Context: an optimization exercise on an open-source flow, tuned for small area, a short achievable clock period and few clock cycles per item. The choices shown serve that exercise and are no tape-out recipe. RTL that was checked went through simulation tests only; none was proved equivalent to the original. The series may have gaps, and a smaller design here may also do less where the tests do not look. No functional check of the RTL was part of run 2.

Run 1, cell area per tile:
Drawn at 1.5 px/um. The die is cut into 27 by 27 equal tiles; white is low, dark blue is high, 0 to 100% covered.
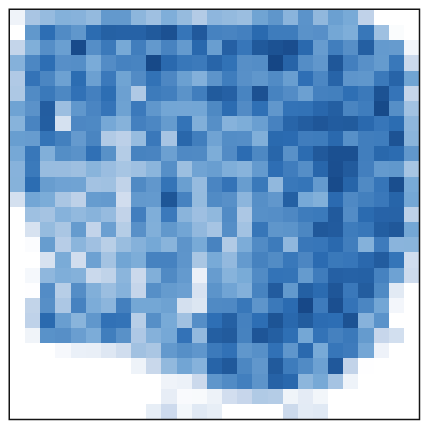
Run 1, met2 routing:
Drawn at 2 px/um. Cells faint in the background.
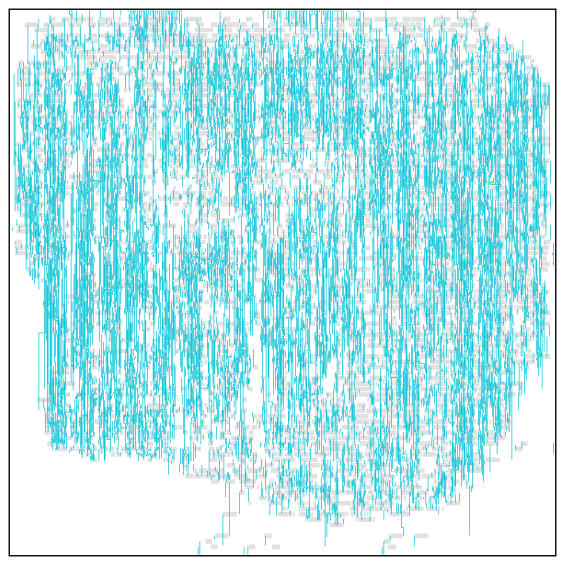
Run 1, signal routing as the flow saved it:
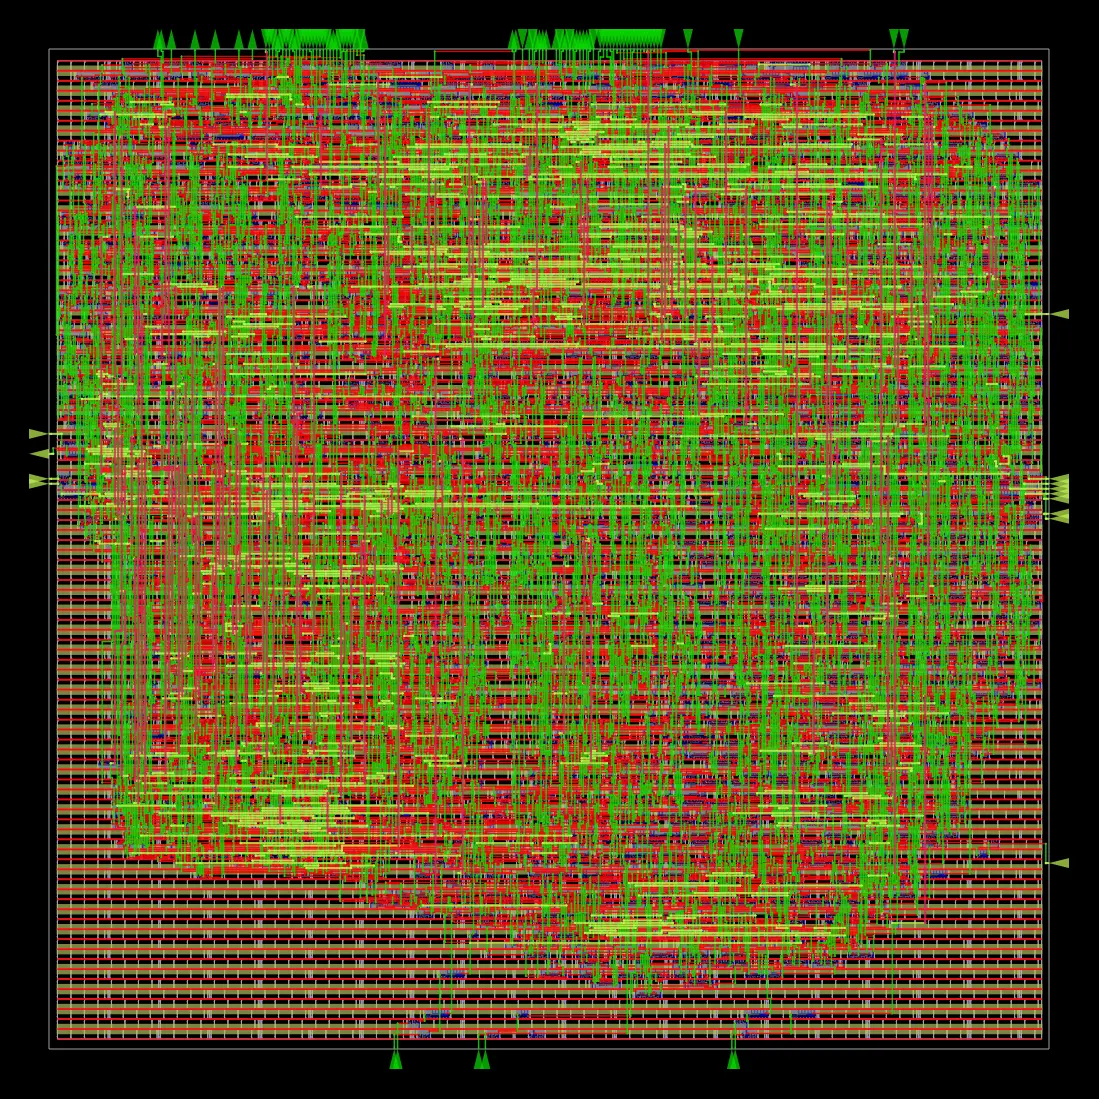
Run 1, layout detail:
Window x 56 to 81, y 192 to 217 um. Cells in grey, sequential cells in the stronger grey; small squares are vias.
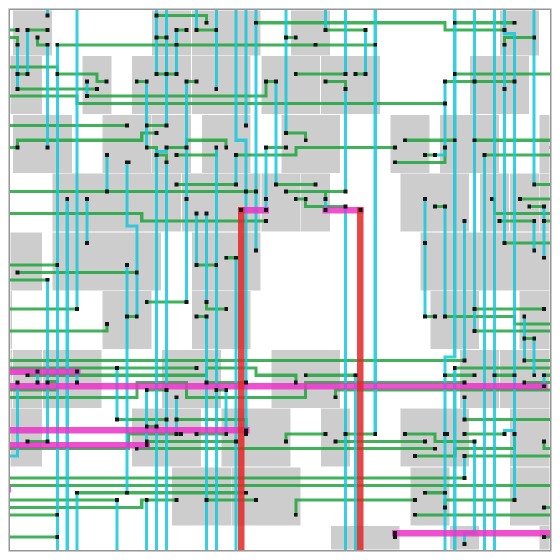
`flow/run.sh`:
```
#!/bin/bash
# synth_recipe.tcl (not shown) runs the flow's synth.tcl, then flattens the netlist and writes it again
# the make line also repeats each setting of config.mk as NAME=value (left out here)
make -C /OpenROAD-flow-scripts/flow DESIGN_CONFIG=/design/flow/config.mk WORK_HOME=/design/flow/orfs CLKGATE_MAP_FILE= SYNTH_SCRIPT=/design/flow/synth_recipe.tcl finish
```
`flow/config.mk`:
```
export PLATFORM = sky130hd
export DESIGN_NAME = f32_mult
export DESIGN_NICKNAME = f32_mult
export VERILOG_FILES = /design/flow/design.v
export SDC_FILE = /design/flow/constraint.sdc
export NUM_CORES = 4
export LEC_CHECK = 0
export CAP_MARGIN = 20
export CORE_MARGIN = 2
export CORE_UTILIZATION = 40
export SLEW_MARGIN = 20
```
`flow/constraint.sdc`:
```
create_clock -name core_clock -period 12.0 [get_ports {clk}]
set_input_delay 2.4000 -clock core_clock [delete_from_list [all_inputs] [get_ports {clk}]]
set_output_delay 2.4000 -clock core_clock [all_outputs]
set_load 0.01 [all_outputs]
```
`flow/design.v`:
```
module f32_mult (
  input logic clk, rst_n,
  input logic [31:0] a, b,
  input logic start,
  output logic done,
  output logic [31:0] p
);
function automatic logic [4:0] lzc24(input logic [23:0] x);
  lzc24 = 5'd23;
  for (int i = 0; i < 24; i++)
    if (x[i]) lzc24 = 5'(23 - i);
endfunction
function automatic logic [4:0] tzc24(input logic [23:0] x);
  tzc24 = 5'd23;
  for (int i = 23; i >= 0; i--)
    if (x[i]) tzc24 = 5'(i);
endfunction
logic s_r;
logic a_ez, b_ez, a_fz, b_fz, a_emax, b_emax;
logic a_nan, b_nan, a_inf, b_inf, a_zero, b_zero, a_den, b_den;
assign s_r    = a[31] ^ b[31];
assign a_ez   = (a[30:23] == 8'h00);
assign b_ez   = (b[30:23] == 8'h00);
assign a_fz   = (a[22:0] == 23'h0);
assign b_fz   = (b[22:0] == 23'h0);
assign a_emax = (a[30:23] == 8'hFF);
assign b_emax = (b[30:23] == 8'hFF);
assign a_nan  = a_emax & ~a_fz;
assign b_nan  = b_emax & ~b_fz;
assign a_inf  = a_emax & a_fz;
assign b_inf  = b_emax & b_fz;
assign a_zero = a_ez & a_fz;
assign b_zero = b_ez & b_fz;
assign a_den  = a_ez & ~a_fz;
assign b_den  = b_ez & ~b_fz;
logic [23:0] m_a, m_b;
logic [8:0] x_sum;
assign m_a = {~a_ez, a[22:0]};
assign m_b = {~b_ez, b[22:0]};
assign x_sum = {1'b0, a[30:24], a[23] | a_ez} + {1'b0, b[30:24], b[23] | b_ez};
logic [47:0] prod;
assign prod = m_a * m_b;
logic [5:0] lz, tz;             
logic nr;                       
logic [9:0] c_sh;               
logic [5:0] sh;                 
logic [8:0] e_base;
assign lz = {1'b0, lzc24(m_a)} + {1'b0, lzc24(m_b)};
assign tz = {1'b0, tzc24(m_a)} + {1'b0, tzc24(m_b)};
assign c_sh = 10'd151 - {1'b0, x_sum};
assign nr = {1'b0, x_sum} >= 10'd128 + {4'b0, lz};
assign e_base = x_sum - 9'd128 - {3'b0, lz};
always_comb begin
  if (nr)
    sh = 6'd23 - lz;
  else if (c_sh[9:6] != 4'd0)
    sh = 6'd63;
  else
    sh = c_sh[5:0];
end
logic [25:0] win;
logic top;
logic [23:0] mant;
logic guard, sticky, round_up;
logic [8:0] e1, e2;
logic [8:0] e_pre;
logic ovf;
logic [30:0] rounded;
assign win = 26'({prod, 1'b0} >> sh);
assign top = win[25];
assign e1 = e_base + 9'd1;
assign e2 = e_base + 9'd2;
always_comb begin
  if (top) begin
    mant = win[25:2];
    guard = win[1];
    sticky = {1'b0, tz} < {1'b0, sh};
  end else begin
    mant = win[24:1];
    guard = win[0];
    sticky = {1'b0, tz} + 7'd1 < {1'b0, sh};
  end
  if (!nr)
    e_pre = {8'b0, mant[23]};
  else if (top)
    e_pre = e2;
  else
    e_pre = e1;
  ovf = nr & (e_pre >= 9'd255);
  round_up = guard & (sticky | mant[0]);
  rounded = {e_pre[7:0], mant[22:0]} + {30'h0, round_up};
end
logic [31:0] result;
always_comb begin
  if (a_nan)
    result = {s_r, 8'hFF, 1'b1, a[21:0]};
  else if (b_nan)
    result = {s_r, 8'hFF, 1'b1, b[21:0]};
  else if ((a_inf | b_inf) & (a_zero | b_zero))
    result = {s_r, 8'hFF, 1'b1, 22'h0};
  else if (a_inf | b_inf)
    result = {s_r, 8'hFF, 23'h0};
  else if (a_zero | b_zero | (a_den & b_den))
    result = {s_r, 31'h0};
  else if (ovf)
    result = {s_r, 8'hFF, 23'h0};
  else
    result = {s_r, rounded};
end
always_ff @(posedge clk)
  p <= result;
always_ff @(posedge clk or negedge rst_n)
  if (!rst_n)
    done <= 1'b0;
  else
    done <= start;
endmodule
```
==> flow_summary_export.csv, run 1 <==
group,metric,value,unit
outcome,run_status,"timing/DRC/antenna clean",
worst_setup_path,critical-path-max-stage-delay,0.58,ns
worst_setup_path,cp_bufs_invs,15,
floorplan,core.rowCount,98,
worst_setup_path,worst_setup_path_end_kind,"flip-flop",
synthesis,ys_warn_count,1,
route,drt_pre_antenna_iters,6,
clocking,cts_inserted_buffers,5,
synthesis,post-synth-top-area-fraction,33.8,%
route,dr.first_iter.drc_count,2527,
cells_and_area,ant_diodes,4,
cells_and_area,largestClassByArea,"multi-input gates",
synthesis,post_synth_most_frequent_cells,"sky130_fd_sc_hd__inv_1 (570), sky130_fd_sc_hd__fa_1 (487), sky130_fd_sc_hd__and2_1 (369)",
cells_and_area,nonClockBufferCount,900,
sta,finalHoldViolations,0,
synthesis,synth_top_cells_by_area,"sky130_fd_sc_hd__fa_1 (34%), sky130_fd_sc_hd__ha_1 (9.6%), sky130_fd_sc_hd__and2_1 (8.0%)",
cells_and_area,finalNetCount,5114,
cells_and_area,syn2layout_area_growth,32.5,%
cells_and_area,most-common-layout-cells,"sky130_fd_sc_hd__buf_4 (720), sky130_fd_sc_hd__inv_1 (556), sky130_fd_sc_hd__fa_1 (478), sky130_fd_sc_hd__and2_1 (364), sky130_fd_sc_hd__nand2_1 (287)",
synthesis,ys_seq_area_share,2.31,%
route,ant_nets,0,
sta,finalMaxSlewViolations,0,
cells_and_area,drive_above_1_share,24.5,%
sta,tightestPinTransition,0.970,ns
Testbench counts for the RTL of run 1, summed over its fixed seeds: cycles 12,000, ops 12,000.
About 'cell area per tile':
emptiest ninth of the die = south-west
fullest tile = 91%
tiles over 75% full = 15%

About 'met2 routing':
main direction = vertical
share of all routed wire = 45%
nets with wire on the layer = 4391

About 'signal routing as the flow saved it':
wl on met1: 49.0 mm
wirelength, routed: 118 mm
routed length per instance: 22.3 um
Global Route Usage Sum: 31.1%
length of routed met2 wiring: 53.6 mm

About 'layout detail':
metal 3 -> magenta
metal 1 -> green
metal 4 -> red
metal 2 -> cyan
sequential cells in the window = 0
cells with their middle in the window = 49
most frequent = buf_4 (15), a21oi_1 (5)

## run 1: logic make-up after synthesis
logic type	after synthesis	synth area share (%)
compound gates	684	16.2
xor+xnor	94	2.88
fa+ha+maj	710	43.5
buf+inv	813	10.9
flops	33	2.31
mux	30	1.07
simple gates	1299	23.2
## run 1: sequential cells by signal (all words and copies together) (netlist names)
| name | cells |
|---|---|
| p | 32 |
| done | 1 |
## run 1: metal layers
layer  routed length (um)  global-route usage, %
met2                53600                   50.4
met1                49000                   42.0
met4                 6130                   11.7
met3                 9310                   4.29
met5                    0                      0
## run 1: per-stage QoR
| stage | worst slack, ns | instances | hold WS [ns] |
|---|---|---|---|
| after floorplan | 0.0256 | 3663 | 2.10 |
| after global placement | -0.682 | 5218 | 2.55 |
| after detailed placement | -0.821 | 5218 | 2.56 |
| after CTS | 0.00336 | 5241 | 2.26 |
| after global routing | -0.113 | 5291 | 2.25 |
| final | 0.183 | 5293 | 2.26 |
==> run 2: changes to the inputs <==
==> flow/design.v (replaced) <==
module f32_mult (
  input logic clk, rst_n,
  input logic [31:0] a, b,
  input logic start,
  output logic done,
  output logic [31:0] p
);
typedef enum logic [2:0] { IDLE, EXTRACT, MULTIPLY, NORMALIZE, DONE } state_t;
state_t state;
logic [31:0] a_reg, b_reg;
logic s_r;
logic [7:0] e_a, e_b;        
logic [23:0] m_a, m_b;       
logic a_is_zero, b_is_zero;
logic a_is_inf, b_is_inf;
logic a_is_nan, b_is_nan;
logic a_is_denormal, b_is_denormal;
logic [47:0] mantissa_product;
logic signed [9:0] exp_sum;
logic [31:0] result_reg;
logic ca_zero, cb_zero, ca_inf, cb_inf, ca_nan, cb_nan, ca_den, cb_den;
assign ca_zero = (a_reg[30:23] == 8'h00) && (a_reg[22:0] == 0);
assign cb_zero = (b_reg[30:23] == 8'h00) && (b_reg[22:0] == 0);
assign ca_inf  = (a_reg[30:23] == 8'hFF) && (a_reg[22:0] == 0);
assign cb_inf  = (b_reg[30:23] == 8'hFF) && (b_reg[22:0] == 0);
assign ca_nan  = (a_reg[30:23] == 8'hFF) && (a_reg[22:0] != 0);
assign cb_nan  = (b_reg[30:23] == 8'hFF) && (b_reg[22:0] != 0);
assign ca_den  = (a_reg[30:23] == 8'h00) && (a_reg[22:0] != 0);
assign cb_den  = (b_reg[30:23] == 8'h00) && (b_reg[22:0] != 0);
logic is_special;
logic [31:0] special_result;
always_comb begin
  is_special = 1'b1;
  special_result = {s_r, 31'h0};
  if (a_is_nan)
    special_result = {s_r, 8'hFF, 1'b1, m_a[21:0]};    
  else if (b_is_nan)
    special_result = {s_r, 8'hFF, 1'b1, m_b[21:0]};    
  else if ((a_is_inf || b_is_inf) && (a_is_zero || b_is_zero))
    special_result = {s_r, 8'hFF, 1'b1, 22'h0};        
  else if (a_is_inf || b_is_inf)
    special_result = {s_r, 8'hFF, 23'h0};              
  else if (a_is_zero || b_is_zero || (a_is_denormal && b_is_denormal))
    special_result = {s_r, 31'h0};                     
  else
    is_special = 1'b0;
end
logic [5:0] lz;
logic [47:0] norm_prod;
logic signed [9:0] norm_exp;
logic [8:0] shift_amt;
logic [47:0] shifted;
logic lost;
logic [30:0] packed_res;
logic guard, sticky, round_up;
logic [30:0] rounded;
logic [31:0] normal_result;
always_comb begin
  lz = 6'd47;
  for (int i = 0; i < 48; i++)
    if (mantissa_product[i]) lz = 6'(47 - i);
  norm_prod = mantissa_product << lz;
  norm_exp = exp_sum + 10'sd1 - $signed({4'b0, lz});
  shift_amt = 9'd0;
  if (norm_exp < 10'sd1)
    shift_amt = (10'sd1 - norm_exp) > 10'sd48 ? 9'd48 : 9'((10'sd1 - norm_exp));
  shifted = norm_prod >> shift_amt;
  lost = 1'b0;
  for (int i = 0; i < 48; i++)
    if (i < shift_amt && norm_prod[i]) lost = 1'b1;
  if (norm_exp < 10'sd1)
    packed_res = {8'h00, shifted[46:24]};
  else
    packed_res = {norm_exp[7:0], shifted[46:24]};
  guard = shifted[23];
  sticky = (|shifted[22:0]) | lost;
  round_up = guard & (sticky | packed_res[0]);
  rounded = packed_res + {30'h0, round_up};
  if (norm_exp >= 10'sd255)
    normal_result = {s_r, 8'hFF, 23'h0};               
  else
    normal_result = {s_r, rounded};
end
always_ff @(posedge clk or negedge rst_n) begin
  if (!rst_n) begin
    state <= IDLE;
    result_reg <= 0;
  end else begin
    case (state)
      IDLE, DONE: begin
        if (start) begin
          a_reg <= a;
          b_reg <= b;
          state <= EXTRACT;
        end else begin
          state <= IDLE;
        end
      end
      EXTRACT: begin
        s_r <= a_reg[31] ^ b_reg[31];
        e_a <= ca_den ? 8'd1 : a_reg[30:23];
        e_b <= cb_den ? 8'd1 : b_reg[30:23];
        m_a <= {~ca_den & ~ca_zero, a_reg[22:0]};
        m_b <= {~cb_den & ~cb_zero, b_reg[22:0]};
        a_is_zero <= ca_zero;  b_is_zero <= cb_zero;
        a_is_inf <= ca_inf;    b_is_inf <= cb_inf;
        a_is_nan <= ca_nan;    b_is_nan <= cb_nan;
        a_is_denormal <= ca_den; b_is_denormal <= cb_den;
        state <= MULTIPLY;
      end
      MULTIPLY: begin
        if (is_special) begin
          result_reg <= special_result;
          state <= DONE;
        end else begin
          mantissa_product <= m_a * m_b;
          exp_sum <= $signed({2'b0, e_a}) + $signed({2'b0, e_b}) - 10'sd127;
          state <= NORMALIZE;
        end
      end
      NORMALIZE: begin
        result_reg <= normal_result;
        state <= DONE;
      end
      default: state <= IDLE;
    endcase
  end
end
assign done = (state == DONE);
assign p = result_reg;
endmodule
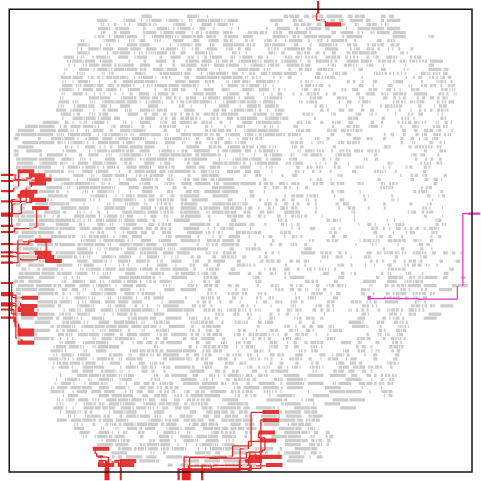
Run 2: port wiring
Drawn at 1.5 px/um.
b -> red  # bits 32, direction input, edge 19 west, 12 south, 1 north, end cells 32, buffers 32, wire 1000 um
done -> magenta  # bits 1, direction output, edge east, end cells 1, buffers 1, wire 121 um

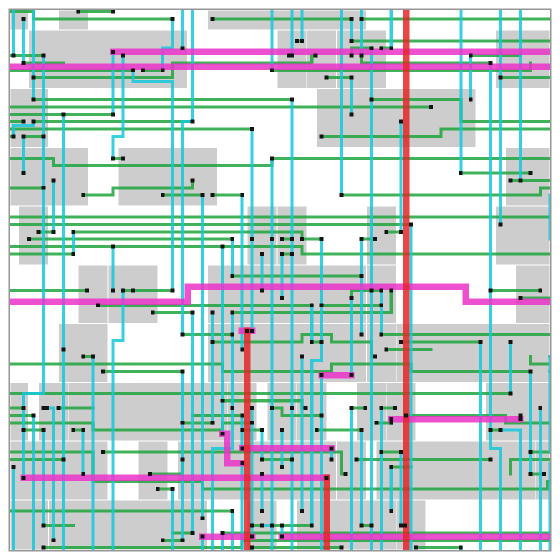
Run 2: layout detail
Window x 64 to 89, y 218 to 243 um. Cells in grey, sequential cells in the stronger grey; small squares are vias.
metal 4 -> red
metal 3 -> magenta
metal 1 -> green
metal 2 -> cyan
cells with their middle in the window = 36
sequential cells in the window = 0
most frequent = inv_1 (13), fa_1 (10), nand2_1 (6)

==> run 2 against run 1 <==
Compared with the run above: worst setup slack gained 1.7 ns; fmax grew 17%; core utilization shrank 9.7 points; non-clock buffer count shrank 682; first-iteration DRC count grew 17%; critical path depth shrank 10; synthesized cell count grew 14%.
==> flow_summary_export.csv, run 2 <==
group,metric,value,unit
synthesis,ys_warn_count,1,
sta,finalMaxSlewViolations,0,
worst_setup_path,cp_bufs_invs,5,
clocking,largest_buffer_count_on_any_clock_path,3,
synthesis,synth_top_cells_by_area,"sky130_fd_sc_hd__fa_1 (26%), sky130_fd_sc_hd__edfxtp_1 (16%), sky130_fd_sc_hd__ha_1 (7.0%)",
cells_and_area,largest-register,"mantissa_product",
sta,finalHoldViolations,0,
cells_and_area,largestClassByArea,"multi-input gates",
worst_setup_path,crit_type,"flip-flop to flip-flop",
cells_and_area,instances_no_fill,5378,
synthesis,ys_seq_area_share,18.3,%
sta,final.hold.worst_slack,0.446,ns
cells_and_area,largest_reg_flops,48,
cells_and_area,non_clock_inverter_count,549,
sta,final.setup.worst_slack,1.90,ns
cells_and_area,layout.filler_cells,9046,
floorplan,coreArea,0.0915,sq mm
route,dr.first_iter.drc_count,2945,
worst_setup_path,worst_setup_path_end_kind,"flip-flop",
clocking,cts_inserted_buffers,27,
cells_and_area,finalNetCount,4927,
place,postPlaceCellArea,0.0392,sq mm
worst_setup_path,critical-path-max-stage-delay,0.68,ns
cells_and_area,syn2layout_area_growth,8.70,%
place,dp_cells,5328,
synthesis,netlist.top_cell.by_area,"sky130_fd_sc_hd__fa_1",
cells_and_area,most-common-layout-cells,"sky130_fd_sc_hd__nand2_1 (587), sky130_fd_sc_hd__inv_1 (545), sky130_fd_sc_hd__fa_1 (484), sky130_fd_sc_hd__nor2_1 (225), sky130_fd_sc_hd__and2_1 (217)",
cells_and_area,drive_above_1_share,6.59,%
synthesis,netlist_cell_types,121,
outcome,run_status,"timing/DRC/antenna clean",
synthesis,post-synth-top-area-fraction,26.3,%
route,drt_wl_total,137,mm
synthesis,post_synth_most_frequent_cells,"sky130_fd_sc_hd__nand2_1 (587), sky130_fd_sc_hd__inv_1 (546), sky130_fd_sc_hd__fa_1 (484)",
cells_and_area,ant_diodes,1,
route,drt_pre_antenna_iters,6,
cells_and_area,final_core_utilization,43.7,%
place,pre_cts_slack,2.17,ns
route,ant_nets,0,
route,routedWlPerCell,25.4,um
cells_and_area,nonClockBufferCount,218,
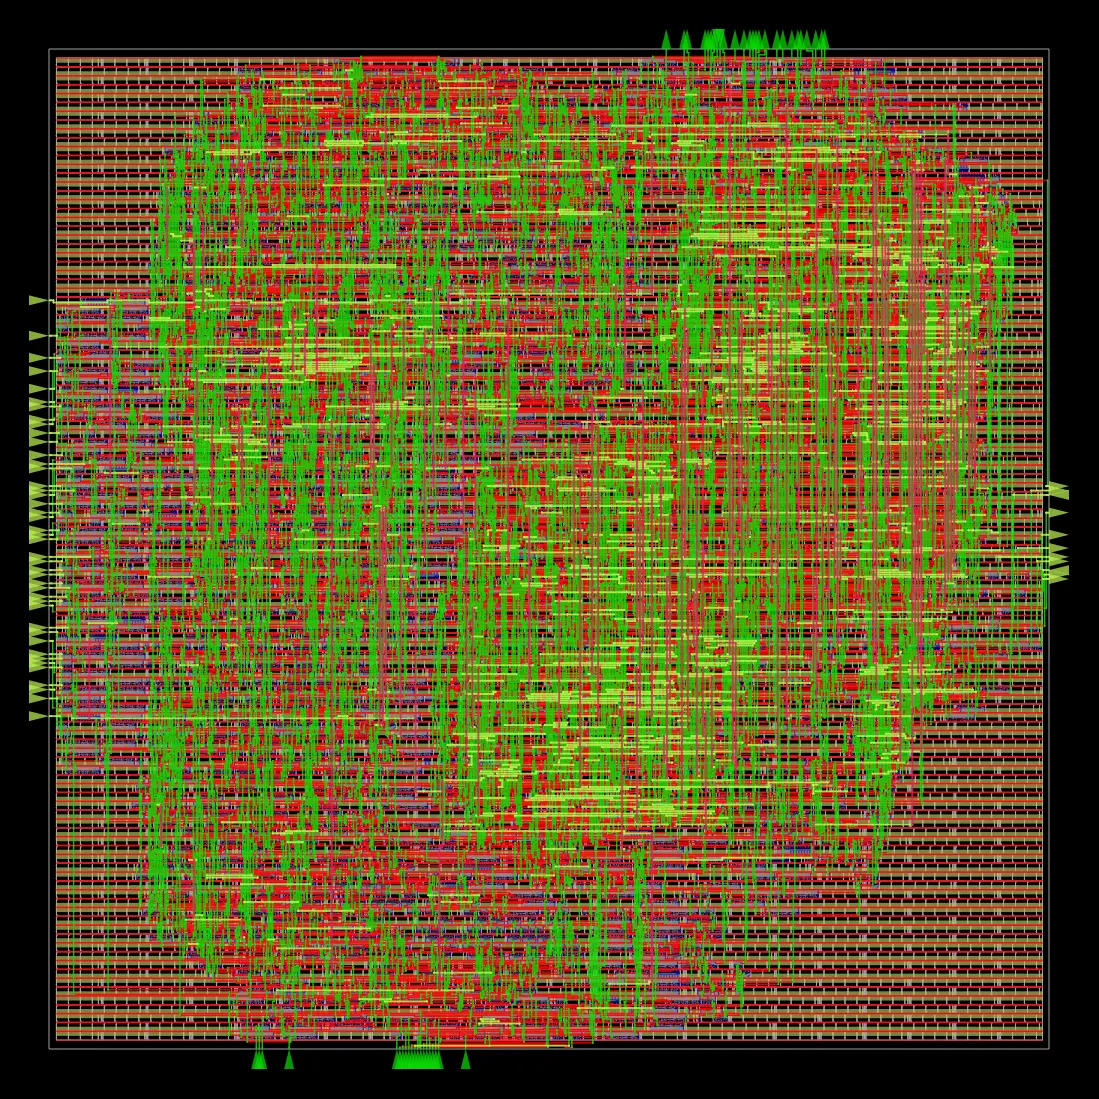
Run 2: signal routing as the flow saved it
Global Route Usage Sum: 29.1%
wl on met1: 57.5 mm
top layer used by detailed routing: met4
detailed route wirelength on metal3: 9.37 mm

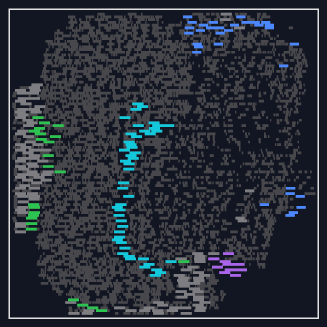
Run 2: sequential cells coloured by netlist name
Drawn at 1 px/um. Other sequential cells in the stronger grey, the rest of the logic in the fainter grey.
m_b -> green  # flops 24
mantissa_product -> cyan  # flops 48
exp_sum -> purple  # flops 10
result_reg -> blue  # flops 32
not coloured = 116

[run 2: cell count changes after synthesis, moves of 18 or more]
cell                       change
sky130_fd_sc_hd__o21ai_0      +18
sky130_fd_sc_hd__edfxtp_1    +195
sky130_fd_sc_hd__mux2i_1      +79
sky130_fd_sc_hd__a22oi_1      +36
sky130_fd_sc_hd__nor2_1       -20
sky130_fd_sc_hd__and2_1      -152
sky130_fd_sc_hd__nand2_1     +297
sky130_fd_sc_hd__o22ai_1      +32
sky130_fd_sc_hd__dfrtp_1      +34
sky130_fd_sc_hd__dfxtp_1      -32
sky130_fd_sc_hd__inv_1        -24
[run 2: logic make-up after synthesis]
| kind of cell | count (synthesis) | synth area share, % |
|---|---|---|
| xor gates and xnor gates | 79 | 1.88 |
| AOI/OAI and AO/OA | 820 | 15.7 |
| adders and majority gates | 689 | 33.3 |
| muxes | 127 | 3.78 |
| and+or+nand+nor | 1430 | 18.6 |
| DFF | 230 | 18.3 |
| buffers and inverters | 800 | 8.52 |
[run 2: routing by layer]
layer	vias to the layer above	share of wire [%]	track usage, %
met2	1426	46	46.5
met5	-	0	0
met1	16300	42	39.3
li1	14200	-	-
met4	0	5.4	13.7
met3	302	6.9	3.51
--- run 3: outline of the changes from run 2 ---
flow/design.v: 131 -> 1373 lines; modules unchanged: 0
  f32_mult: edited, 131 -> 117 lines
  f32_mult_mul24: new, 1249 lines
  f32_mult_fa: new, 7 lines
==> module f32_mult_fa as of run 3 <==
module f32_mult_fa (
  input  logic a, b, c,
  output logic s, co
);
  assign s = a ^ b ^ c;
  assign co = (a & b) | (a & c) | (b & c);
endmodule
==> module f32_mult as of run 3 <==
module f32_mult (
  input logic clk, rst_n,
  input logic [31:0] a, b,
  input logic start,
  output logic done,
  output logic [31:0] p
);
function automatic logic [4:0] lzc24(input logic [23:0] x);
  lzc24 = 5'd23;
  for (int i = 0; i < 24; i++)
    if (x[i]) lzc24 = 5'(23 - i);
endfunction
function automatic logic [4:0] tzc24(input logic [23:0] x);
  tzc24 = 5'd23;
  for (int i = 23; i >= 0; i--)
    if (x[i]) tzc24 = 5'(i);
endfunction
logic s_r;
logic a_ez, b_ez, a_fz, b_fz, a_emax, b_emax;
logic a_nan, b_nan, a_inf, b_inf, a_zero, b_zero, a_den, b_den;
assign s_r    = a[31] ^ b[31];
assign a_ez   = (a[30:23] == 8'h00);
assign b_ez   = (b[30:23] == 8'h00);
assign a_fz   = (a[22:0] == 23'h0);
assign b_fz   = (b[22:0] == 23'h0);
assign a_emax = (a[30:23] == 8'hFF);
assign b_emax = (b[30:23] == 8'hFF);
assign a_nan  = a_emax & ~a_fz;
assign b_nan  = b_emax & ~b_fz;
assign a_inf  = a_emax & a_fz;
assign b_inf  = b_emax & b_fz;
assign a_zero = a_ez & a_fz;
assign b_zero = b_ez & b_fz;
assign a_den  = a_ez & ~a_fz;
assign b_den  = b_ez & ~b_fz;
logic [23:0] m_a, m_b;
logic [8:0] x_sum;
assign m_a = {~a_ez, a[22:0]};
assign m_b = {~b_ez, b[22:0]};
assign x_sum = {1'b0, a[30:24], a[23] | a_ez} + {1'b0, b[30:24], b[23] | b_ez};
logic [47:0] prod;
f32_mult_mul24 u_mul (.x(m_a), .y(m_b), .prod(prod));
logic [5:0] lz, tz;             
logic nr;                       
logic [9:0] c_sh;               
logic [5:0] sh;                 
logic [8:0] e_base;
assign lz = {1'b0, lzc24(m_a)} + {1'b0, lzc24(m_b)};
assign tz = {1'b0, tzc24(m_a)} + {1'b0, tzc24(m_b)};
assign c_sh = 10'd151 - {1'b0, x_sum};
assign nr = {1'b0, x_sum} >= 10'd128 + {4'b0, lz};
assign e_base = x_sum - 9'd128 - {3'b0, lz};
always_comb begin
  if (nr)
    sh = 6'd23 - lz;
  else if (c_sh[9:6] != 4'd0)
    sh = 6'd63;
  else
    sh = c_sh[5:0];
end
logic [25:0] win;
logic top;
logic [23:0] mant;
logic guard, sticky, round_up;
logic [8:0] e1, e2;
logic [8:0] e_pre;
logic ovf;
logic [30:0] rounded;
assign win = 26'({prod, 1'b0} >> sh);
assign top = win[25];
assign e1 = e_base + 9'd1;
assign e2 = e_base + 9'd2;
always_comb begin
  if (top) begin
    mant = win[25:2];
    guard = win[1];
    sticky = {1'b0, tz} < {1'b0, sh};
  end else begin
    mant = win[24:1];
    guard = win[0];
    sticky = {1'b0, tz} + 7'd1 < {1'b0, sh};
  end
  if (!nr)
    e_pre = {8'b0, mant[23]};
  else if (top)
    e_pre = e2;
  else
    e_pre = e1;
  ovf = nr & (e_pre >= 9'd255);
  round_up = guard & (sticky | mant[0]);
  rounded = {e_pre[7:0], mant[22:0]} + {30'h0, round_up};
end
logic [31:0] result;
always_comb begin
  if (a_nan)
    result = {s_r, 8'hFF, 1'b1, a[21:0]};
  else if (b_nan)
    result = {s_r, 8'hFF, 1'b1, b[21:0]};
  else if ((a_inf | b_inf) & (a_zero | b_zero))
    result = {s_r, 8'hFF, 1'b1, 22'h0};
  else if (a_inf | b_inf)
    result = {s_r, 8'hFF, 23'h0};
  else if (a_zero | b_zero | (a_den & b_den))
    result = {s_r, 31'h0};
  else if (ovf)
    result = {s_r, 8'hFF, 23'h0};
  else
    result = {s_r, rounded};
end
always_ff @(posedge clk)
  p <= result;
always_ff @(posedge clk or negedge rst_n)
  if (!rst_n)
    done <= 1'b0;
  else
    done <= start;
endmodule
--- a/flow/config.mk
+++ b/flow/config.mk
@@ -6,6 +6,10 @@
 export NUM_CORES = 4
 export LEC_CHECK = 0
+export ABC_AREA = 1
 export CAP_MARGIN = 20
 export CORE_MARGIN = 2
 export CORE_UTILIZATION = 40
+export SETUP_SLACK_MARGIN = 1.5
 export SLEW_MARGIN = 20
+export SYNTH_HIERARCHICAL = 1
+export SYNTH_MINIMUM_KEEP_SIZE = 0
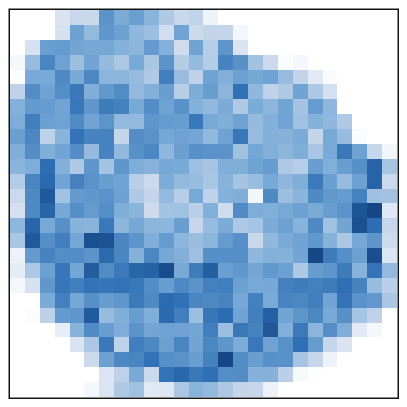
Run 3: cell area per tile
Drawn at 1.5 px/um. The die is cut into 26 by 26 equal tiles; white is low, dark blue is high, 0 to 100% covered.
fullest tile = 90%
nearly empty tiles = 17%
tiles over 75% full = 4.4%
emptiest ninth of the die = north-east
mean over tiles = 42%

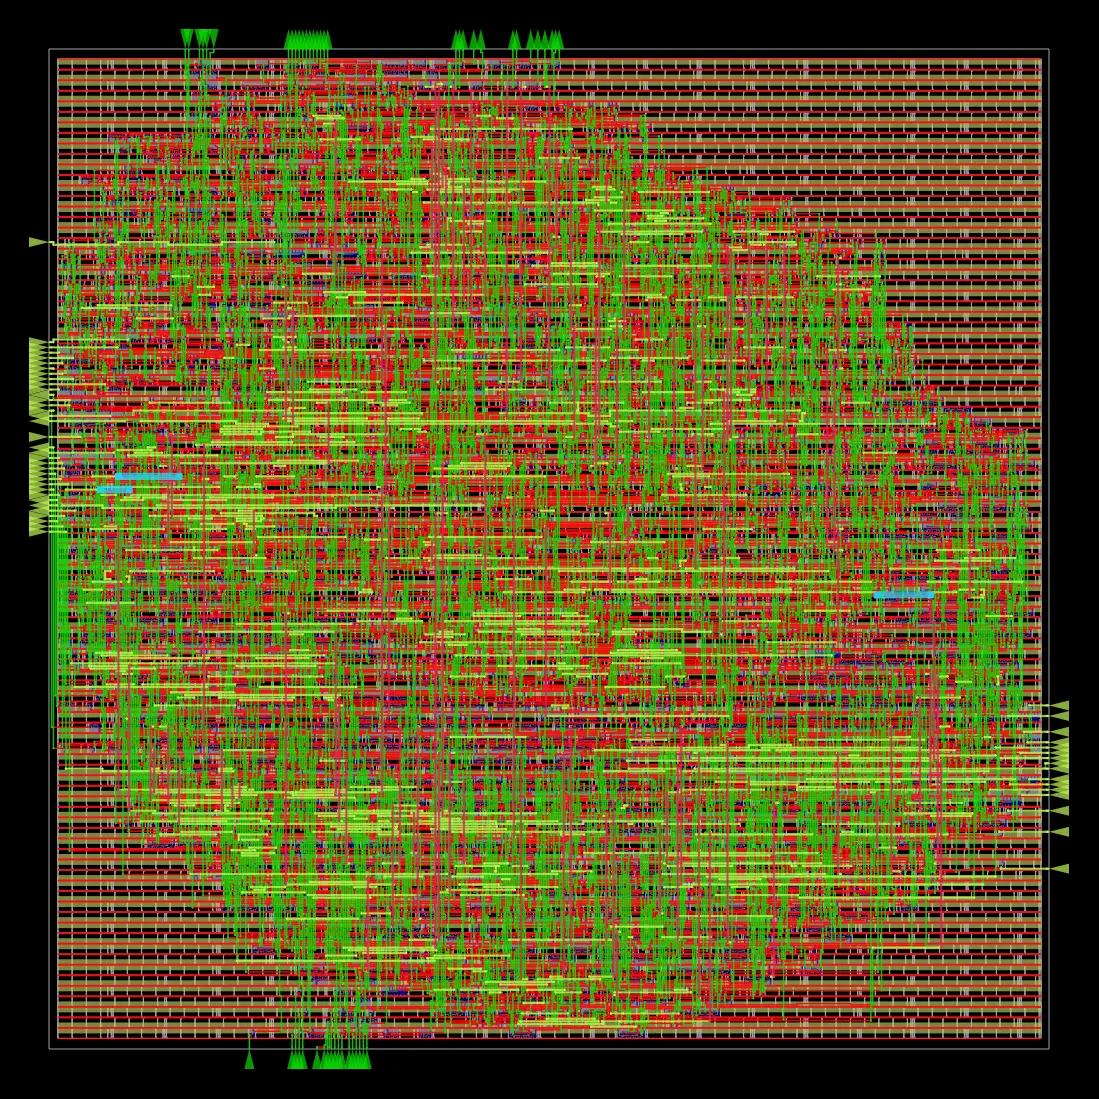
Run 3: signal routing as the flow saved it
wl on met1: 41.2 mm
top layer used by detailed routing: met5
detailed route wirelength on metal3: 8.30 mm

==> run 3 against run 2 <==
Compared with the run above: first-iteration DRC count fell by 16%; highest routed layer is now met5; via count down 20%; clock-buffer cell count fell by 24; cell count decreased by 11%; still clean on timing, DRC and antenna; wire length shrank 28%; fmax fell by 0.22%; critical path type is now input pin to flip-flop; sequential share of layout area is 14 points lower; largest cell class unchanged; sequential cell count down 197.
==> flow_summary_export.csv, run 3 <==
group,metric,value,unit
grt,global_route.peak_usage_layer,"met2",
clocking,cts_inserted_buffers,5,
grt,grtUsageMet1,39.5,%
sta,tightestPinTransition,0.916,ns
route,drt_wl_total,98.1,mm
cells_and_area,syn2layout_area_growth,11.1,%
grt,grt_util_all_layers,29.3,%
synthesis,post-synth-top-area-fraction,37.8,%
synthesis,netlist_cell_types,49,
synthesis,ys_warn_count,7,
route,dr.first_iter.drc_count,2483,
route,detailroute.wirelength.met2,44.6,mm
worst_setup_path,worst_setup_path_end_kind,"flip-flop",
place,postPlaceCellArea,0.0279,sq mm
worst_setup_path,crit_type,"input pin to flip-flop",
cells_and_area,reg_top3,"p (32), done (1)",
outcome,run_status,"timing/DRC/antenna clean",
synthesis,synth-compound-area-share,3.93,%
synthesis,synth_simple_gate_area_share,38.2,%
sta,finalMaxSlewViolations,0,
synthesis,yosys-mux-area-fraction,0,%
cells_and_area,drive_above_1_share,8.80,%
cells_and_area,largest_reg_flops,32,
route,routedWlPerCell,20.5,um
synthesis,synth_top_cells_by_area,"sky130_fd_sc_hd__fa_1 (38%), sky130_fd_sc_hd__nand2_1 (22%), sky130_fd_sc_hd__nand3_1 (7.9%)",
sta,final.setup.worst_slack,1.88,ns
cells_and_area,layout.filler_cells,6868,
cells_and_area,instances_no_fill,4787,
clocking,largest_buffer_count_on_any_clock_path,2,
sta,finalHoldViolations,0,
synthesis,synthXorXnorAreaFrac,1.90,%
grt,grt.met3_usage,4.85,%
synthesis,post_synth_most_frequent_cells,"sky130_fd_sc_hd__nand2_1 (1506), sky130_fd_sc_hd__fa_1 (489), sky130_fd_sc_hd__inv_1 (461)",
synthesis,synth_top_family_by_area,"adder cells",
cells_and_area,largest-register,"p",
cells_and_area,final_core_utilization,44.7,%
grt,use_met2,47.5,%
synthesis,ys_seq_area_share,2.57,%
synthesis,synth_adder_area_share,43.5,%
floorplan,core.rowCount,93,
cells_and_area,finalNetCount,4603,
Testbench counts for the RTL of run 3, summed over its fixed seeds: cycles 12,000, ops 12,000.
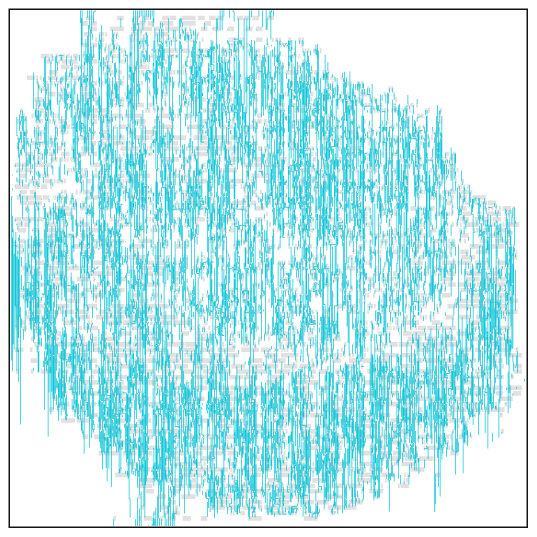
Run 3: met2 routing
Drawn at 2 px/um. Cells faint in the background.
nets with wire on the layer = 3739
main direction = vertical
share of all routed wire = 45%
longest straight run = 81.8 um
wire length on this layer = 44.6 mm

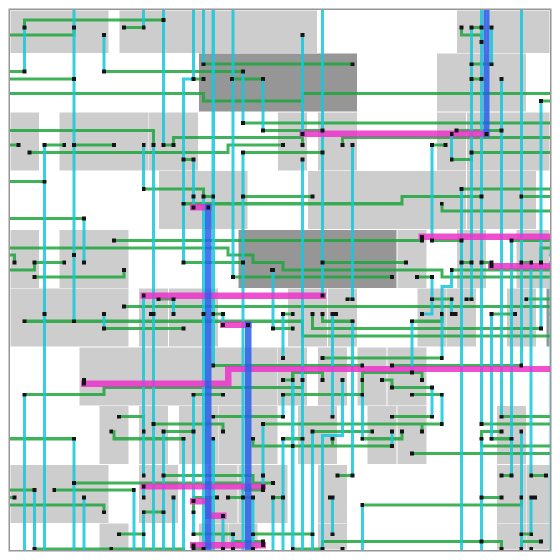
Run 3: layout detail
Window x 52 to 77, y 181 to 206 um. Cells in grey, sequential cells in the stronger grey; small squares are vias.
metal 1 -> green
metal 4 -> blue
metal 2 -> cyan
metal 3 -> magenta
most frequent = inv_1 (11), nor2_1 (7), nand2_1 (6)
netlist names of flops here include = p (2)
sequential cells in the window = 2
cells with their middle in the window = 47

==> run 3: changes by cell type in the layout (fill, tap and decap cells not counted), moves of 103 or more <==
cell and change:
sky130_fd_sc_hd__and2_1 -215, sky130_fd_sc_hd__edfxtp_1 -195, sky130_fd_sc_hd__ha_1 -103, sky130_fd_sc_hd__mux2i_1 -103, sky130_fd_sc_hd__nand2_1 +911, sky130_fd_sc_hd__nand3_1 +306
==> run 3: Yosys stat by module, one instance, submodules excluded <==
| module | cell area, sq um | cells | flops+latches |
|---|---|---|---|
| f32_mult_mul24 | 7090 | 1619 | 0 |
| f32_mult | 9110 | 1758 | 33 |
| f32_mult_fa | 20.0 | 1 | 0 |
==> run 3: metrics by stage <==
stage               hold WS, ns
finish                     2.23
global route               2.24
CTS                        2.24
detailed placement         2.55
global placement           2.55
floorplan                  2.10
==> run 3: final cells by class <==
class,instances,share of cell area (%)
repair buffers,218,6.86
clock inverters,3,0.161
clock buffers,5,0.435
well taps,855,3.72
diodes,1,0.00871
flip-flops and latches,33,2.32
inverters,478,6.27
multi-input cells,3194,80.2
==> run 4: changes to the inputs <==
--- a/flow/config.mk
+++ b/flow/config.mk
@@ -9,7 +9,7 @@
 export CAP_MARGIN = 20
 export CORE_MARGIN = 2
 export CORE_UTILIZATION = 40
-export SETUP_SLACK_MARGIN = 1.5
+export SETUP_SLACK_MARGIN = 3.0
 export SLEW_MARGIN = 20
 export SYNTH_HIERARCHICAL = 1
 export SYNTH_MINIMUM_KEEP_SIZE = 0
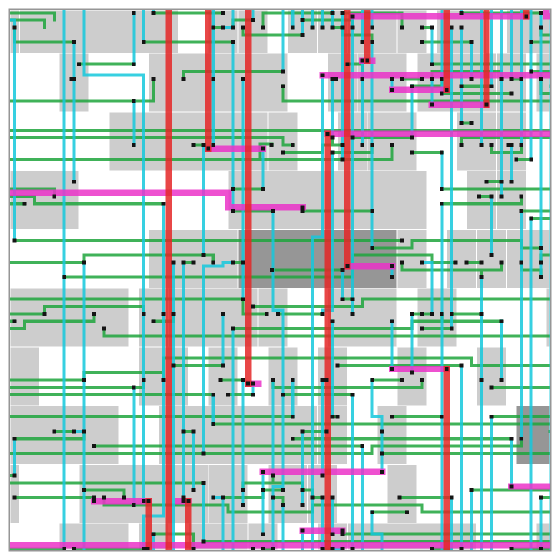
Run 4: layout detail
Window x 52 to 77, y 181 to 206 um. Cells in grey, sequential cells in the stronger grey; small squares are vias.
metal 2 -> cyan
metal 1 -> green
metal 3 -> magenta
metal 4 -> red
sequential cells in the window = 1
netlist names of flops here include = p (1)
most frequent = inv_1 (10), nand2_1 (10), nor2_1 (6)
cells with their middle in the window = 52

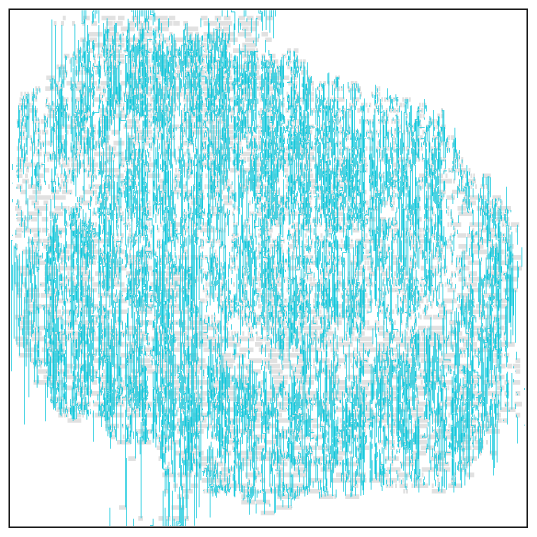
Run 4: met2 routing
Drawn at 2 px/um. Cells faint in the background.
longest straight run = 80.2 um
share of all routed wire = 46%
wire length on this layer = 47.4 mm
nets with wire on the layer = 3992

==> run 4 against run 3 <==
Compared with the run above: still clean on timing, DRC and antenna; synthesized area unchanged; critical path depth grew 1; sequential share of layout area fell by 0.25 points; cell count increased by 3.0%; hold slack better by 0.0050 ns; wire length rose by 5.9%; largest cell class unchanged.
==> flow_summary_export.csv, run 4 <==
group,metric,value,unit
grt,use_met2,49.6,%
route,dr.first_iter.drc_count,2790,
route,detailroute.wirelength.met3,8.64,mm
worst_setup_path,crit_type,"input pin to flip-flop",
route,detailroute.wirelength.met2,47.4,mm
synthesis,synth-compound-area-share,3.93,%
synthesis,ys_seq_area_share,2.57,%
synthesis,synth_top_cells_by_area,"sky130_fd_sc_hd__fa_1 (38%), sky130_fd_sc_hd__nand2_1 (22%), sky130_fd_sc_hd__nand3_1 (7.9%)",
synthesis,synth_simple_gate_area_share,38.2,%
synthesis,synth_top_family_by_area,"adder cells",
sta,finalHoldViolations,0,
cells_and_area,layout.filler_cells,6370,
cells_and_area,multi_input_gates,3202,
grt,grt.met3_usage,4.92,%
worst_setup_path,critical-path-max-stage-delay,0.57,ns
cells_and_area,finalNetCount,4748,
floorplan,n_tap_cell,855,
cells_and_area,drive_above_1_share,21.4,%
cells_and_area,sh_seq_area,2.06,%
clocking,cts_inserted_buffers,5,
grt,grt_util_all_layers,30.5,%
route,drt_pre_antenna_iters,6,
cells_and_area,nonClockBufferCount,354,
synthesis,netlist_cell_types,49,
synthesis,synth_adder_area_share,43.5,%
cells_and_area,most-common-layout-cells,"sky130_fd_sc_hd__nand2_1 (1377), sky130_fd_sc_hd__fa_1 (436), sky130_fd_sc_hd__inv_1 (434), sky130_fd_sc_hd__nand3_1 (355), sky130_fd_sc_hd__nor2_1 (196)",
place,pre_cts_slack,0.658,ns
cells_and_area,syn2layout_area_growth,24.8,%
clocking,largest_buffer_count_on_any_clock_path,2,
cells_and_area,buf_share,10.8,%
worst_setup_path,cp_bufs_invs,12,
synthesis,ys_warn_count,7,
synthesis,post_synth_most_frequent_cells,"sky130_fd_sc_hd__nand2_1 (1506), sky130_fd_sc_hd__fa_1 (489), sky130_fd_sc_hd__inv_1 (461)",
sta,finalMaxSlewViolations,0,
floorplan,core.rowCount,93,
synthesis,synthXorXnorAreaFrac,1.90,%
cells_and_area,numSequentialCells,33,
sta,tightestPinTransition,0.854,ns
sta,final.setup.worst_slack,2.55,ns
outcome,run_status,"timing/DRC/antenna clean",
cells_and_area,ant_diodes,0,
place,dp_cells,4756,
worst_setup_path,worst_setup_path_end_kind,"flip-flop",
cells_and_area,non_clock_inverter_count,479,
cells_and_area,largest_reg_flops,32,
cells_and_area,instances_no_fill,4931,
synthesis,post-synth-top-area-fraction,37.8,%
cells_and_area,clockBufferCount,5,
route,m1WireLength,43.0,mm
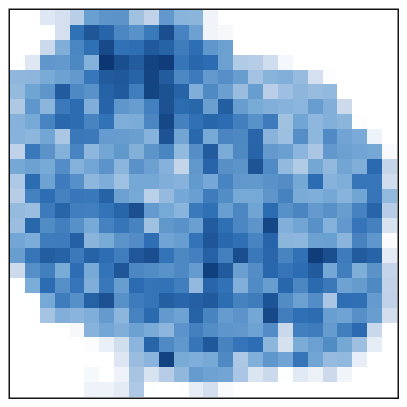
Run 4: cell area per tile
Drawn at 1.5 px/um. The die is cut into 26 by 26 equal tiles; white is low, dark blue is high, 0 to 100% covered.
tiles over 75% full = 15%
mean over tiles = 47%
emptiest ninth of the die = north-east

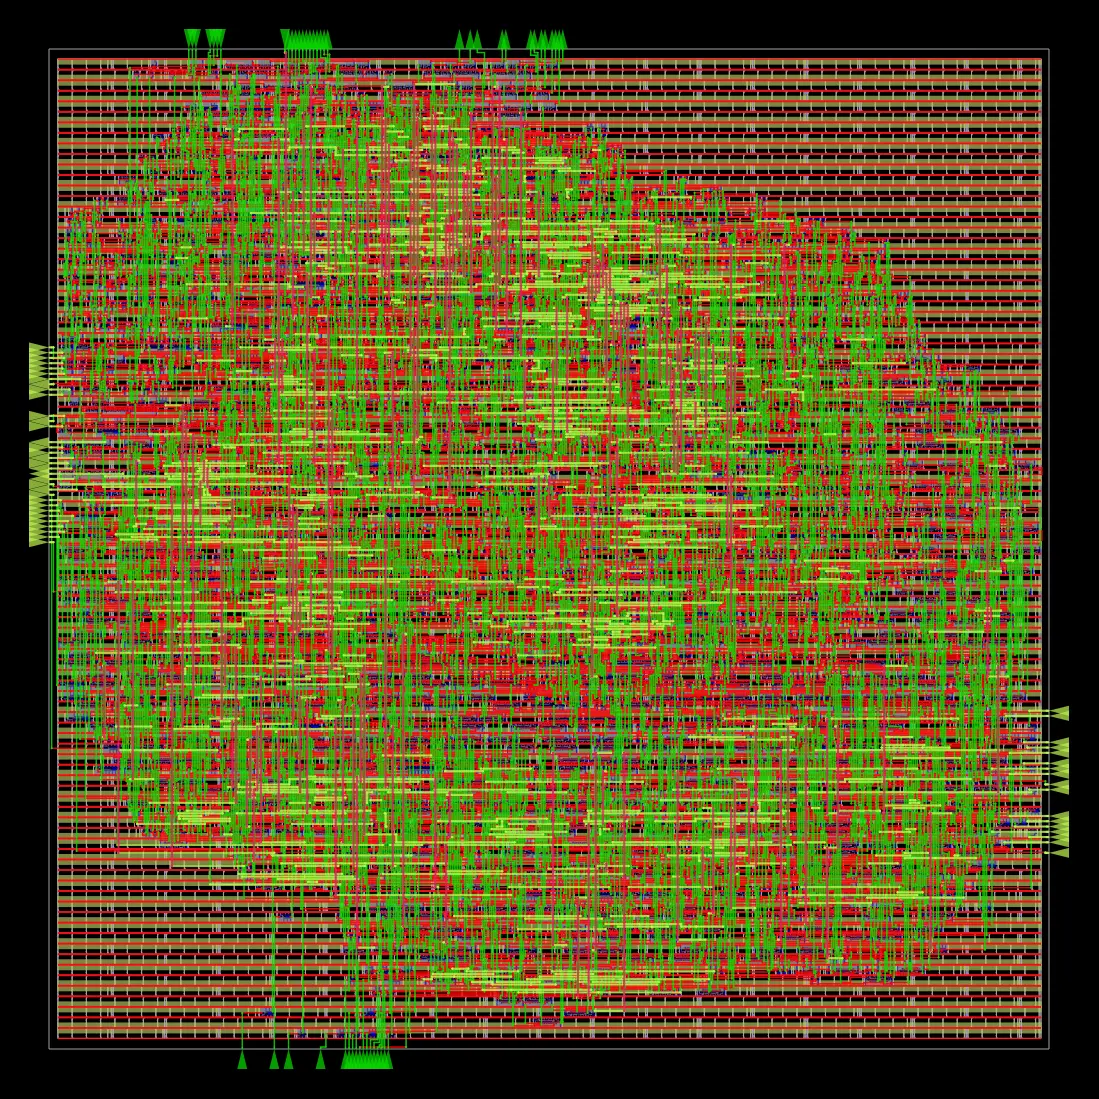
Run 4: signal routing as the flow saved it
top layer used by detailed routing: met4
routed length per instance: 21.1 um

## run 4: changes by cell type in the layout (fill, tap and decap cells not counted), moves of 40 or more
cell	previous run	this run
sky130_fd_sc_hd__buf_6	6	54
sky130_fd_sc_hd__nor2_1	247	196
sky130_fd_sc_hd__fa_1	487	436
sky130_fd_sc_hd__buf_4	99	186
sky130_fd_sc_hd__nor2_4	20	60
sky130_fd_sc_hd__fa_2	2	53
sky130_fd_sc_hd__nand2_2	33	118
sky130_fd_sc_hd__nand2_1	1498	1377
sky130_fd_sc_hd__nand3_1	403	355
## run 4: what timing repair did
item / in CTS / in global routing
setup endpoints to repair: 31 / 31
hold buffers: 0 / 0
pin swaps: 135 / 114
buffers inserted: 100 / 47
resized for setup: 694 / 270
cloned: 16 / 4
## run 4: stage by stage
stage          hold WS [ns]  instance area [sq um]  utilization, %
2_1_floorplan          2.10                  26100               -
6_report               2.24                  32300            50.3
3_5_place_dp           2.56                  28100            43.8
3_3_place_gp           2.55                  28100            43.8
4_1_cts                2.24                  31000            48.2
5_1_grt                2.24                  32300            50.3
==> run 5: changes to the inputs <==
--- a/flow/config.mk
+++ b/flow/config.mk
@@ -9,7 +9,6 @@
 export CAP_MARGIN = 20
 export CORE_MARGIN = 2
 export CORE_UTILIZATION = 40
-export SETUP_SLACK_MARGIN = 3.0
 export SLEW_MARGIN = 20
 export SYNTH_HIERARCHICAL = 1
 export SYNTH_MINIMUM_KEEP_SIZE = 0
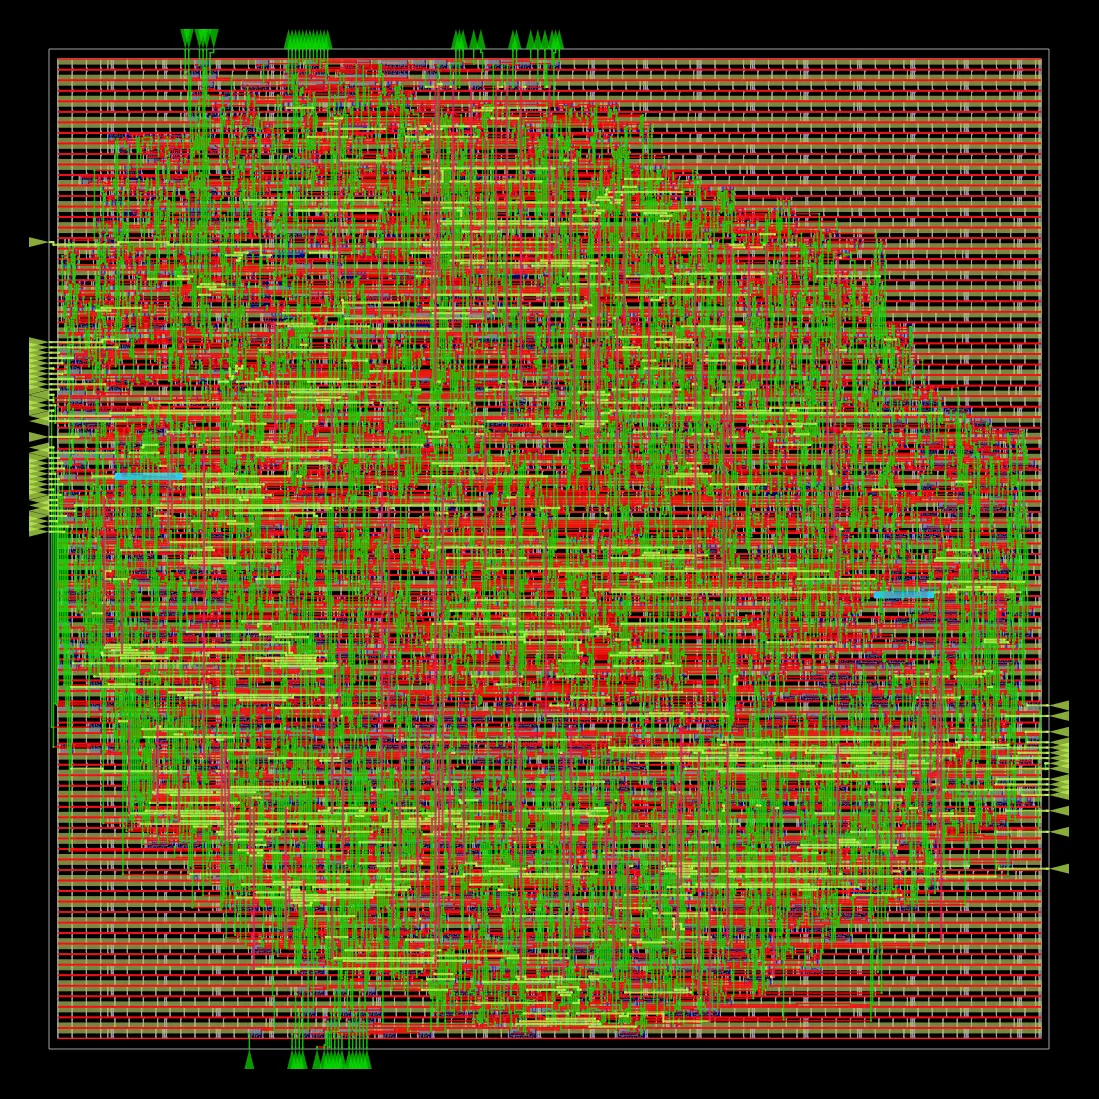
Run 5: signal routing as the flow saved it
top layer used by detailed routing: met5
routed length per instance: 20.3 um
wl on met1: 40.8 mm

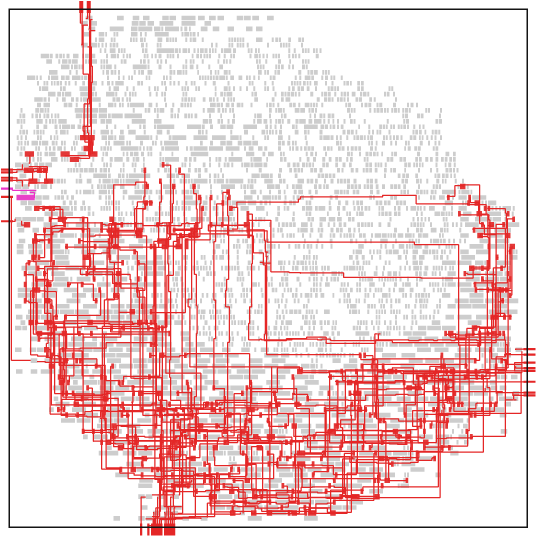
Run 5: port wiring
Drawn at 2 px/um.
b -> red  # bits 32, direction input, edge 14 south, 8 east, 6 west, 4 north, end cells 629, buffers 74, wire 15400 um
done -> magenta  # bits 1, direction output, edge west, end cells 1, buffers 1, wire 18.5 um

==> run 5 against run 4 <==
Compared with the run above: synthesized cell count is the same; still clean on timing, DRC and antenna; design area shrank 13%; synthesized area is the same; core utilization shrank 6.5 points; first-iteration DRC count shrank 11%.
==> flow_summary_export.csv, run 5 <==
group,metric,value,unit
cells_and_area,largest_reg_flops,32,
clocking,ctsResizeCount,0,
worst_setup_path,critical-path-max-stage-delay,1.13,ns
synthesis,synth_simple_gate_area_share,38.2,%
place,dp_cells,4757,
cells_and_area,fraction_of_standard_cell_area_in_multi_input_logic,80.6,%
floorplan,n_tap_cell,855,
cells_and_area,largestClassByArea,"multi-input gates",
synthesis,post-synth-top-area-fraction,37.8,%
cells_and_area,layout.filler_cells,6920,
route,drt_wl_total,96.5,mm
sta,final.setup.worst_slack,0.658,ns
outcome,run_status,"timing/DRC/antenna clean",
grt,use_met2,47.4,%
cells_and_area,clock_cell_area_share,0.610,%
worst_setup_path,crit_type,"input pin to flip-flop",
cells_and_area,final_core_utilization,43.8,%
clocking,largest_buffer_count_on_any_clock_path,2,
cells_and_area,ant_diodes,1,
place,pre_cts_slack,0.509,ns
cells_and_area,non_clock_inverter_count,478,
clocking,cts_inserted_buffers,5,
worst_setup_path,cp_bufs_invs,5,
sta,finalHoldViolations,0,
cells_and_area,clockBufferCount,5,
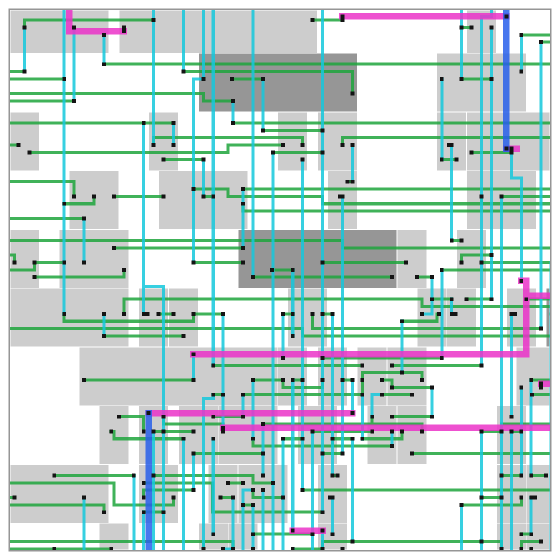
Run 5: layout detail
Window x 52 to 77, y 181 to 206 um. Cells in grey, sequential cells in the stronger grey; small squares are vias.
metal 1 -> green
metal 2 -> cyan
metal 4 -> blue
metal 3 -> magenta
sequential cells in the window = 2
netlist names of flops here include = p (2)
most frequent = inv_1 (11), nor2_1 (8), nand2_1 (7)
cells with their middle in the window = 47

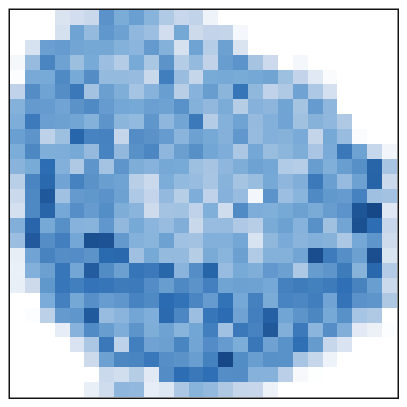
Run 5: cell area per tile
Drawn at 1.5 px/um. The die is cut into 26 by 26 equal tiles; white is low, dark blue is high, 0 to 100% covered.
mean over tiles = 41%
tiles over 75% full = 4.6%
nearly empty tiles = 17%
emptiest ninth of the die = north-east
fullest tile = 90%

-- run 5: cell types whose count changed in the layout (fill, tap and decap cells not counted), moves of 36 or more --
cell                              previous run  this run
sky130_fd_sc_hd__a21oi_1                    69       109
sky130_fd_sc_hd__buf_4                     186       100
sky130_fd_sc_hd__buf_6                      54         0
sky130_fd_sc_hd__clkdlybuf4s50_1            37        99
sky130_fd_sc_hd__fa_1                      436       489
sky130_fd_sc_hd__fa_2                       53         0
sky130_fd_sc_hd__nand2_1                  1377      1506
sky130_fd_sc_hd__nand2_2                   118        26
sky130_fd_sc_hd__nand2_4                    38         2
sky130_fd_sc_hd__nand3_1                   355       408
sky130_fd_sc_hd__nor2_1                    196       271
sky130_fd_sc_hd__nor2_4                     60        10
-- run 5: final timing paths --
kind,end,slack (ns),cells after the start
min in group core_clock,done$_DFF_PN0_,2.55,1
setup / recovery,p[14]$_DFF_P_,0.66,39
hold / removal,done$_DFF_PN0_,2.24,1
max in group asynchronous,done$_DFF_PN0_,9.67,1
-- run 5: logic make-up (layout without fill, tap and decap cells) --
group           count (synthesis)  after routing
compound gates                188            188
xor+xnor                       56             56
fa+ha+maj                     606            606
simple gates                 2341           2341
flops                          33             33
buf+inv                       636            686
other cells                     0              1
## Run 6: large edit since run 5, in outline
flow/design.v: 1373 -> 923 lines; modules unchanged: 2
  f32_mult_mul24: edited, 1249 -> 799 lines
--- a/flow/config.mk
+++ b/flow/config.mk
@@ -10,4 +10,5 @@
 export CORE_MARGIN = 2
 export CORE_UTILIZATION = 40
+export SETUP_SLACK_MARGIN = 2.2
 export SLEW_MARGIN = 20
 export SYNTH_HIERARCHICAL = 1
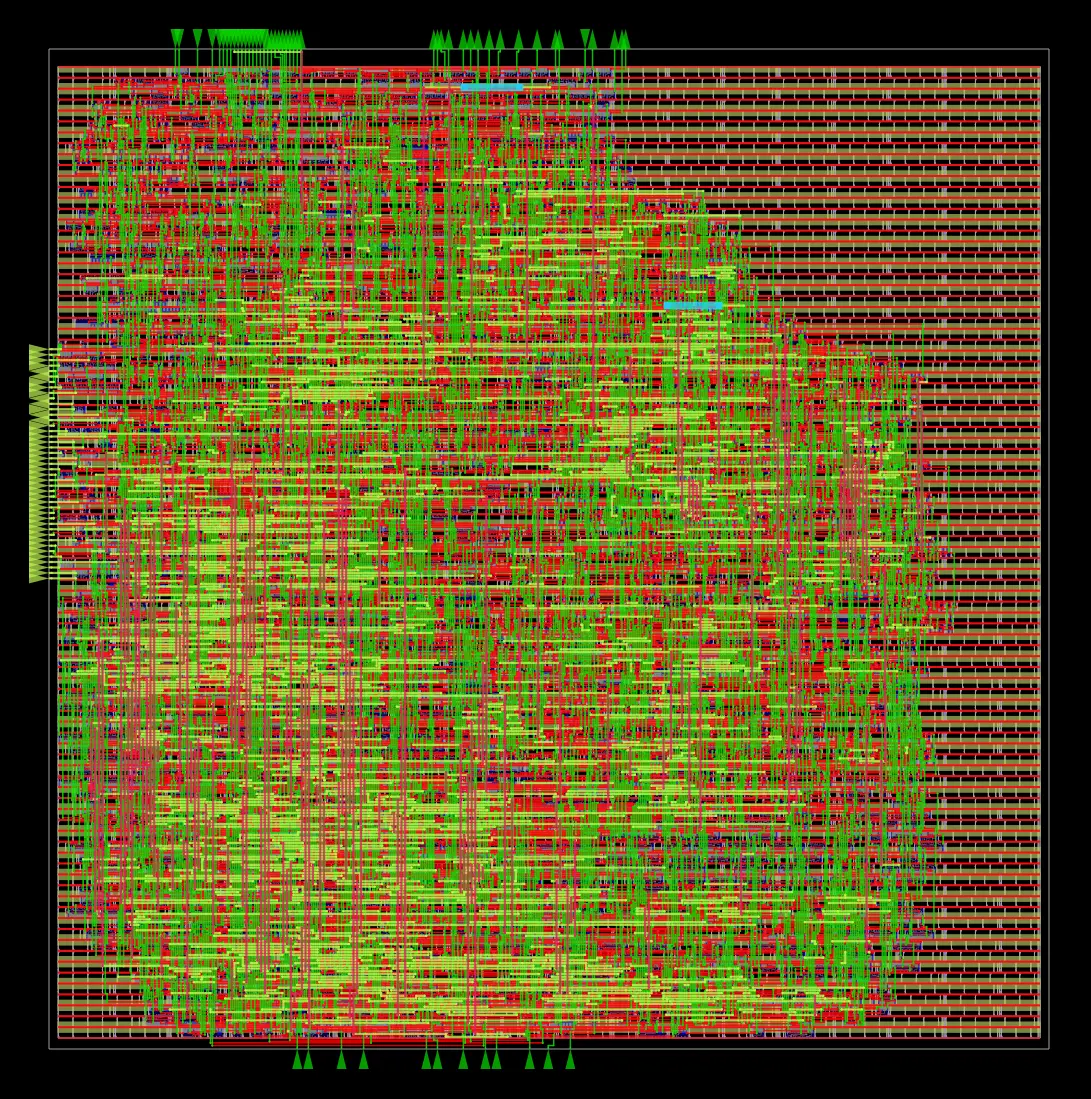
Run 6: signal routing as the flow saved it
Global Route Usage Sum: 33.0%
length of routed met2 wiring: 46.2 mm
wirelength, routed: 111 mm

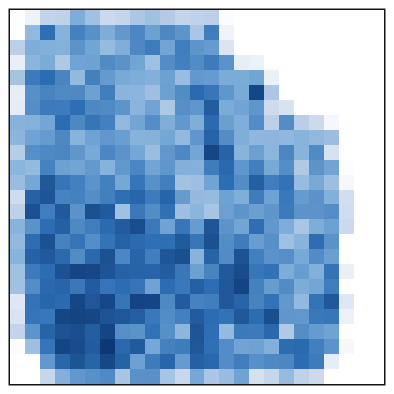
Run 6: cell area per tile
Drawn at 1.5 px/um. The die is cut into 25 by 25 equal tiles; white is low, dark blue is high, 0 to 100% covered.
tiles over 75% full = 18%
fullest tile = 97%
nearly empty tiles = 18%
emptiest ninth of the die = north-east

==> run 6 against run 5 <==
Compared with the run above: sequential cell count unchanged; still clean on timing, DRC and antenna; synthesized cell count shrank 4.5%; design area grew 10%; sequential share of layout area shrank 0.22 points; highest routed layer unchanged; global-route usage up 3.8 points; synthesized area is 7.0% lower; core utilization up 8.5 points; cell count is 0.94% lower; via count grew 11%.
==> flow_summary_export.csv, run 6 <==
group,metric,value,unit
cells_and_area,finalNetCount,4404,
clocking,ctsResizeCount,316,
synthesis,synth-compound-area-share,14.3,%
sta,final.hold.worst_slack,2.24,ns
sta,tightestPinTransition,0.879,ns
worst_setup_path,crit_type,"input pin to flip-flop",
route,routedWlPerCell,23.5,um
cells_and_area,instances_no_fill,4721,
floorplan,coreArea,0.0592,sq mm
clocking,postCtsSetupBuffers,89,
cells_and_area,largest_reg_flops,32,
synthesis,netlist.top_cell.by_area,"sky130_fd_sc_hd__fa_1",
outcome,run_status,"timing/DRC/antenna clean",
synthesis,synth_top_family_by_area,"simple AND/OR/NAND/NOR gates",
route,drt_pre_antenna_iters,9,
place,pre_cts_slack,0.725,ns
sta,finalHoldViolations,0,
synthesis,post-synth-top-area-fraction,21.8,%
route,dr.first_iter.drc_count,4127,
synthesis,synthXorXnorAreaFrac,12.0,%
cells_and_area,layout.filler_cells,5781,
synthesis,post_synth_most_frequent_cells,"sky130_fd_sc_hd__nand2_1 (768), sky130_fd_sc_hd__nand3_1 (430), sky130_fd_sc_hd__inv_1 (411)",
cells_and_area,reg_top3,"p (32), done (1)",
clocking,largest_buffer_count_on_any_clock_path,2,
cells_and_area,largest-register,"p",
cells_and_area,most-common-layout-cells,"sky130_fd_sc_hd__nand2_1 (701), sky130_fd_sc_hd__nand3_1 (386), sky130_fd_sc_hd__inv_1 (348), sky130_fd_sc_hd__xor2_1 (275), sky130_fd_sc_hd__buf_4 (264)",
cells_and_area,drive_above_1_share,26.2,%
Testbench counts for the RTL of run 6, summed over its fixed seeds: cycles 12,000, ops 12,000.
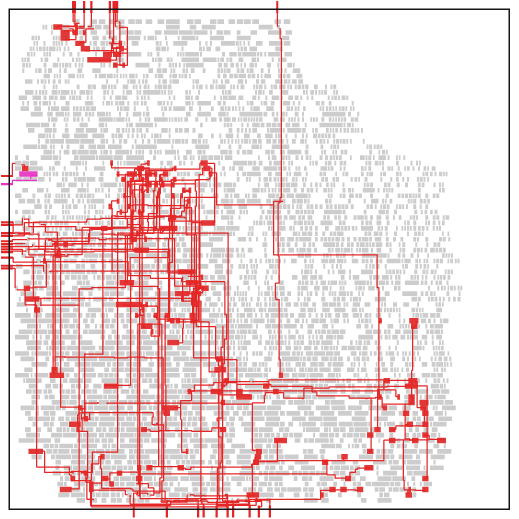
Run 6: port wiring
Drawn at 2 px/um.
done -> magenta  # bits 1, direction output, edge west, end cells 1, buffers 1, wire 19.9 um
b -> red  # bits 32, direction input, edge 13 west, 10 south, 9 north, end cells 199, buffers 55, wire 7860 um

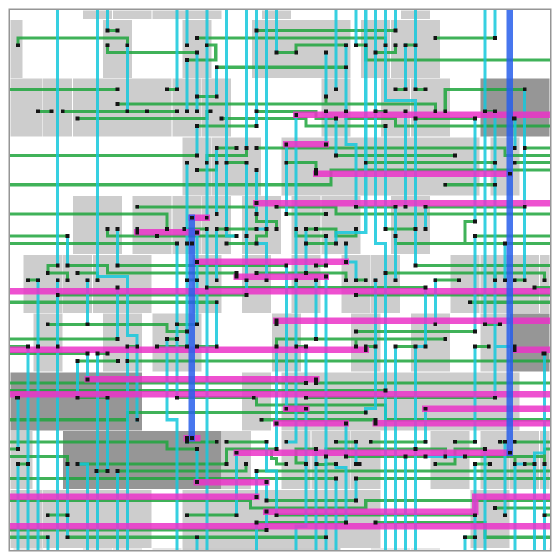
Run 6: layout detail
Window x 50 to 75, y 174 to 199 um. Cells in grey, sequential cells in the stronger grey; small squares are vias.
metal 4 -> blue
metal 3 -> magenta
metal 2 -> cyan
metal 1 -> green
cells with their middle in the window = 56
sequential cells in the window = 2
most frequent = nand2_1 (12), nor2_1 (11), inv_1 (8)
netlist names of flops here include = p (2)

## run 6: through the flow
stage	util [%]
after global placement	44.3
after CTS	47.6
final	52.3
after global routing	52.3
after detailed placement	44.3
after floorplan	-
## run 6: critical path, delay by kind of cell
kind / cells / cell delay, ns
adders and majority gates: 6 / 2.75
and+or+nand+nor: 17 / 2.13
AOI/OAI and AO/OA: 7 / 1.25
buffers and inverters: 7 / 0.97
xor gates and xnor gates: 2 / 0.54
## run 6: area by class of cell
class | instances | share of cell area (%)
Multi-Input combinational cell | 3021 | 75.1
Clock inverter | 1 | 0.0969
Timing Repair Buffer | 432 | 13.1
Clock buffer | 7 | 0.460
Tap cell | 773 | 3.12
Sequential cell | 33 | 2.15
Inverter | 445 | 5.83
Timing Repair inverter | 8 | 0.194
Antenna cell | 1 | 0.00807
## run 6: routing by layer
metal	GRT usage, %	vias to the layer above	part of all wire (%)
met5	0	-	0.023
met3	7.10	372	13
met2	49.2	2033	42
met4	13.7	4	5.4
met1	46.1	13400	40
li1	-	12600	-
## run 6: cells by family after synthesis
group | count (synthesis)
xor+xnor | 329
simple gates | 1703
fa+ha+maj | 391
buf+inv | 639
compound gates | 592
flops | 33
==> run 7: changes to the inputs <==
--- a/flow/config.mk
+++ b/flow/config.mk
@@ -9,7 +9,7 @@
 export CAP_MARGIN = 20
 export CORE_MARGIN = 2
 export CORE_UTILIZATION = 40
-export SETUP_SLACK_MARGIN = 2.2
+export SETUP_SLACK_MARGIN = 1.5
 export SLEW_MARGIN = 20
 export SYNTH_HIERARCHICAL = 1
 export SYNTH_MINIMUM_KEEP_SIZE = 0
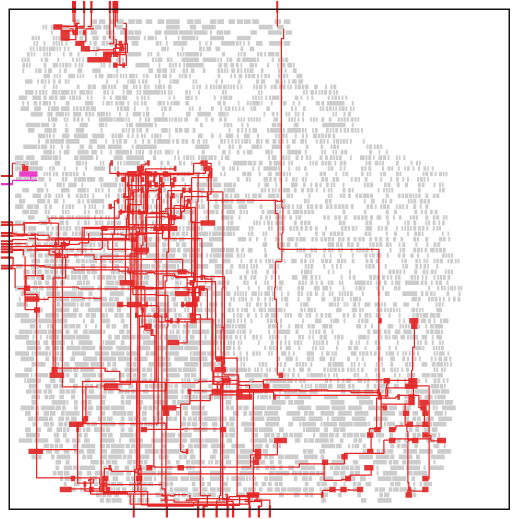
Run 7: port wiring
Drawn at 2 px/um.
done -> magenta  # bits 1, direction output, edge west, end cells 1, buffers 1, wire 19.9 um
b -> red  # bits 32, direction input, edge 13 west, 10 south, 9 north, end cells 199, buffers 51, wire 7780 um

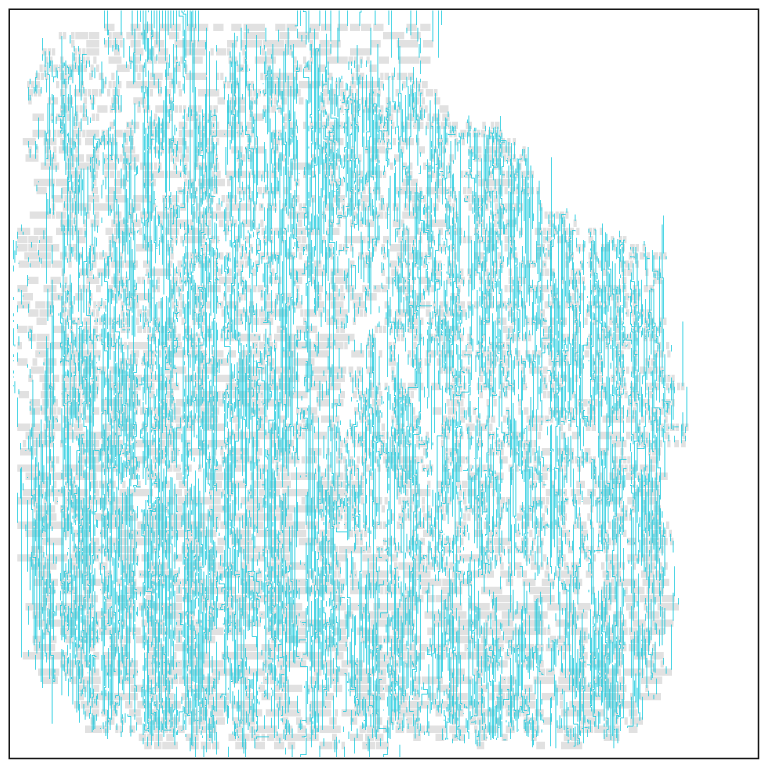
Run 7: met2 routing
Drawn at 3 px/um. Cells faint in the background.
longest straight run = 87.4 um
main direction = vertical
nets with wire on the layer = 3478
share of all routed wire = 42%

==> run 7 against run 6 <==
Compared with the run above: still clean on timing, DRC and antenna; cell count is 2.9% lower; via count is 5.1% lower; clock-buffer cell count stayed put; design area is 11% lower; sequential cell count stayed put; global-route usage is 1.1 points lower; die area stayed put; wire length is 6.5% lower; core utilization is 5.7 points lower; critical path depth is 2 lower; non-clock buffer count is 127 lower; critical path type unchanged.
==> flow_summary_export.csv, run 7 <==
group,metric,value,unit
clocking,largest_buffer_count_on_any_clock_path,2,
route,detailroute.wirelength.met2,43.2,mm
sta,tightestPinTransition,1.01,ns
cells_and_area,instances_no_fill,4584,
clocking,ctsResizeCount,56,
synthesis,post-synth-top-area-fraction,21.8,%
synthesis,ys_seq_area_share,2.77,%
cells_and_area,finalInstanceArea,0.0276,sq mm
clocking,cts_inserted_buffers,5,
grt,use_met2,48.3,%
cells_and_area,ant_diodes,0,
worst_setup_path,critical-path-top-delay-family,"adder cells",
clocking,postCtsSetupBuffers,16,
outcome,run_status,"timing/DRC/antenna clean",
sta,final.hold.worst_slack,2.24,ns
grt,grtUsageMet1,45.2,%
worst_setup_path,worst_setup_path_end_kind,"flip-flop",
grt,grt.met3_usage,6.35,%
floorplan,core.rowCount,89,
worst_setup_path,critical-path-max-stage-delay,0.60,ns
cells_and_area,syn2layout_area_growth,14.9,%
route,top_layer_used_by_detailed_routing,"met4",
cells_and_area,reg_top3,"p (32), done (1)",
sta,final.setup.worst_slack,1.71,ns
route,routedWlPerCell,22.7,um
clocking,cts-hold-fix-buffers,0,
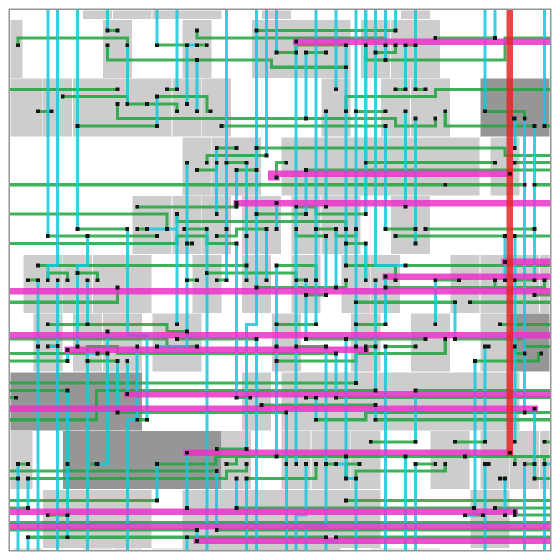
Run 7: layout detail
Window x 50 to 75, y 174 to 199 um. Cells in grey, sequential cells in the stronger grey; small squares are vias.
metal 2 -> cyan
metal 3 -> magenta
metal 1 -> green
metal 4 -> red
cells with their middle in the window = 56
netlist names of flops here include = p (2)
sequential cells in the window = 2
most frequent = nand2_1 (12), nor2_1 (11), inv_1 (8)

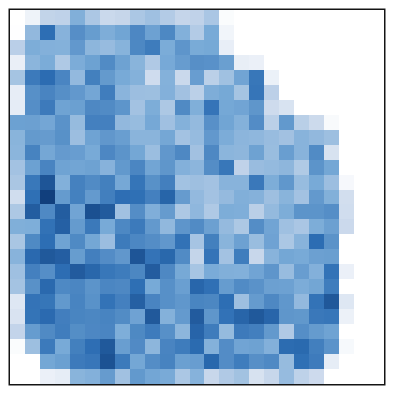
Run 7: cell area per tile
Drawn at 1.5 px/um. The die is cut into 25 by 25 equal tiles; white is low, dark blue is high, 0 to 100% covered.
mean over tiles = 43%
fullest tile = 94%
nearly empty tiles = 18%
tiles over 75% full = 6.1%
emptiest ninth of the die = north-east

[run 7: cell families after synthesis]
group / count (synthesis) / synth area share [%]
fa+ha+maj: 391 / 28.5
simple gates: 1703 / 31.4
buf+inv: 639 / 11.1
compound gates: 592 / 14.3
flops: 33 / 2.77
xor+xnor: 329 / 12.0
[run 7: how the worst max path moves through the flow]
stage | slack, ns | end
4_1_cts | 1.50 | p[30]$_SDFF_PP1_
3_5_place_dp | 0.72 | p[10]$_DFF_P_
2_1_floorplan | 2.70 | p[30]$_SDFF_PP1_
5_1_grt | 1.41 | p[24]$_SDFF_PP1_
6_report | 1.71 | p[13]$_DFF_P_
3_3_place_gp | 0.59 | p[10]$_DFF_P_
[run 7: cell type report]
class                   instances  area [sq um]  area share, %
well taps                     773           967           3.50
flip-flops and latches         33           666           2.41
repair buffers                305          2740           9.92
multi-input cells            3016         21300           77.1
clock buffers                   7           143          0.516
repair inverters                4          27.5         0.0996
clock inverters                 1          30.0          0.109
inverters                     445          1760           6.36
==> run 8: changes to the inputs <==
--- a/flow/design.v
+++ b/flow/design.v
@@ -45,7 +45,7 @@
 logic [9:0] c_sh;               
 logic [5:0] sh;                 
 logic [8:0] e_base;
-assign lz = {1'b0, lzc24(m_a)} + {1'b0, lzc24(m_b)};
+assign lz = {1'b0, lzc24(a_ez ? m_a : m_b)};
 assign tz = {1'b0, tzc24(m_a)} + {1'b0, tzc24(m_b)};
 assign c_sh = 10'd151 - {1'b0, x_sum};
 assign nr = {1'b0, x_sum} >= 10'd128 + {4'b0, lz};
--- a/flow/config.mk
+++ b/flow/config.mk
@@ -9,7 +9,7 @@
 export CAP_MARGIN = 20
 export CORE_MARGIN = 2
 export CORE_UTILIZATION = 40
-export SETUP_SLACK_MARGIN = 1.5
+export SETUP_SLACK_MARGIN = 1.0
 export SLEW_MARGIN = 20
 export SYNTH_HIERARCHICAL = 1
 export SYNTH_MINIMUM_KEEP_SIZE = 0
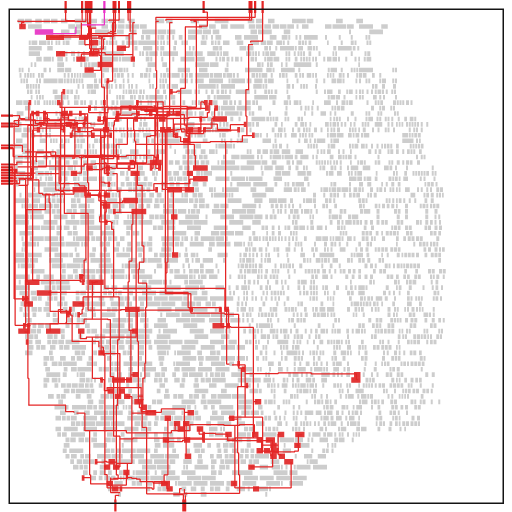
Run 8: port wiring
Drawn at 2 px/um.
done -> magenta  # bits 1, direction output, edge north, end cells 1, buffers 1, wire 32.9 um
b -> red  # bits 32, direction input, edge 16 north, 13 west, 3 south, end cells 195, buffers 48, wire 7000 um

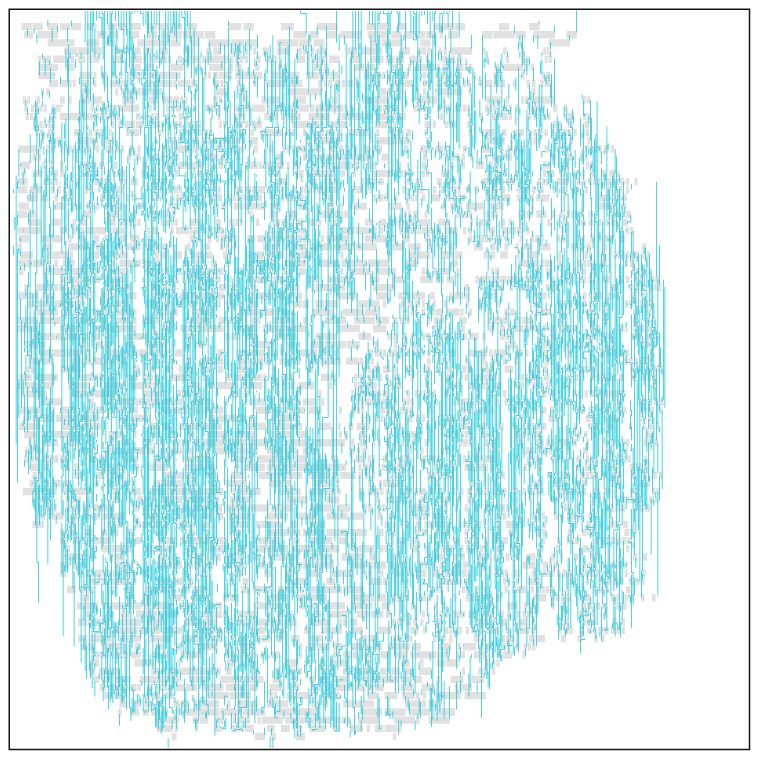
Run 8: met2 routing
Drawn at 3 px/um. Cells faint in the background.
wire length on this layer = 42.9 mm
share of all routed wire = 43%
nets with wire on the layer = 3255
longest straight run = 102 um

==> run 8 against run 7 <==
Compared with the run above: still clean on timing, DRC and antenna; synthesized cell count decreased by 3.3%; synthesized area is 2.4% lower; design area fell by 5.9%; hold slack gained 0.011 ns; non-clock buffer count down 72; die area down 2.4%; critical path depth stayed put; critical path type unchanged.
==> flow_summary_export.csv, run 8 <==
group,metric,value,unit
route,routedWlPerCell,22.9,um
worst_setup_path,critical-path-top-delay-family,"adder cells",
cells_and_area,largest_reg_flops,32,
synthesis,netlist_cell_types,60,
cells_and_area,multi_input_gates,2909,
cells_and_area,layout.filler_cells,6163,
cells_and_area,clock_cell_area_share,0.664,%
worst_setup_path,crit_type,"input pin to flip-flop",
clocking,cts-hold-fix-buffers,0,
cells_and_area,sh_seq_area,2.56,%
cells_and_area,numSequentialCells,33,
synthesis,ys_seq_area_share,2.84,%
outcome,run_status,"timing/DRC/antenna clean",
cells_and_area,final_core_utilization,45.0,%
cells_and_area,largestClassByArea,"multi-input gates",
place,postPlaceCellArea,0.0253,sq mm
cells_and_area,nonClockBufferCount,233,
worst_setup_path,critical-path-max-stage-delay,0.70,ns
cells_and_area,fraction_of_standard_cell_area_in_multi_input_logic,78.5,%
sta,final.hold.worst_slack,2.25,ns
synthesis,netlist.top_cell.by_area,"sky130_fd_sc_hd__fa_1",
floorplan,coreArea,0.0578,sq mm
route,drt_pre_antenna_iters,8,
cells_and_area,drive_above_1_share,8.80,%
sta,finalMaxSlewViolations,0,
cells_and_area,finalNetCount,4067,
cells_and_area,finalInstanceArea,0.0260,sq mm
clocking,largest_buffer_count_on_any_clock_path,2,
cells_and_area,largest-register,"p",
cells_and_area,layout.area.seq,666,sq um
cells_and_area,multiInputGateArea,0.0204,sq mm
Testbench counts for the RTL of run 8, summed over its fixed seeds: cycles 12,000, ops 12,000.
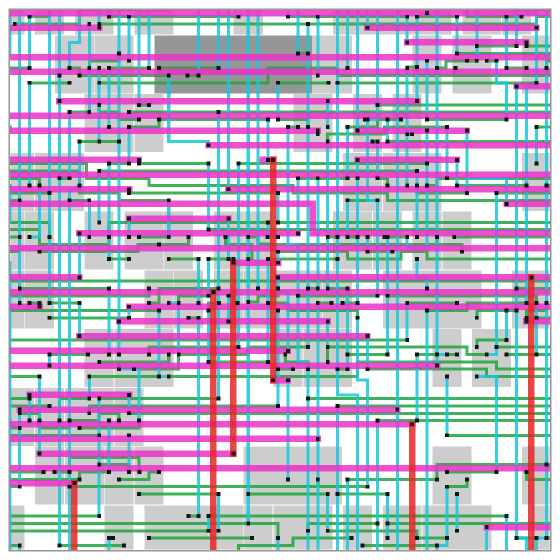
Run 8: layout detail
Window x 49 to 74, y 172 to 197 um. Cells in grey, sequential cells in the stronger grey; small squares are vias.
metal 2 -> cyan
metal 4 -> red
metal 3 -> magenta
metal 1 -> green
cells with their middle in the window = 61
sequential cells in the window = 1
netlist names of flops here include = p (1)
most frequent = nor2_1 (12), inv_1 (11), nand2_1 (11)

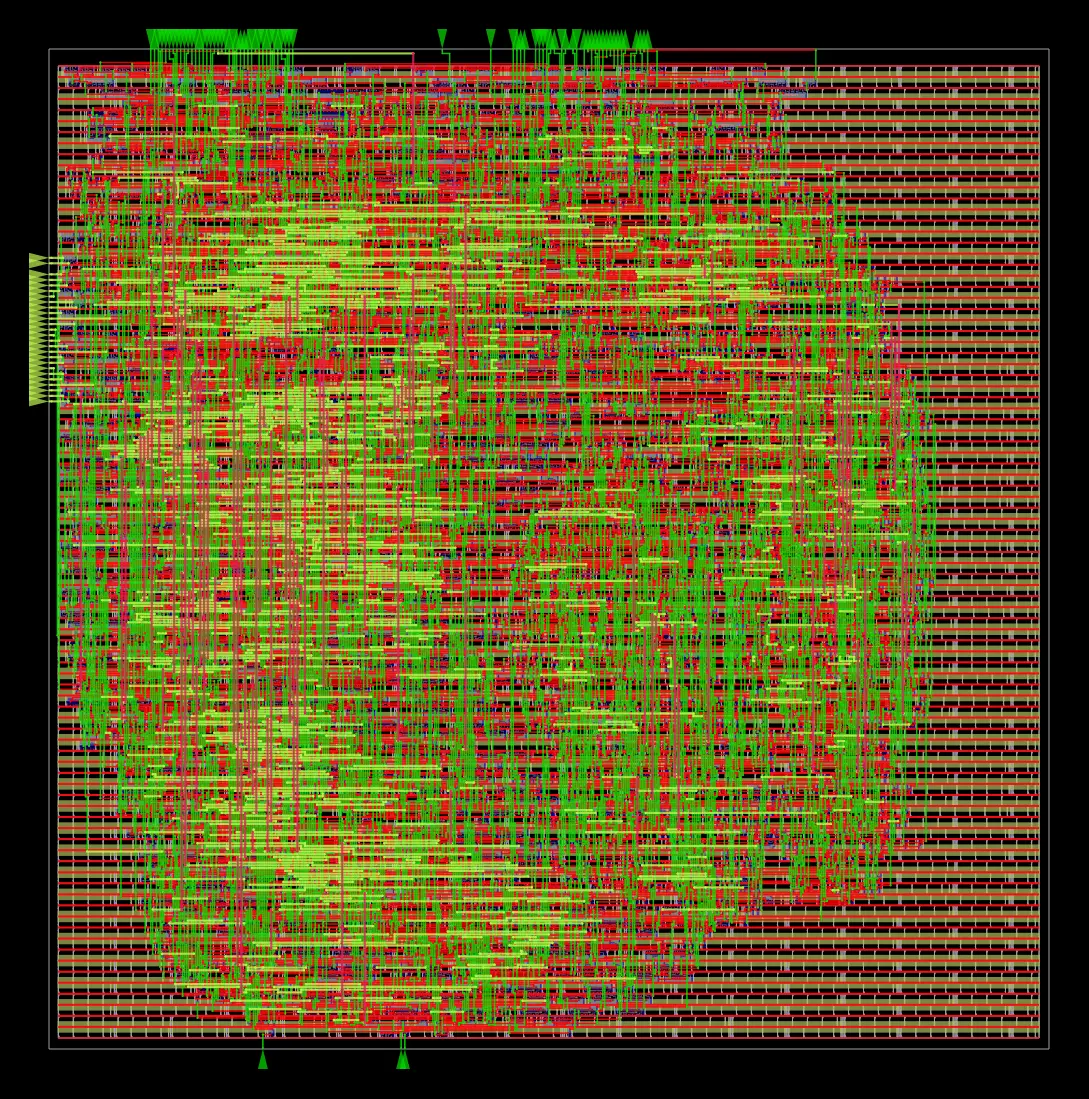
Run 8: signal routing as the flow saved it
count of vias placed by the detailed router: 25800
detailed route wirelength on metal3: 10.8 mm
wirelength, routed: 100 mm
top layer used by detailed routing: met4
length of routed met2 wiring: 42.9 mm

==> run 8: routing by layer <==
layer | wire length (um) | track usage (%)
met2 | 42900 | 47.9
met5 | 0 | 0
met4 | 3990 | 8.79
met1 | 42800 | 46.0
met3 | 10800 | 5.58
==> run 8: cells by family after synthesis <==
logic type                 after synthesis  synth area share (%)
and+or+nand+nor                       1590                  29.5
AOI/OAI and AO/OA                      598                  15.1
buffers and inverters                  624                  11.1
xor gates and xnor gates               334                  12.5
DFF                                     33                  2.84
adders and majority gates              386                  29.0
==> run 8: final timing paths <==
check	cells past startpoint	endpoint	start	slack (ns)
setup / recovery	37	p[12]$_DFF_P_	a[15]	1.15
hold / removal	1	done$_DFF_PN0_	rst_n	2.25
max in group asynchronous	1	done$_DFF_PN0_	rst_n	9.65
min in group core_clock	1	done$_DFF_PN0_	start	2.55
==> run 8: timing repair <==
item | in CTS | in global routing
gates resized for setup | 5 | 99
pin swaps | 1 | 1
setup buffers | 0 | 26
cloned | 1 | 8
setup endpoints to repair | 17 | 31
==> run 9: changes to the inputs <==
--- a/flow/config.mk
+++ b/flow/config.mk
@@ -8,8 +8,8 @@
 export ABC_AREA = 1
 export CAP_MARGIN = 20
 export CORE_MARGIN = 2
-export CORE_UTILIZATION = 40
-export SETUP_SLACK_MARGIN = 1.0
+export CORE_UTILIZATION = 60
+export SETUP_SLACK_MARGIN = 1.5
 export SLEW_MARGIN = 20
 export SYNTH_HIERARCHICAL = 1
 export SYNTH_MINIMUM_KEEP_SIZE = 0
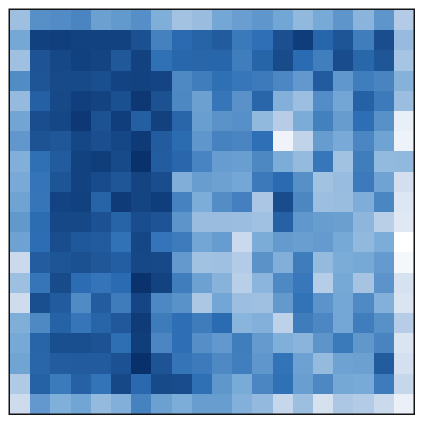
Run 9: cell area per tile
Drawn at 2 px/um. The die is cut into 20 by 20 equal tiles; white is low, dark blue is high, 0 to 100% covered.
fullest tile = 100%
nearly empty tiles = 0.30%
mean over tiles = 64%
tiles over 75% full = 35%

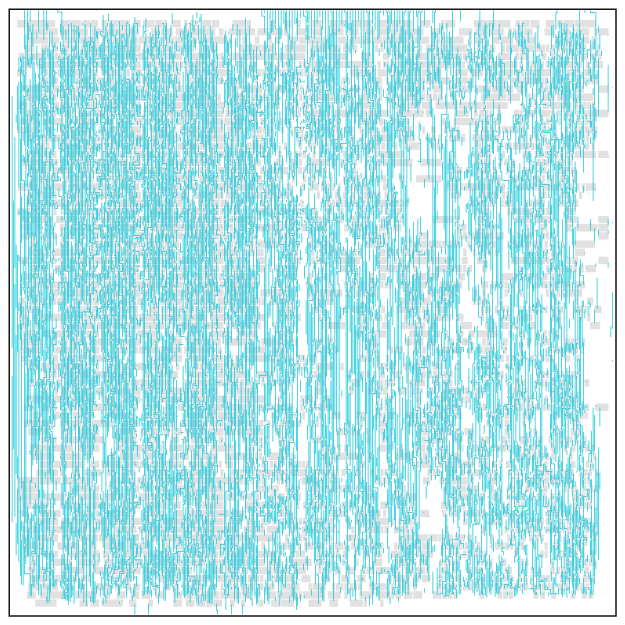
Run 9: met2 routing
Drawn at 3 px/um. Cells faint in the background.
nets with wire on the layer = 3581
share of all routed wire = 42%
main direction = vertical

==> run 9 against run 8 <==
Compared with the run above: die area down 33%; wire length up 3.9%; sequential share of layout area is 0.063 points lower; clock-buffer cell count did not move; via count increased by 9.9%; cell count fell by 4.3%; fmax is 3.5% higher; sequential cell count is the same; worst setup slack gained 0.37 ns; largest cell class unchanged.
==> flow_summary_export.csv, run 9 <==
group,metric,value,unit
outcome,run_status,"timing/DRC/antenna clean",
synthesis,synth-compound-area-share,15.1,%
synthesis,synth_adder_area_share,29.0,%
synthesis,synth_top_cells_by_area,"sky130_fd_sc_hd__fa_1 (22%), sky130_fd_sc_hd__nand2_1 (12%), sky130_fd_sc_hd__xor2_1 (11%)",
synthesis,yosys-mux-area-fraction,0,%
cells_and_area,syn2layout_area_growth,13.6,%
worst_setup_path,worstSetupStartpoint,"b[11]",
worst_setup_path,critical-path-top-delay-family,"simple AND/OR/NAND/NOR gates",
clocking,cts_inserted_buffers,5,
route,detailroute.wirelength.met2,43.9,mm
cells_and_area,final_core_utilization,69.0,%
cells_and_area,finalInstanceArea,0.0267,sq mm
place,dp_cells,4087,
synthesis,netlist_cell_types,60,
route,routedWlPerCell,24.9,um
route,dr.first_iter.drc_count,4324,
grt,global_route.peak_usage_layer,"met2",
route,detailroute.wirelength.met3,14.4,mm
synthesis,synthXorXnorAreaFrac,12.5,%
synthesis,post-synth-top-area-fraction,22.3,%
route,top_layer_used_by_detailed_routing,"met4",
worst_setup_path,cp.depth,42,
cells_and_area,reg_top3,"p (32), done (1)",
place,postPlaceCellArea,0.0249,sq mm
route,m1WireLength,35.6,mm
grt,grt.met3_usage,13.3,%
sta,final.hold.worst_slack,2.23,ns
synthesis,netlist.top_cell.by_area,"sky130_fd_sc_hd__fa_1",
grt,grtUsageMet1,59.5,%
worst_setup_path,worst_setup_path_end_kind,"flip-flop",
synthesis,synth_simple_gate_area_share,29.5,%
route,drt_pre_antenna_iters,14,
cells_and_area,most-common-layout-cells,"sky130_fd_sc_hd__nand2_1 (715), sky130_fd_sc_hd__nand3_1 (402), sky130_fd_sc_hd__inv_1 (362), sky130_fd_sc_hd__xor2_1 (294), sky130_fd_sc_hd__nor2_1 (284)",
route,count_of_vias_placed_by_the_detailed_router,28400,
cells_and_area,finalNetCount,4127,
cells_and_area,largest-register,"p",
sta,final.setup.worst_slack,1.51,ns
place,pre_cts_slack,-0.0212,ns
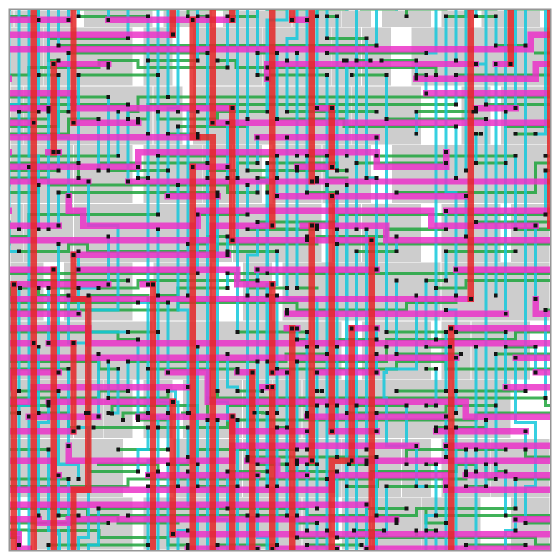
Run 9: layout detail
Window x 38 to 63, y 139 to 164 um. Cells in grey, sequential cells in the stronger grey; small squares are vias.
metal 2 -> cyan
metal 3 -> magenta
metal 1 -> green
metal 4 -> red
sequential cells in the window = 0
cells with their middle in the window = 63
most frequent = fa_1 (9), buf_4 (9), inv_1 (8)

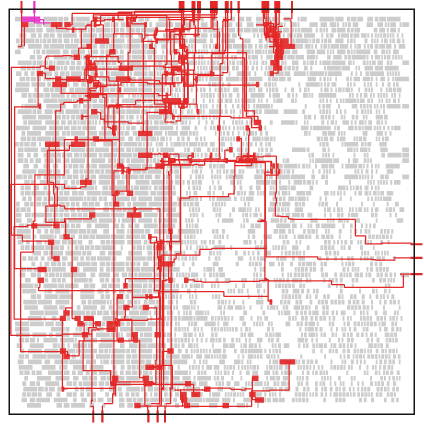
Run 9: port wiring
Drawn at 2 px/um.
done -> magenta  # bits 1, direction output, edge north, end cells 1, buffers 1, wire 18.7 um
b -> red  # bits 32, direction input, edge 24 north, 5 south, 3 east, end cells 195, buffers 47, wire 6420 um

[run 9: cell types whose count changed in the layout (fill, tap and decap cells not counted), moves of 13 or more]
| cell | delta |
|---|---|
| sky130_fd_sc_hd__nor2_1 | -31 |
| sky130_fd_sc_hd__ha_1 | -14 |
| sky130_fd_sc_hd__clkinvlp_4 | +13 |
| sky130_fd_sc_hd__ha_4 | +13 |
| sky130_fd_sc_hd__clkdlybuf4s50_1 | -21 |
| sky130_fd_sc_hd__inv_1 | -17 |
| sky130_fd_sc_hd__nor2_2 | +21 |
| sky130_fd_sc_hd__buf_4 | +44 |
[run 9: cell type report]
type / count / area [sq um]
clock inverters: 1 / 30.0
repair inverters: 10 / 67.6
repair buffers: 290 / 2560
fillers: 3241 / 12000
inverters: 424 / 1690
clock buffers: 7 / 143
multi-input cells: 2910 / 20900
well taps: 518 / 648
flip-flops and latches: 33 / 666
[run 9: repair_timing]
action | CTS | global route
pin swaps | 3 | 23
endpoints found under the hold margin | 0 | 0
hold buffers | 0 | 0
buffers inserted | 58 | 26
endpoints found under the setup margin | 31 | 31
gates cloned | 10 | 4
gates resized for setup | 113 | 188
==> run 10: changes to the inputs <==
==> flow/flow/run.sh (new file) <==
#!/bin/bash
# The standard layout, with the input/output port buffers made from plain
# buf cells (buffer_ports otherwise picks a slow delay cell for them).
set -euo pipefail
bash standard.sh "BUFFER_PORTS_ARGS=-buffer_cell sky130_fd_sc_hd__buf_1" finish > standard_flow.log 2>&1
==> flow/standard.sh (new file) <==
#!/bin/bash
# synth_recipe.tcl (not shown) runs the flow's synth.tcl, then flattens the netlist and writes it again
# the make line also repeats each setting of config.mk as NAME=value (left out here)
make -C /OpenROAD-flow-scripts/flow DESIGN_CONFIG=/design/flow/config.mk WORK_HOME=/design/flow/orfs CLKGATE_MAP_FILE= SYNTH_SCRIPT=/design/flow/synth_recipe.tcl "${@:-finish}"
--- a/flow/config.mk
+++ b/flow/config.mk
@@ -8,7 +8,7 @@
 export ABC_AREA = 1
 export CAP_MARGIN = 20
 export CORE_MARGIN = 2
-export CORE_UTILIZATION = 60
+export CORE_UTILIZATION = 40
 export SETUP_SLACK_MARGIN = 1.5
 export SLEW_MARGIN = 20
 export SYNTH_HIERARCHICAL = 1
removed: flow/run.sh
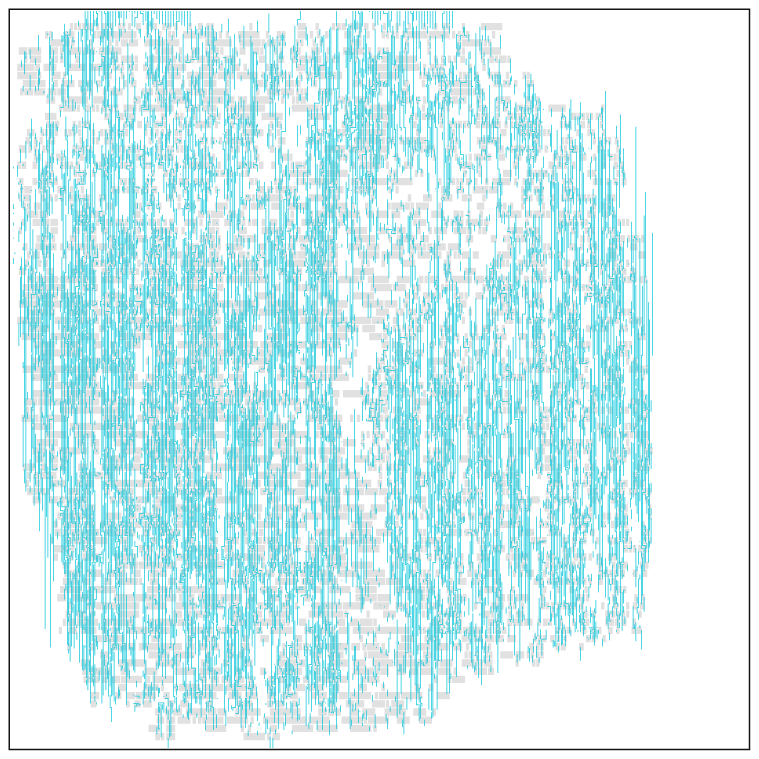
Run 10: met2 routing
Drawn at 3 px/um. Cells faint in the background.
nets with wire on the layer = 3261
longest straight run = 75.1 um
share of all routed wire = 42%
wire length on this layer = 42.7 mm
main direction = vertical

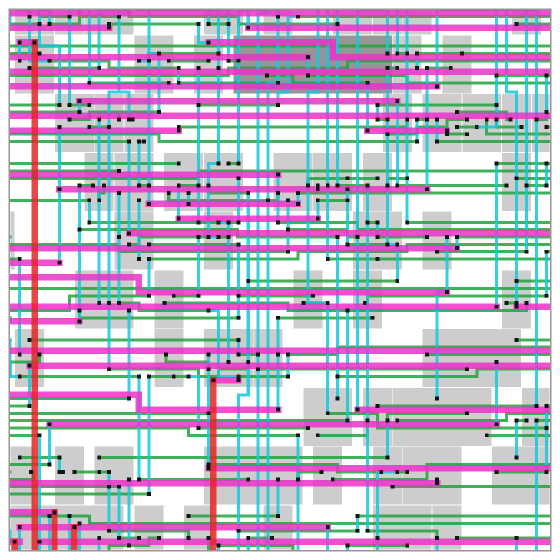
Run 10: layout detail
Window x 49 to 74, y 172 to 197 um. Cells in grey, sequential cells in the stronger grey; small squares are vias.
metal 2 -> cyan
metal 4 -> red
metal 1 -> green
metal 3 -> magenta
cells with their middle in the window = 53
most frequent = inv_1 (12), nor2_1 (10), nand2_1 (7)
sequential cells in the window = 1
netlist names of flops here include = p (1)

==> run 10 against run 9 <==
Compared with the run above: clock-buffer cell count fell by 2; first-iteration DRC count fell by 20%; wire length fell by 2.1%; worst setup slack improved by 0.18 ns; critical path depth fell by 6; sequential cell count did not move; highest routed layer unchanged; largest cell class unchanged.
==> flow_summary_export.csv, run 10 <==
group,metric,value,unit
cells_and_area,final_core_utilization,44.8,%
cells_and_area,nonClockBufferCount,254,
synthesis,ys_warn_count,7,
cells_and_area,largestClassByArea,"multi-input gates",
worst_setup_path,worstSetupStartpoint,"a[17]",
cells_and_area,multi_input_gates,2912,
cells_and_area,fraction_of_standard_cell_area_in_multi_input_logic,79.7,%
cells_and_area,largest_reg_flops,32,
sta,tightestPinTransition,0.929,ns
synthesis,post_synth_most_frequent_cells,"sky130_fd_sc_hd__nand2_1 (724), sky130_fd_sc_hd__nand3_1 (409), sky130_fd_sc_hd__inv_1 (395)",
cells_and_area,clock_cell_area_share,0.551,%
synthesis,netlist_cell_types,60,
synthesis,post-synth-top-area-fraction,22.3,%
cells_and_area,drive_above_1_share,11.3,%
cells_and_area,multiInputGateArea,0.0206,sq mm
clocking,ctsResizeCount,33,
grt,grt_util_all_layers,31.9,%
route,detailroute.wirelength.met2,42.7,mm
cells_and_area,largest-register,"p",
route,ant_nets,0,
route,count_of_vias_placed_by_the_detailed_router,26100,
cells_and_area,clockBufferCount,5,
worst_setup_path,critical-path-top-delay-family,"adder cells",
clocking,cts_inserted_buffers,5,
worst_setup_path,crit_type,"input pin to flip-flop",
sta,final.setup.worst_slack,1.70,ns
worst_setup_path,worst_setup_path_end_kind,"flip-flop",
clocking,postCtsSetupBuffers,6,
sta,finalMaxSlewViolations,0,
worst_setup_path,cp_bufs_invs,6,
worst_setup_path,cp.depth,36,
cells_and_area,sh_seq_area,2.57,%
clocking,cts-hold-fix-buffers,0,
grt,grtUsageMet1,43.3,%
grt,grt.met3_usage,8.07,%
outcome,run_status,"timing/DRC/antenna clean",
synthesis,ys_seq_area_share,2.84,%
floorplan,coreArea,0.0578,sq mm
cells_and_area,buf_share,6.67,%
route,top_layer_used_by_detailed_routing,"met4",
worst_setup_path,critical-path-max-stage-delay,0.59,ns
route,drt_pre_antenna_iters,6,
synthesis,synth_top_cells_by_area,"sky130_fd_sc_hd__fa_1 (22%), sky130_fd_sc_hd__nand2_1 (12%), sky130_fd_sc_hd__xor2_1 (11%)",
place,pre_cts_slack,0.533,ns
cells_and_area,ant_diodes,0,
sta,finalHoldViolations,0,
cells_and_area,finalNetCount,4095,
cells_and_area,most-common-layout-cells,"sky130_fd_sc_hd__nand2_1 (723), sky130_fd_sc_hd__nand3_1 (406), sky130_fd_sc_hd__inv_1 (373), sky130_fd_sc_hd__xor2_1 (298), sky130_fd_sc_hd__nor2_1 (297)",
cells_and_area,non_clock_inverter_count,436,
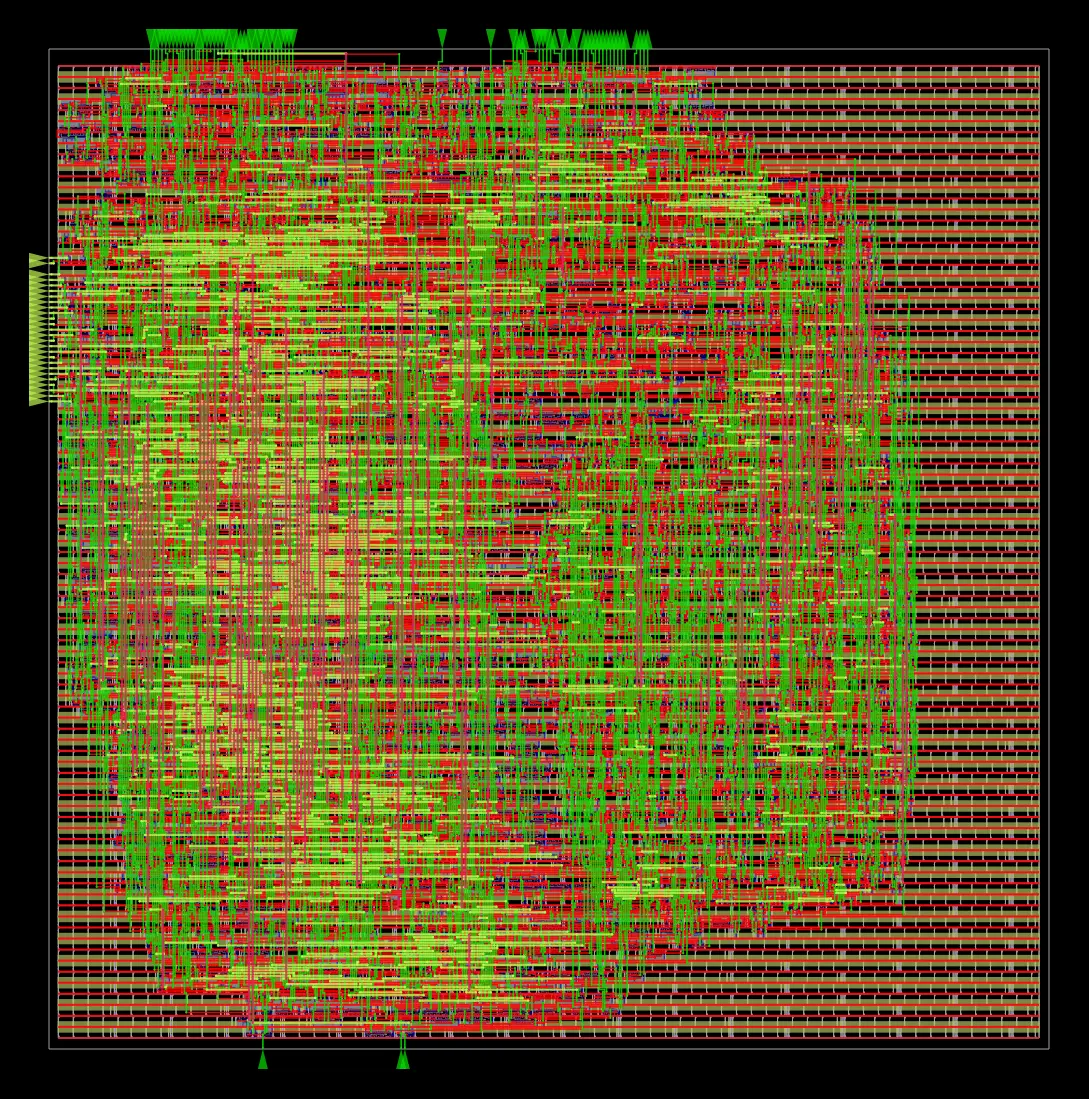
Run 10: signal routing as the flow saved it
wirelength, routed: 102 mm
routed length per instance: 23.2 um

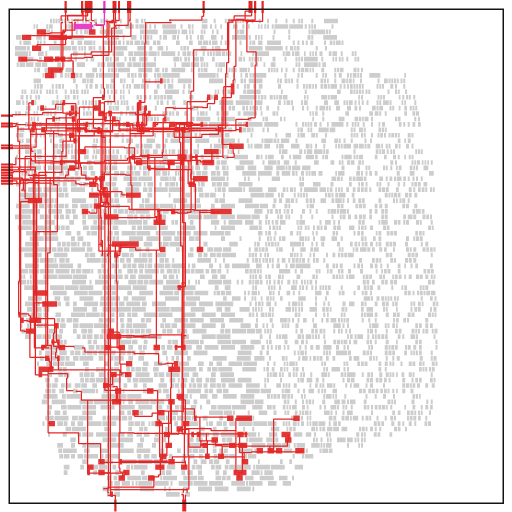
Run 10: port wiring
Drawn at 2 px/um.
b -> red  # bits 32, direction input, edge 16 north, 13 west, 3 south, end cells 195, buffers 46, wire 6720 um
done -> magenta  # bits 1, direction output, edge north, end cells 1, buffers 1, wire 13.2 um

-- run 10: how the worst min path moves through the flow --
stage,from,to,slack [ns],depth (start not counted)
after floorplan,rst_n,done$_DFF_PN0_,2.10,0
after global routing,rst_n,done$_DFF_PN0_,1.86,1
after detailed placement,rst_n,done$_DFF_PN0_,2.17,1
after CTS,rst_n,done$_DFF_PN0_,1.86,1
final,rst_n,done$_DFF_PN0_,1.87,1
after global placement,rst_n,done$_DFF_PN0_,2.16,1
-- run 10: cell families after synthesis --
group | share of synthesized area, %
adder cells (fa/ha/maj) | 29.0
XOR/XNOR | 12.5
AND/OR/NAND/NOR | 29.5
AO/OA/AOI/OAI | 15.1
buffers and inverters | 11.1
flip-flops | 2.84
-- run 10: Yosys stat by module (local to each module, per instance) --
module / times used / area (sq um) / cells / flip-flops and latches
f32_mult: 1 / 8880 / 1701 / 33
f32_mult_fa: 257 / 20.0 / 1 / 0
f32_mult_mul24: 1 / 9440 / 1607 / 0
-- run 10: metrics by stage --
stage / cells / cell area (sq um)
floorplan: 3565 / 23500
CTS: 4342 / 24800
global route: 4408 / 25900
finish: 4408 / 25900
detailed placement: 4323 / 24500
global placement: 4322 / 24500
==> run 11: changes to the inputs <==
==> flow/flow/run.sh (replaced) <==
#!/bin/bash
# The standard layout, with the input/output port buffers made from plain
# buf cells (buffer_ports otherwise picks a slow delay cell for them).
set -euo pipefail
bash standard.sh "BUFFER_PORTS_ARGS=-buffer_cell sky130_fd_sc_hd__buf_4" finish > standard_flow.log 2>&1
--- a/flow/config.mk
+++ b/flow/config.mk
@@ -9,7 +9,7 @@
 export CAP_MARGIN = 20
 export CORE_MARGIN = 2
 export CORE_UTILIZATION = 40
-export SETUP_SLACK_MARGIN = 1.5
+export SETUP_SLACK_MARGIN = 2.0
 export SLEW_MARGIN = 20
 export SYNTH_HIERARCHICAL = 1
 export SYNTH_MINIMUM_KEEP_SIZE = 0
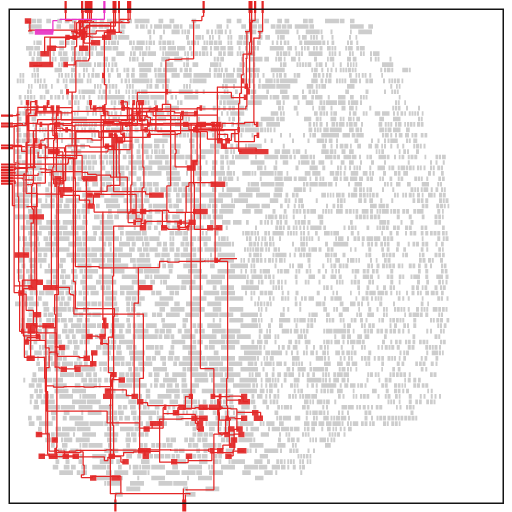
Run 11: port wiring
Drawn at 2 px/um.
done -> magenta  # bits 1, direction output, edge north, end cells 1, buffers 1, wire 34.8 um
b -> red  # bits 32, direction input, edge 16 north, 13 west, 3 south, end cells 195, buffers 34, wire 6930 um

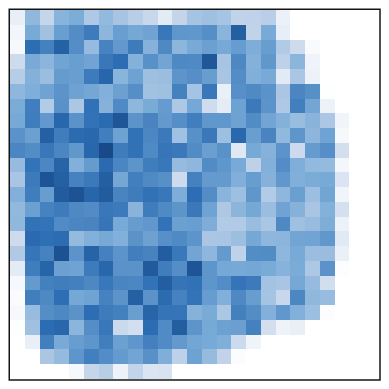
Run 11: cell area per tile
Drawn at 1.5 px/um. The die is cut into 25 by 25 equal tiles; white is low, dark blue is high, 0 to 100% covered.
emptiest ninth of the die = south-east
mean over tiles = 43%
tiles over 75% full = 6.9%
nearly empty tiles = 17%
densest ninth of the die = west

==> run 11 against run 10 <==
Compared with the run above: still clean; design area rose by 4.7%; critical path depth rose by 8; core utilization rose by 2.1 points; die area did not move; cell count barely moved; wire length fell by 1.9%; non-clock buffer count rose by 1; fmax rose by 4.3%; worst setup slack improved by 0.43 ns; clock-buffer cell count did not move; first-iteration DRC count decreased by 14%; critical endpoint is now p[19]$_DFF_P_.
==> flow_summary_export.csv, run 11 <==
group,metric,value,unit
sta,tightestPinTransition,0.961,ns
cells_and_area,sh_seq_area,2.46,%
sta,final.setup.worst_slack,2.13,ns
outcome,run_status,"timing/DRC/antenna clean",
floorplan,core.rowCount,88,
worst_setup_path,cp_bufs_invs,9,
cells_and_area,syn2layout_area_growth,15.4,%
synthesis,netlist_cell_types,60,
cells_and_area,final_core_utilization,46.9,%
worst_setup_path,worstSetupStartpoint,"b[13]",
cells_and_area,reg_top3,"p (32), done (1)",
worst_setup_path,cp.depth,44,
clocking,largest_buffer_count_on_any_clock_path,2,
cells_and_area,most-common-layout-cells,"sky130_fd_sc_hd__nand2_1 (690), sky130_fd_sc_hd__nand3_1 (394), sky130_fd_sc_hd__inv_1 (368), sky130_fd_sc_hd__xor2_1 (291), sky130_fd_sc_hd__o22ai_1 (264)",
synthesis,ys_seq_area_share,2.84,%
route,count_of_vias_placed_by_the_detailed_router,25900,
synthesis,synth_top_cells_by_area,"sky130_fd_sc_hd__fa_1 (22%), sky130_fd_sc_hd__nand2_1 (12%), sky130_fd_sc_hd__xor2_1 (11%)",
synthesis,netlist.top_cell.by_area,"sky130_fd_sc_hd__fa_1",
grt,grt.met3_usage,7.92,%
route,dr.first_iter.drc_count,2983,
cells_and_area,clock_cell_area_share,0.526,%
cells_and_area,finalNetCount,4090,
grt,grtUsageMet1,45.0,%
worst_setup_path,crit_type,"input pin to flip-flop",
cells_and_area,nonClockBufferCount,255,
grt,use_met2,48.1,%
sta,finalHoldViolations,0,
floorplan,n_tap_cell,765,
cells_and_area,fraction_of_standard_cell_area_in_multi_input_logic,79.1,%
cells_and_area,multi_input_gates,2911,
cells_and_area,numSequentialCells,33,
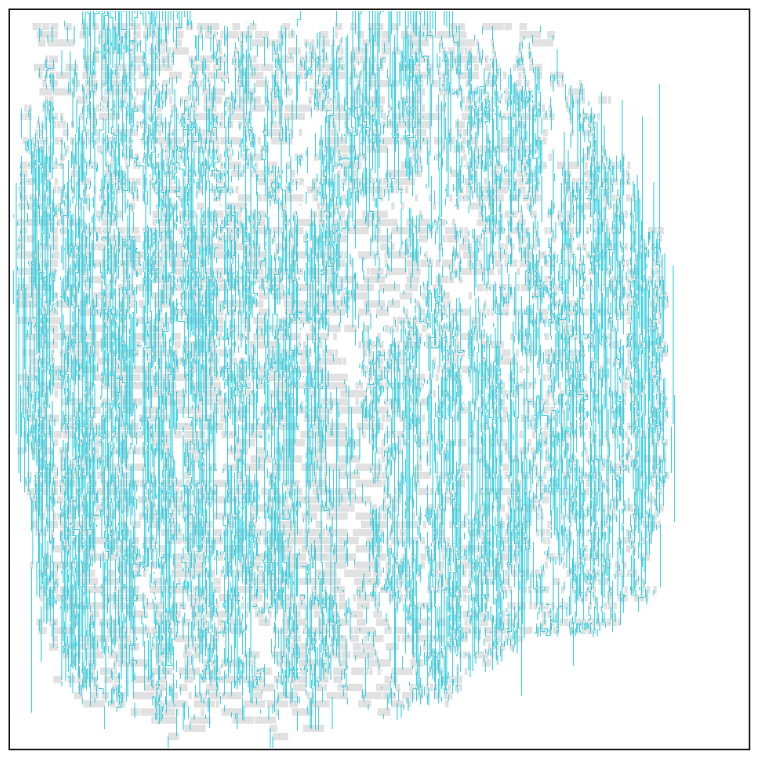
Run 11: met2 routing
Drawn at 3 px/um. Cells faint in the background.
wire length on this layer = 42.2 mm
share of all routed wire = 42%
longest straight run = 83.6 um
main direction = vertical

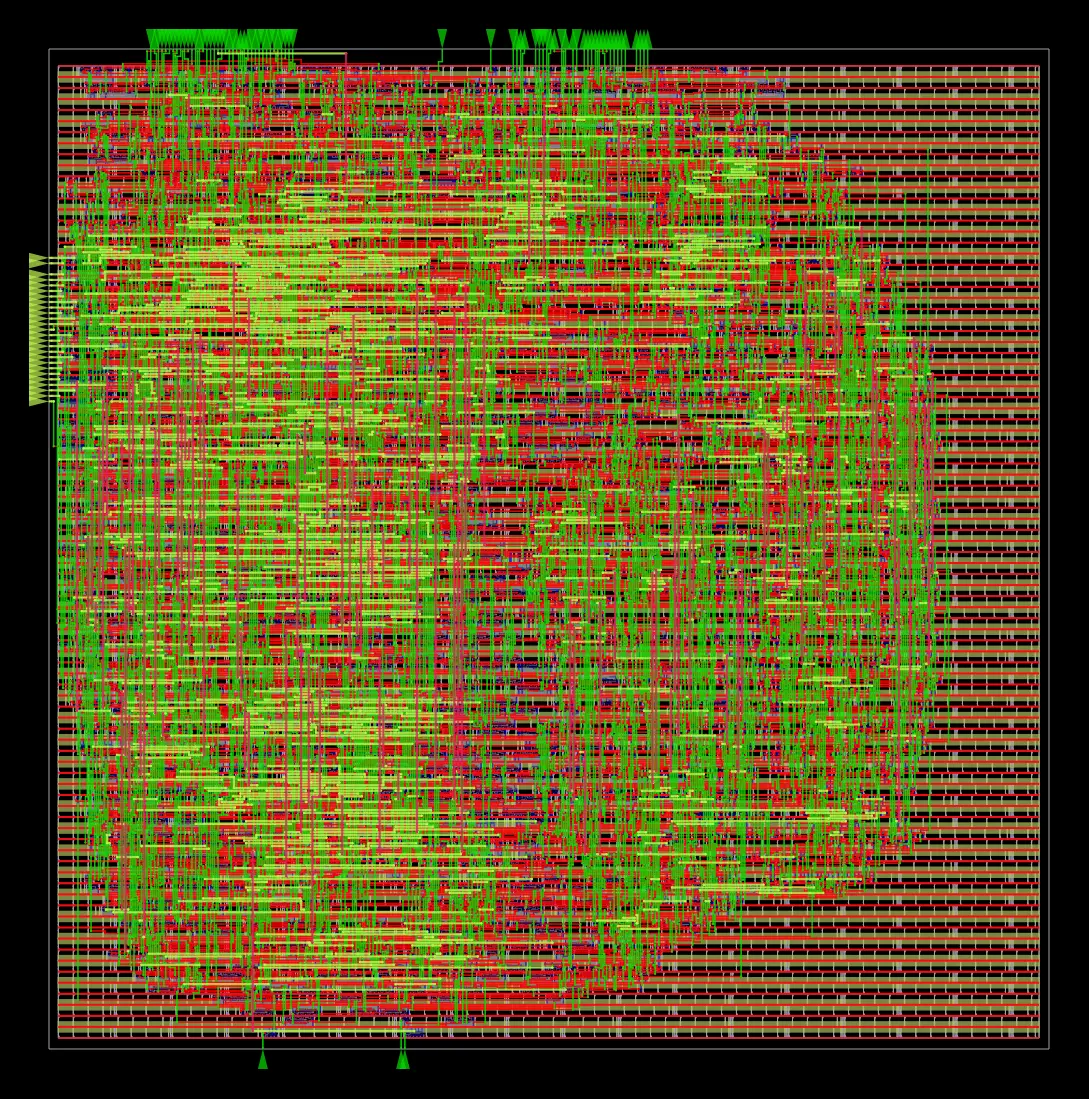
Run 11: signal routing as the flow saved it
Global Route Usage Sum: 32.2%
routed length per instance: 22.8 um

[run 11: cell counts after synthesis]
No cell type changed its count.
[run 11: cell families after synthesis]
| group | share of synthesized area [%] |
|---|---|
| DFF | 2.84 |
| AOI/OAI and AO/OA | 15.1 |
| and+or+nand+nor | 29.5 |
| adders and majority gates | 29.0 |
| xor gates and xnor gates | 12.5 |
| buffers and inverters | 11.1 |
[run 11: what timing repair did]
item	CTS	global route
gates resized for setup	102	266
setup buffers	46	36
cloned	10	0
endpoints found under the setup margin	31	31
pin swaps	12	74
[run 11: through the flow]
stage               hold slack [ns]  instances  cell area [sq um]
CTS                            1.86       4367              25700
global route                   1.86       4403              27100
global placement               2.18       4303              24700
detailed placement             2.18       4303              24700
floorplan                      2.10       3565              23500
finish                         1.87       4404              27100
[run 11: layer usage]
| metal | vias up | part of all wire, % |
|---|---|---|
| li1 | 11900 | - |
| met1 | 12300 | 42 |
| met2 | 1548 | 42 |
| met3 | 249 | 11 |
| met4 | 0 | 4.5 |
| met5 | - | 0 |

-- what the ideal ports hide --
The results above use ideal ports. As a check the final layouts listed here were re-extracted and re-timed, cells and wires unchanged.
Step 1 sets driving cells, clkbuf_16 on the clock port and buf_2 on the other inputs (assumed; they add their load-dependent delay and slew).
Step 2 moves the port delays by t, midway between the first and last clock arrival at a register: inputs arrive t later, outputs are due t later. That takes back most of the time a late clock gives input paths.
a / b / c = ideal ports / drivers / drivers and shift; a / b = the first two.
run	t, ns	setup slack, ns	slew at the worst register clock pin (ns)
run 1	0.311	0.183 / 0.190 / -0.122	0.06 / 0.06
run 2	0.649	1.899 / 1.899 / 1.899	0.08 / 0.08
run 3	0.322	1.877 / 1.836 / 1.514	0.07 / 0.07
run 4	0.331	2.555 / 2.502 / 2.172	0.07 / 0.07
run 5	0.319	0.658 / 0.621 / 0.302	0.07 / 0.07
run 6	0.319	2.176 / 2.182 / 1.863	0.07 / 0.07
run 7	0.322	1.713 / 1.716 / 1.395	0.07 / 0.07
run 8	0.330	1.149 / 1.160 / 0.831	0.06 / 0.06
run 9	0.337	1.515 / 1.533 / 1.196	0.06 / 0.06
run 10	0.322	1.697 / 1.709 / 1.387	0.06 / 0.06
run 11	0.326	2.126 / 2.124 / 1.798	0.06 / 0.06
Met with ideal ports but missed after step 2: setup timing in run 1. For run 4, which loses most, drivers alone change the setup slack by -0.053 ns; drivers and shift together by -0.383 ns.
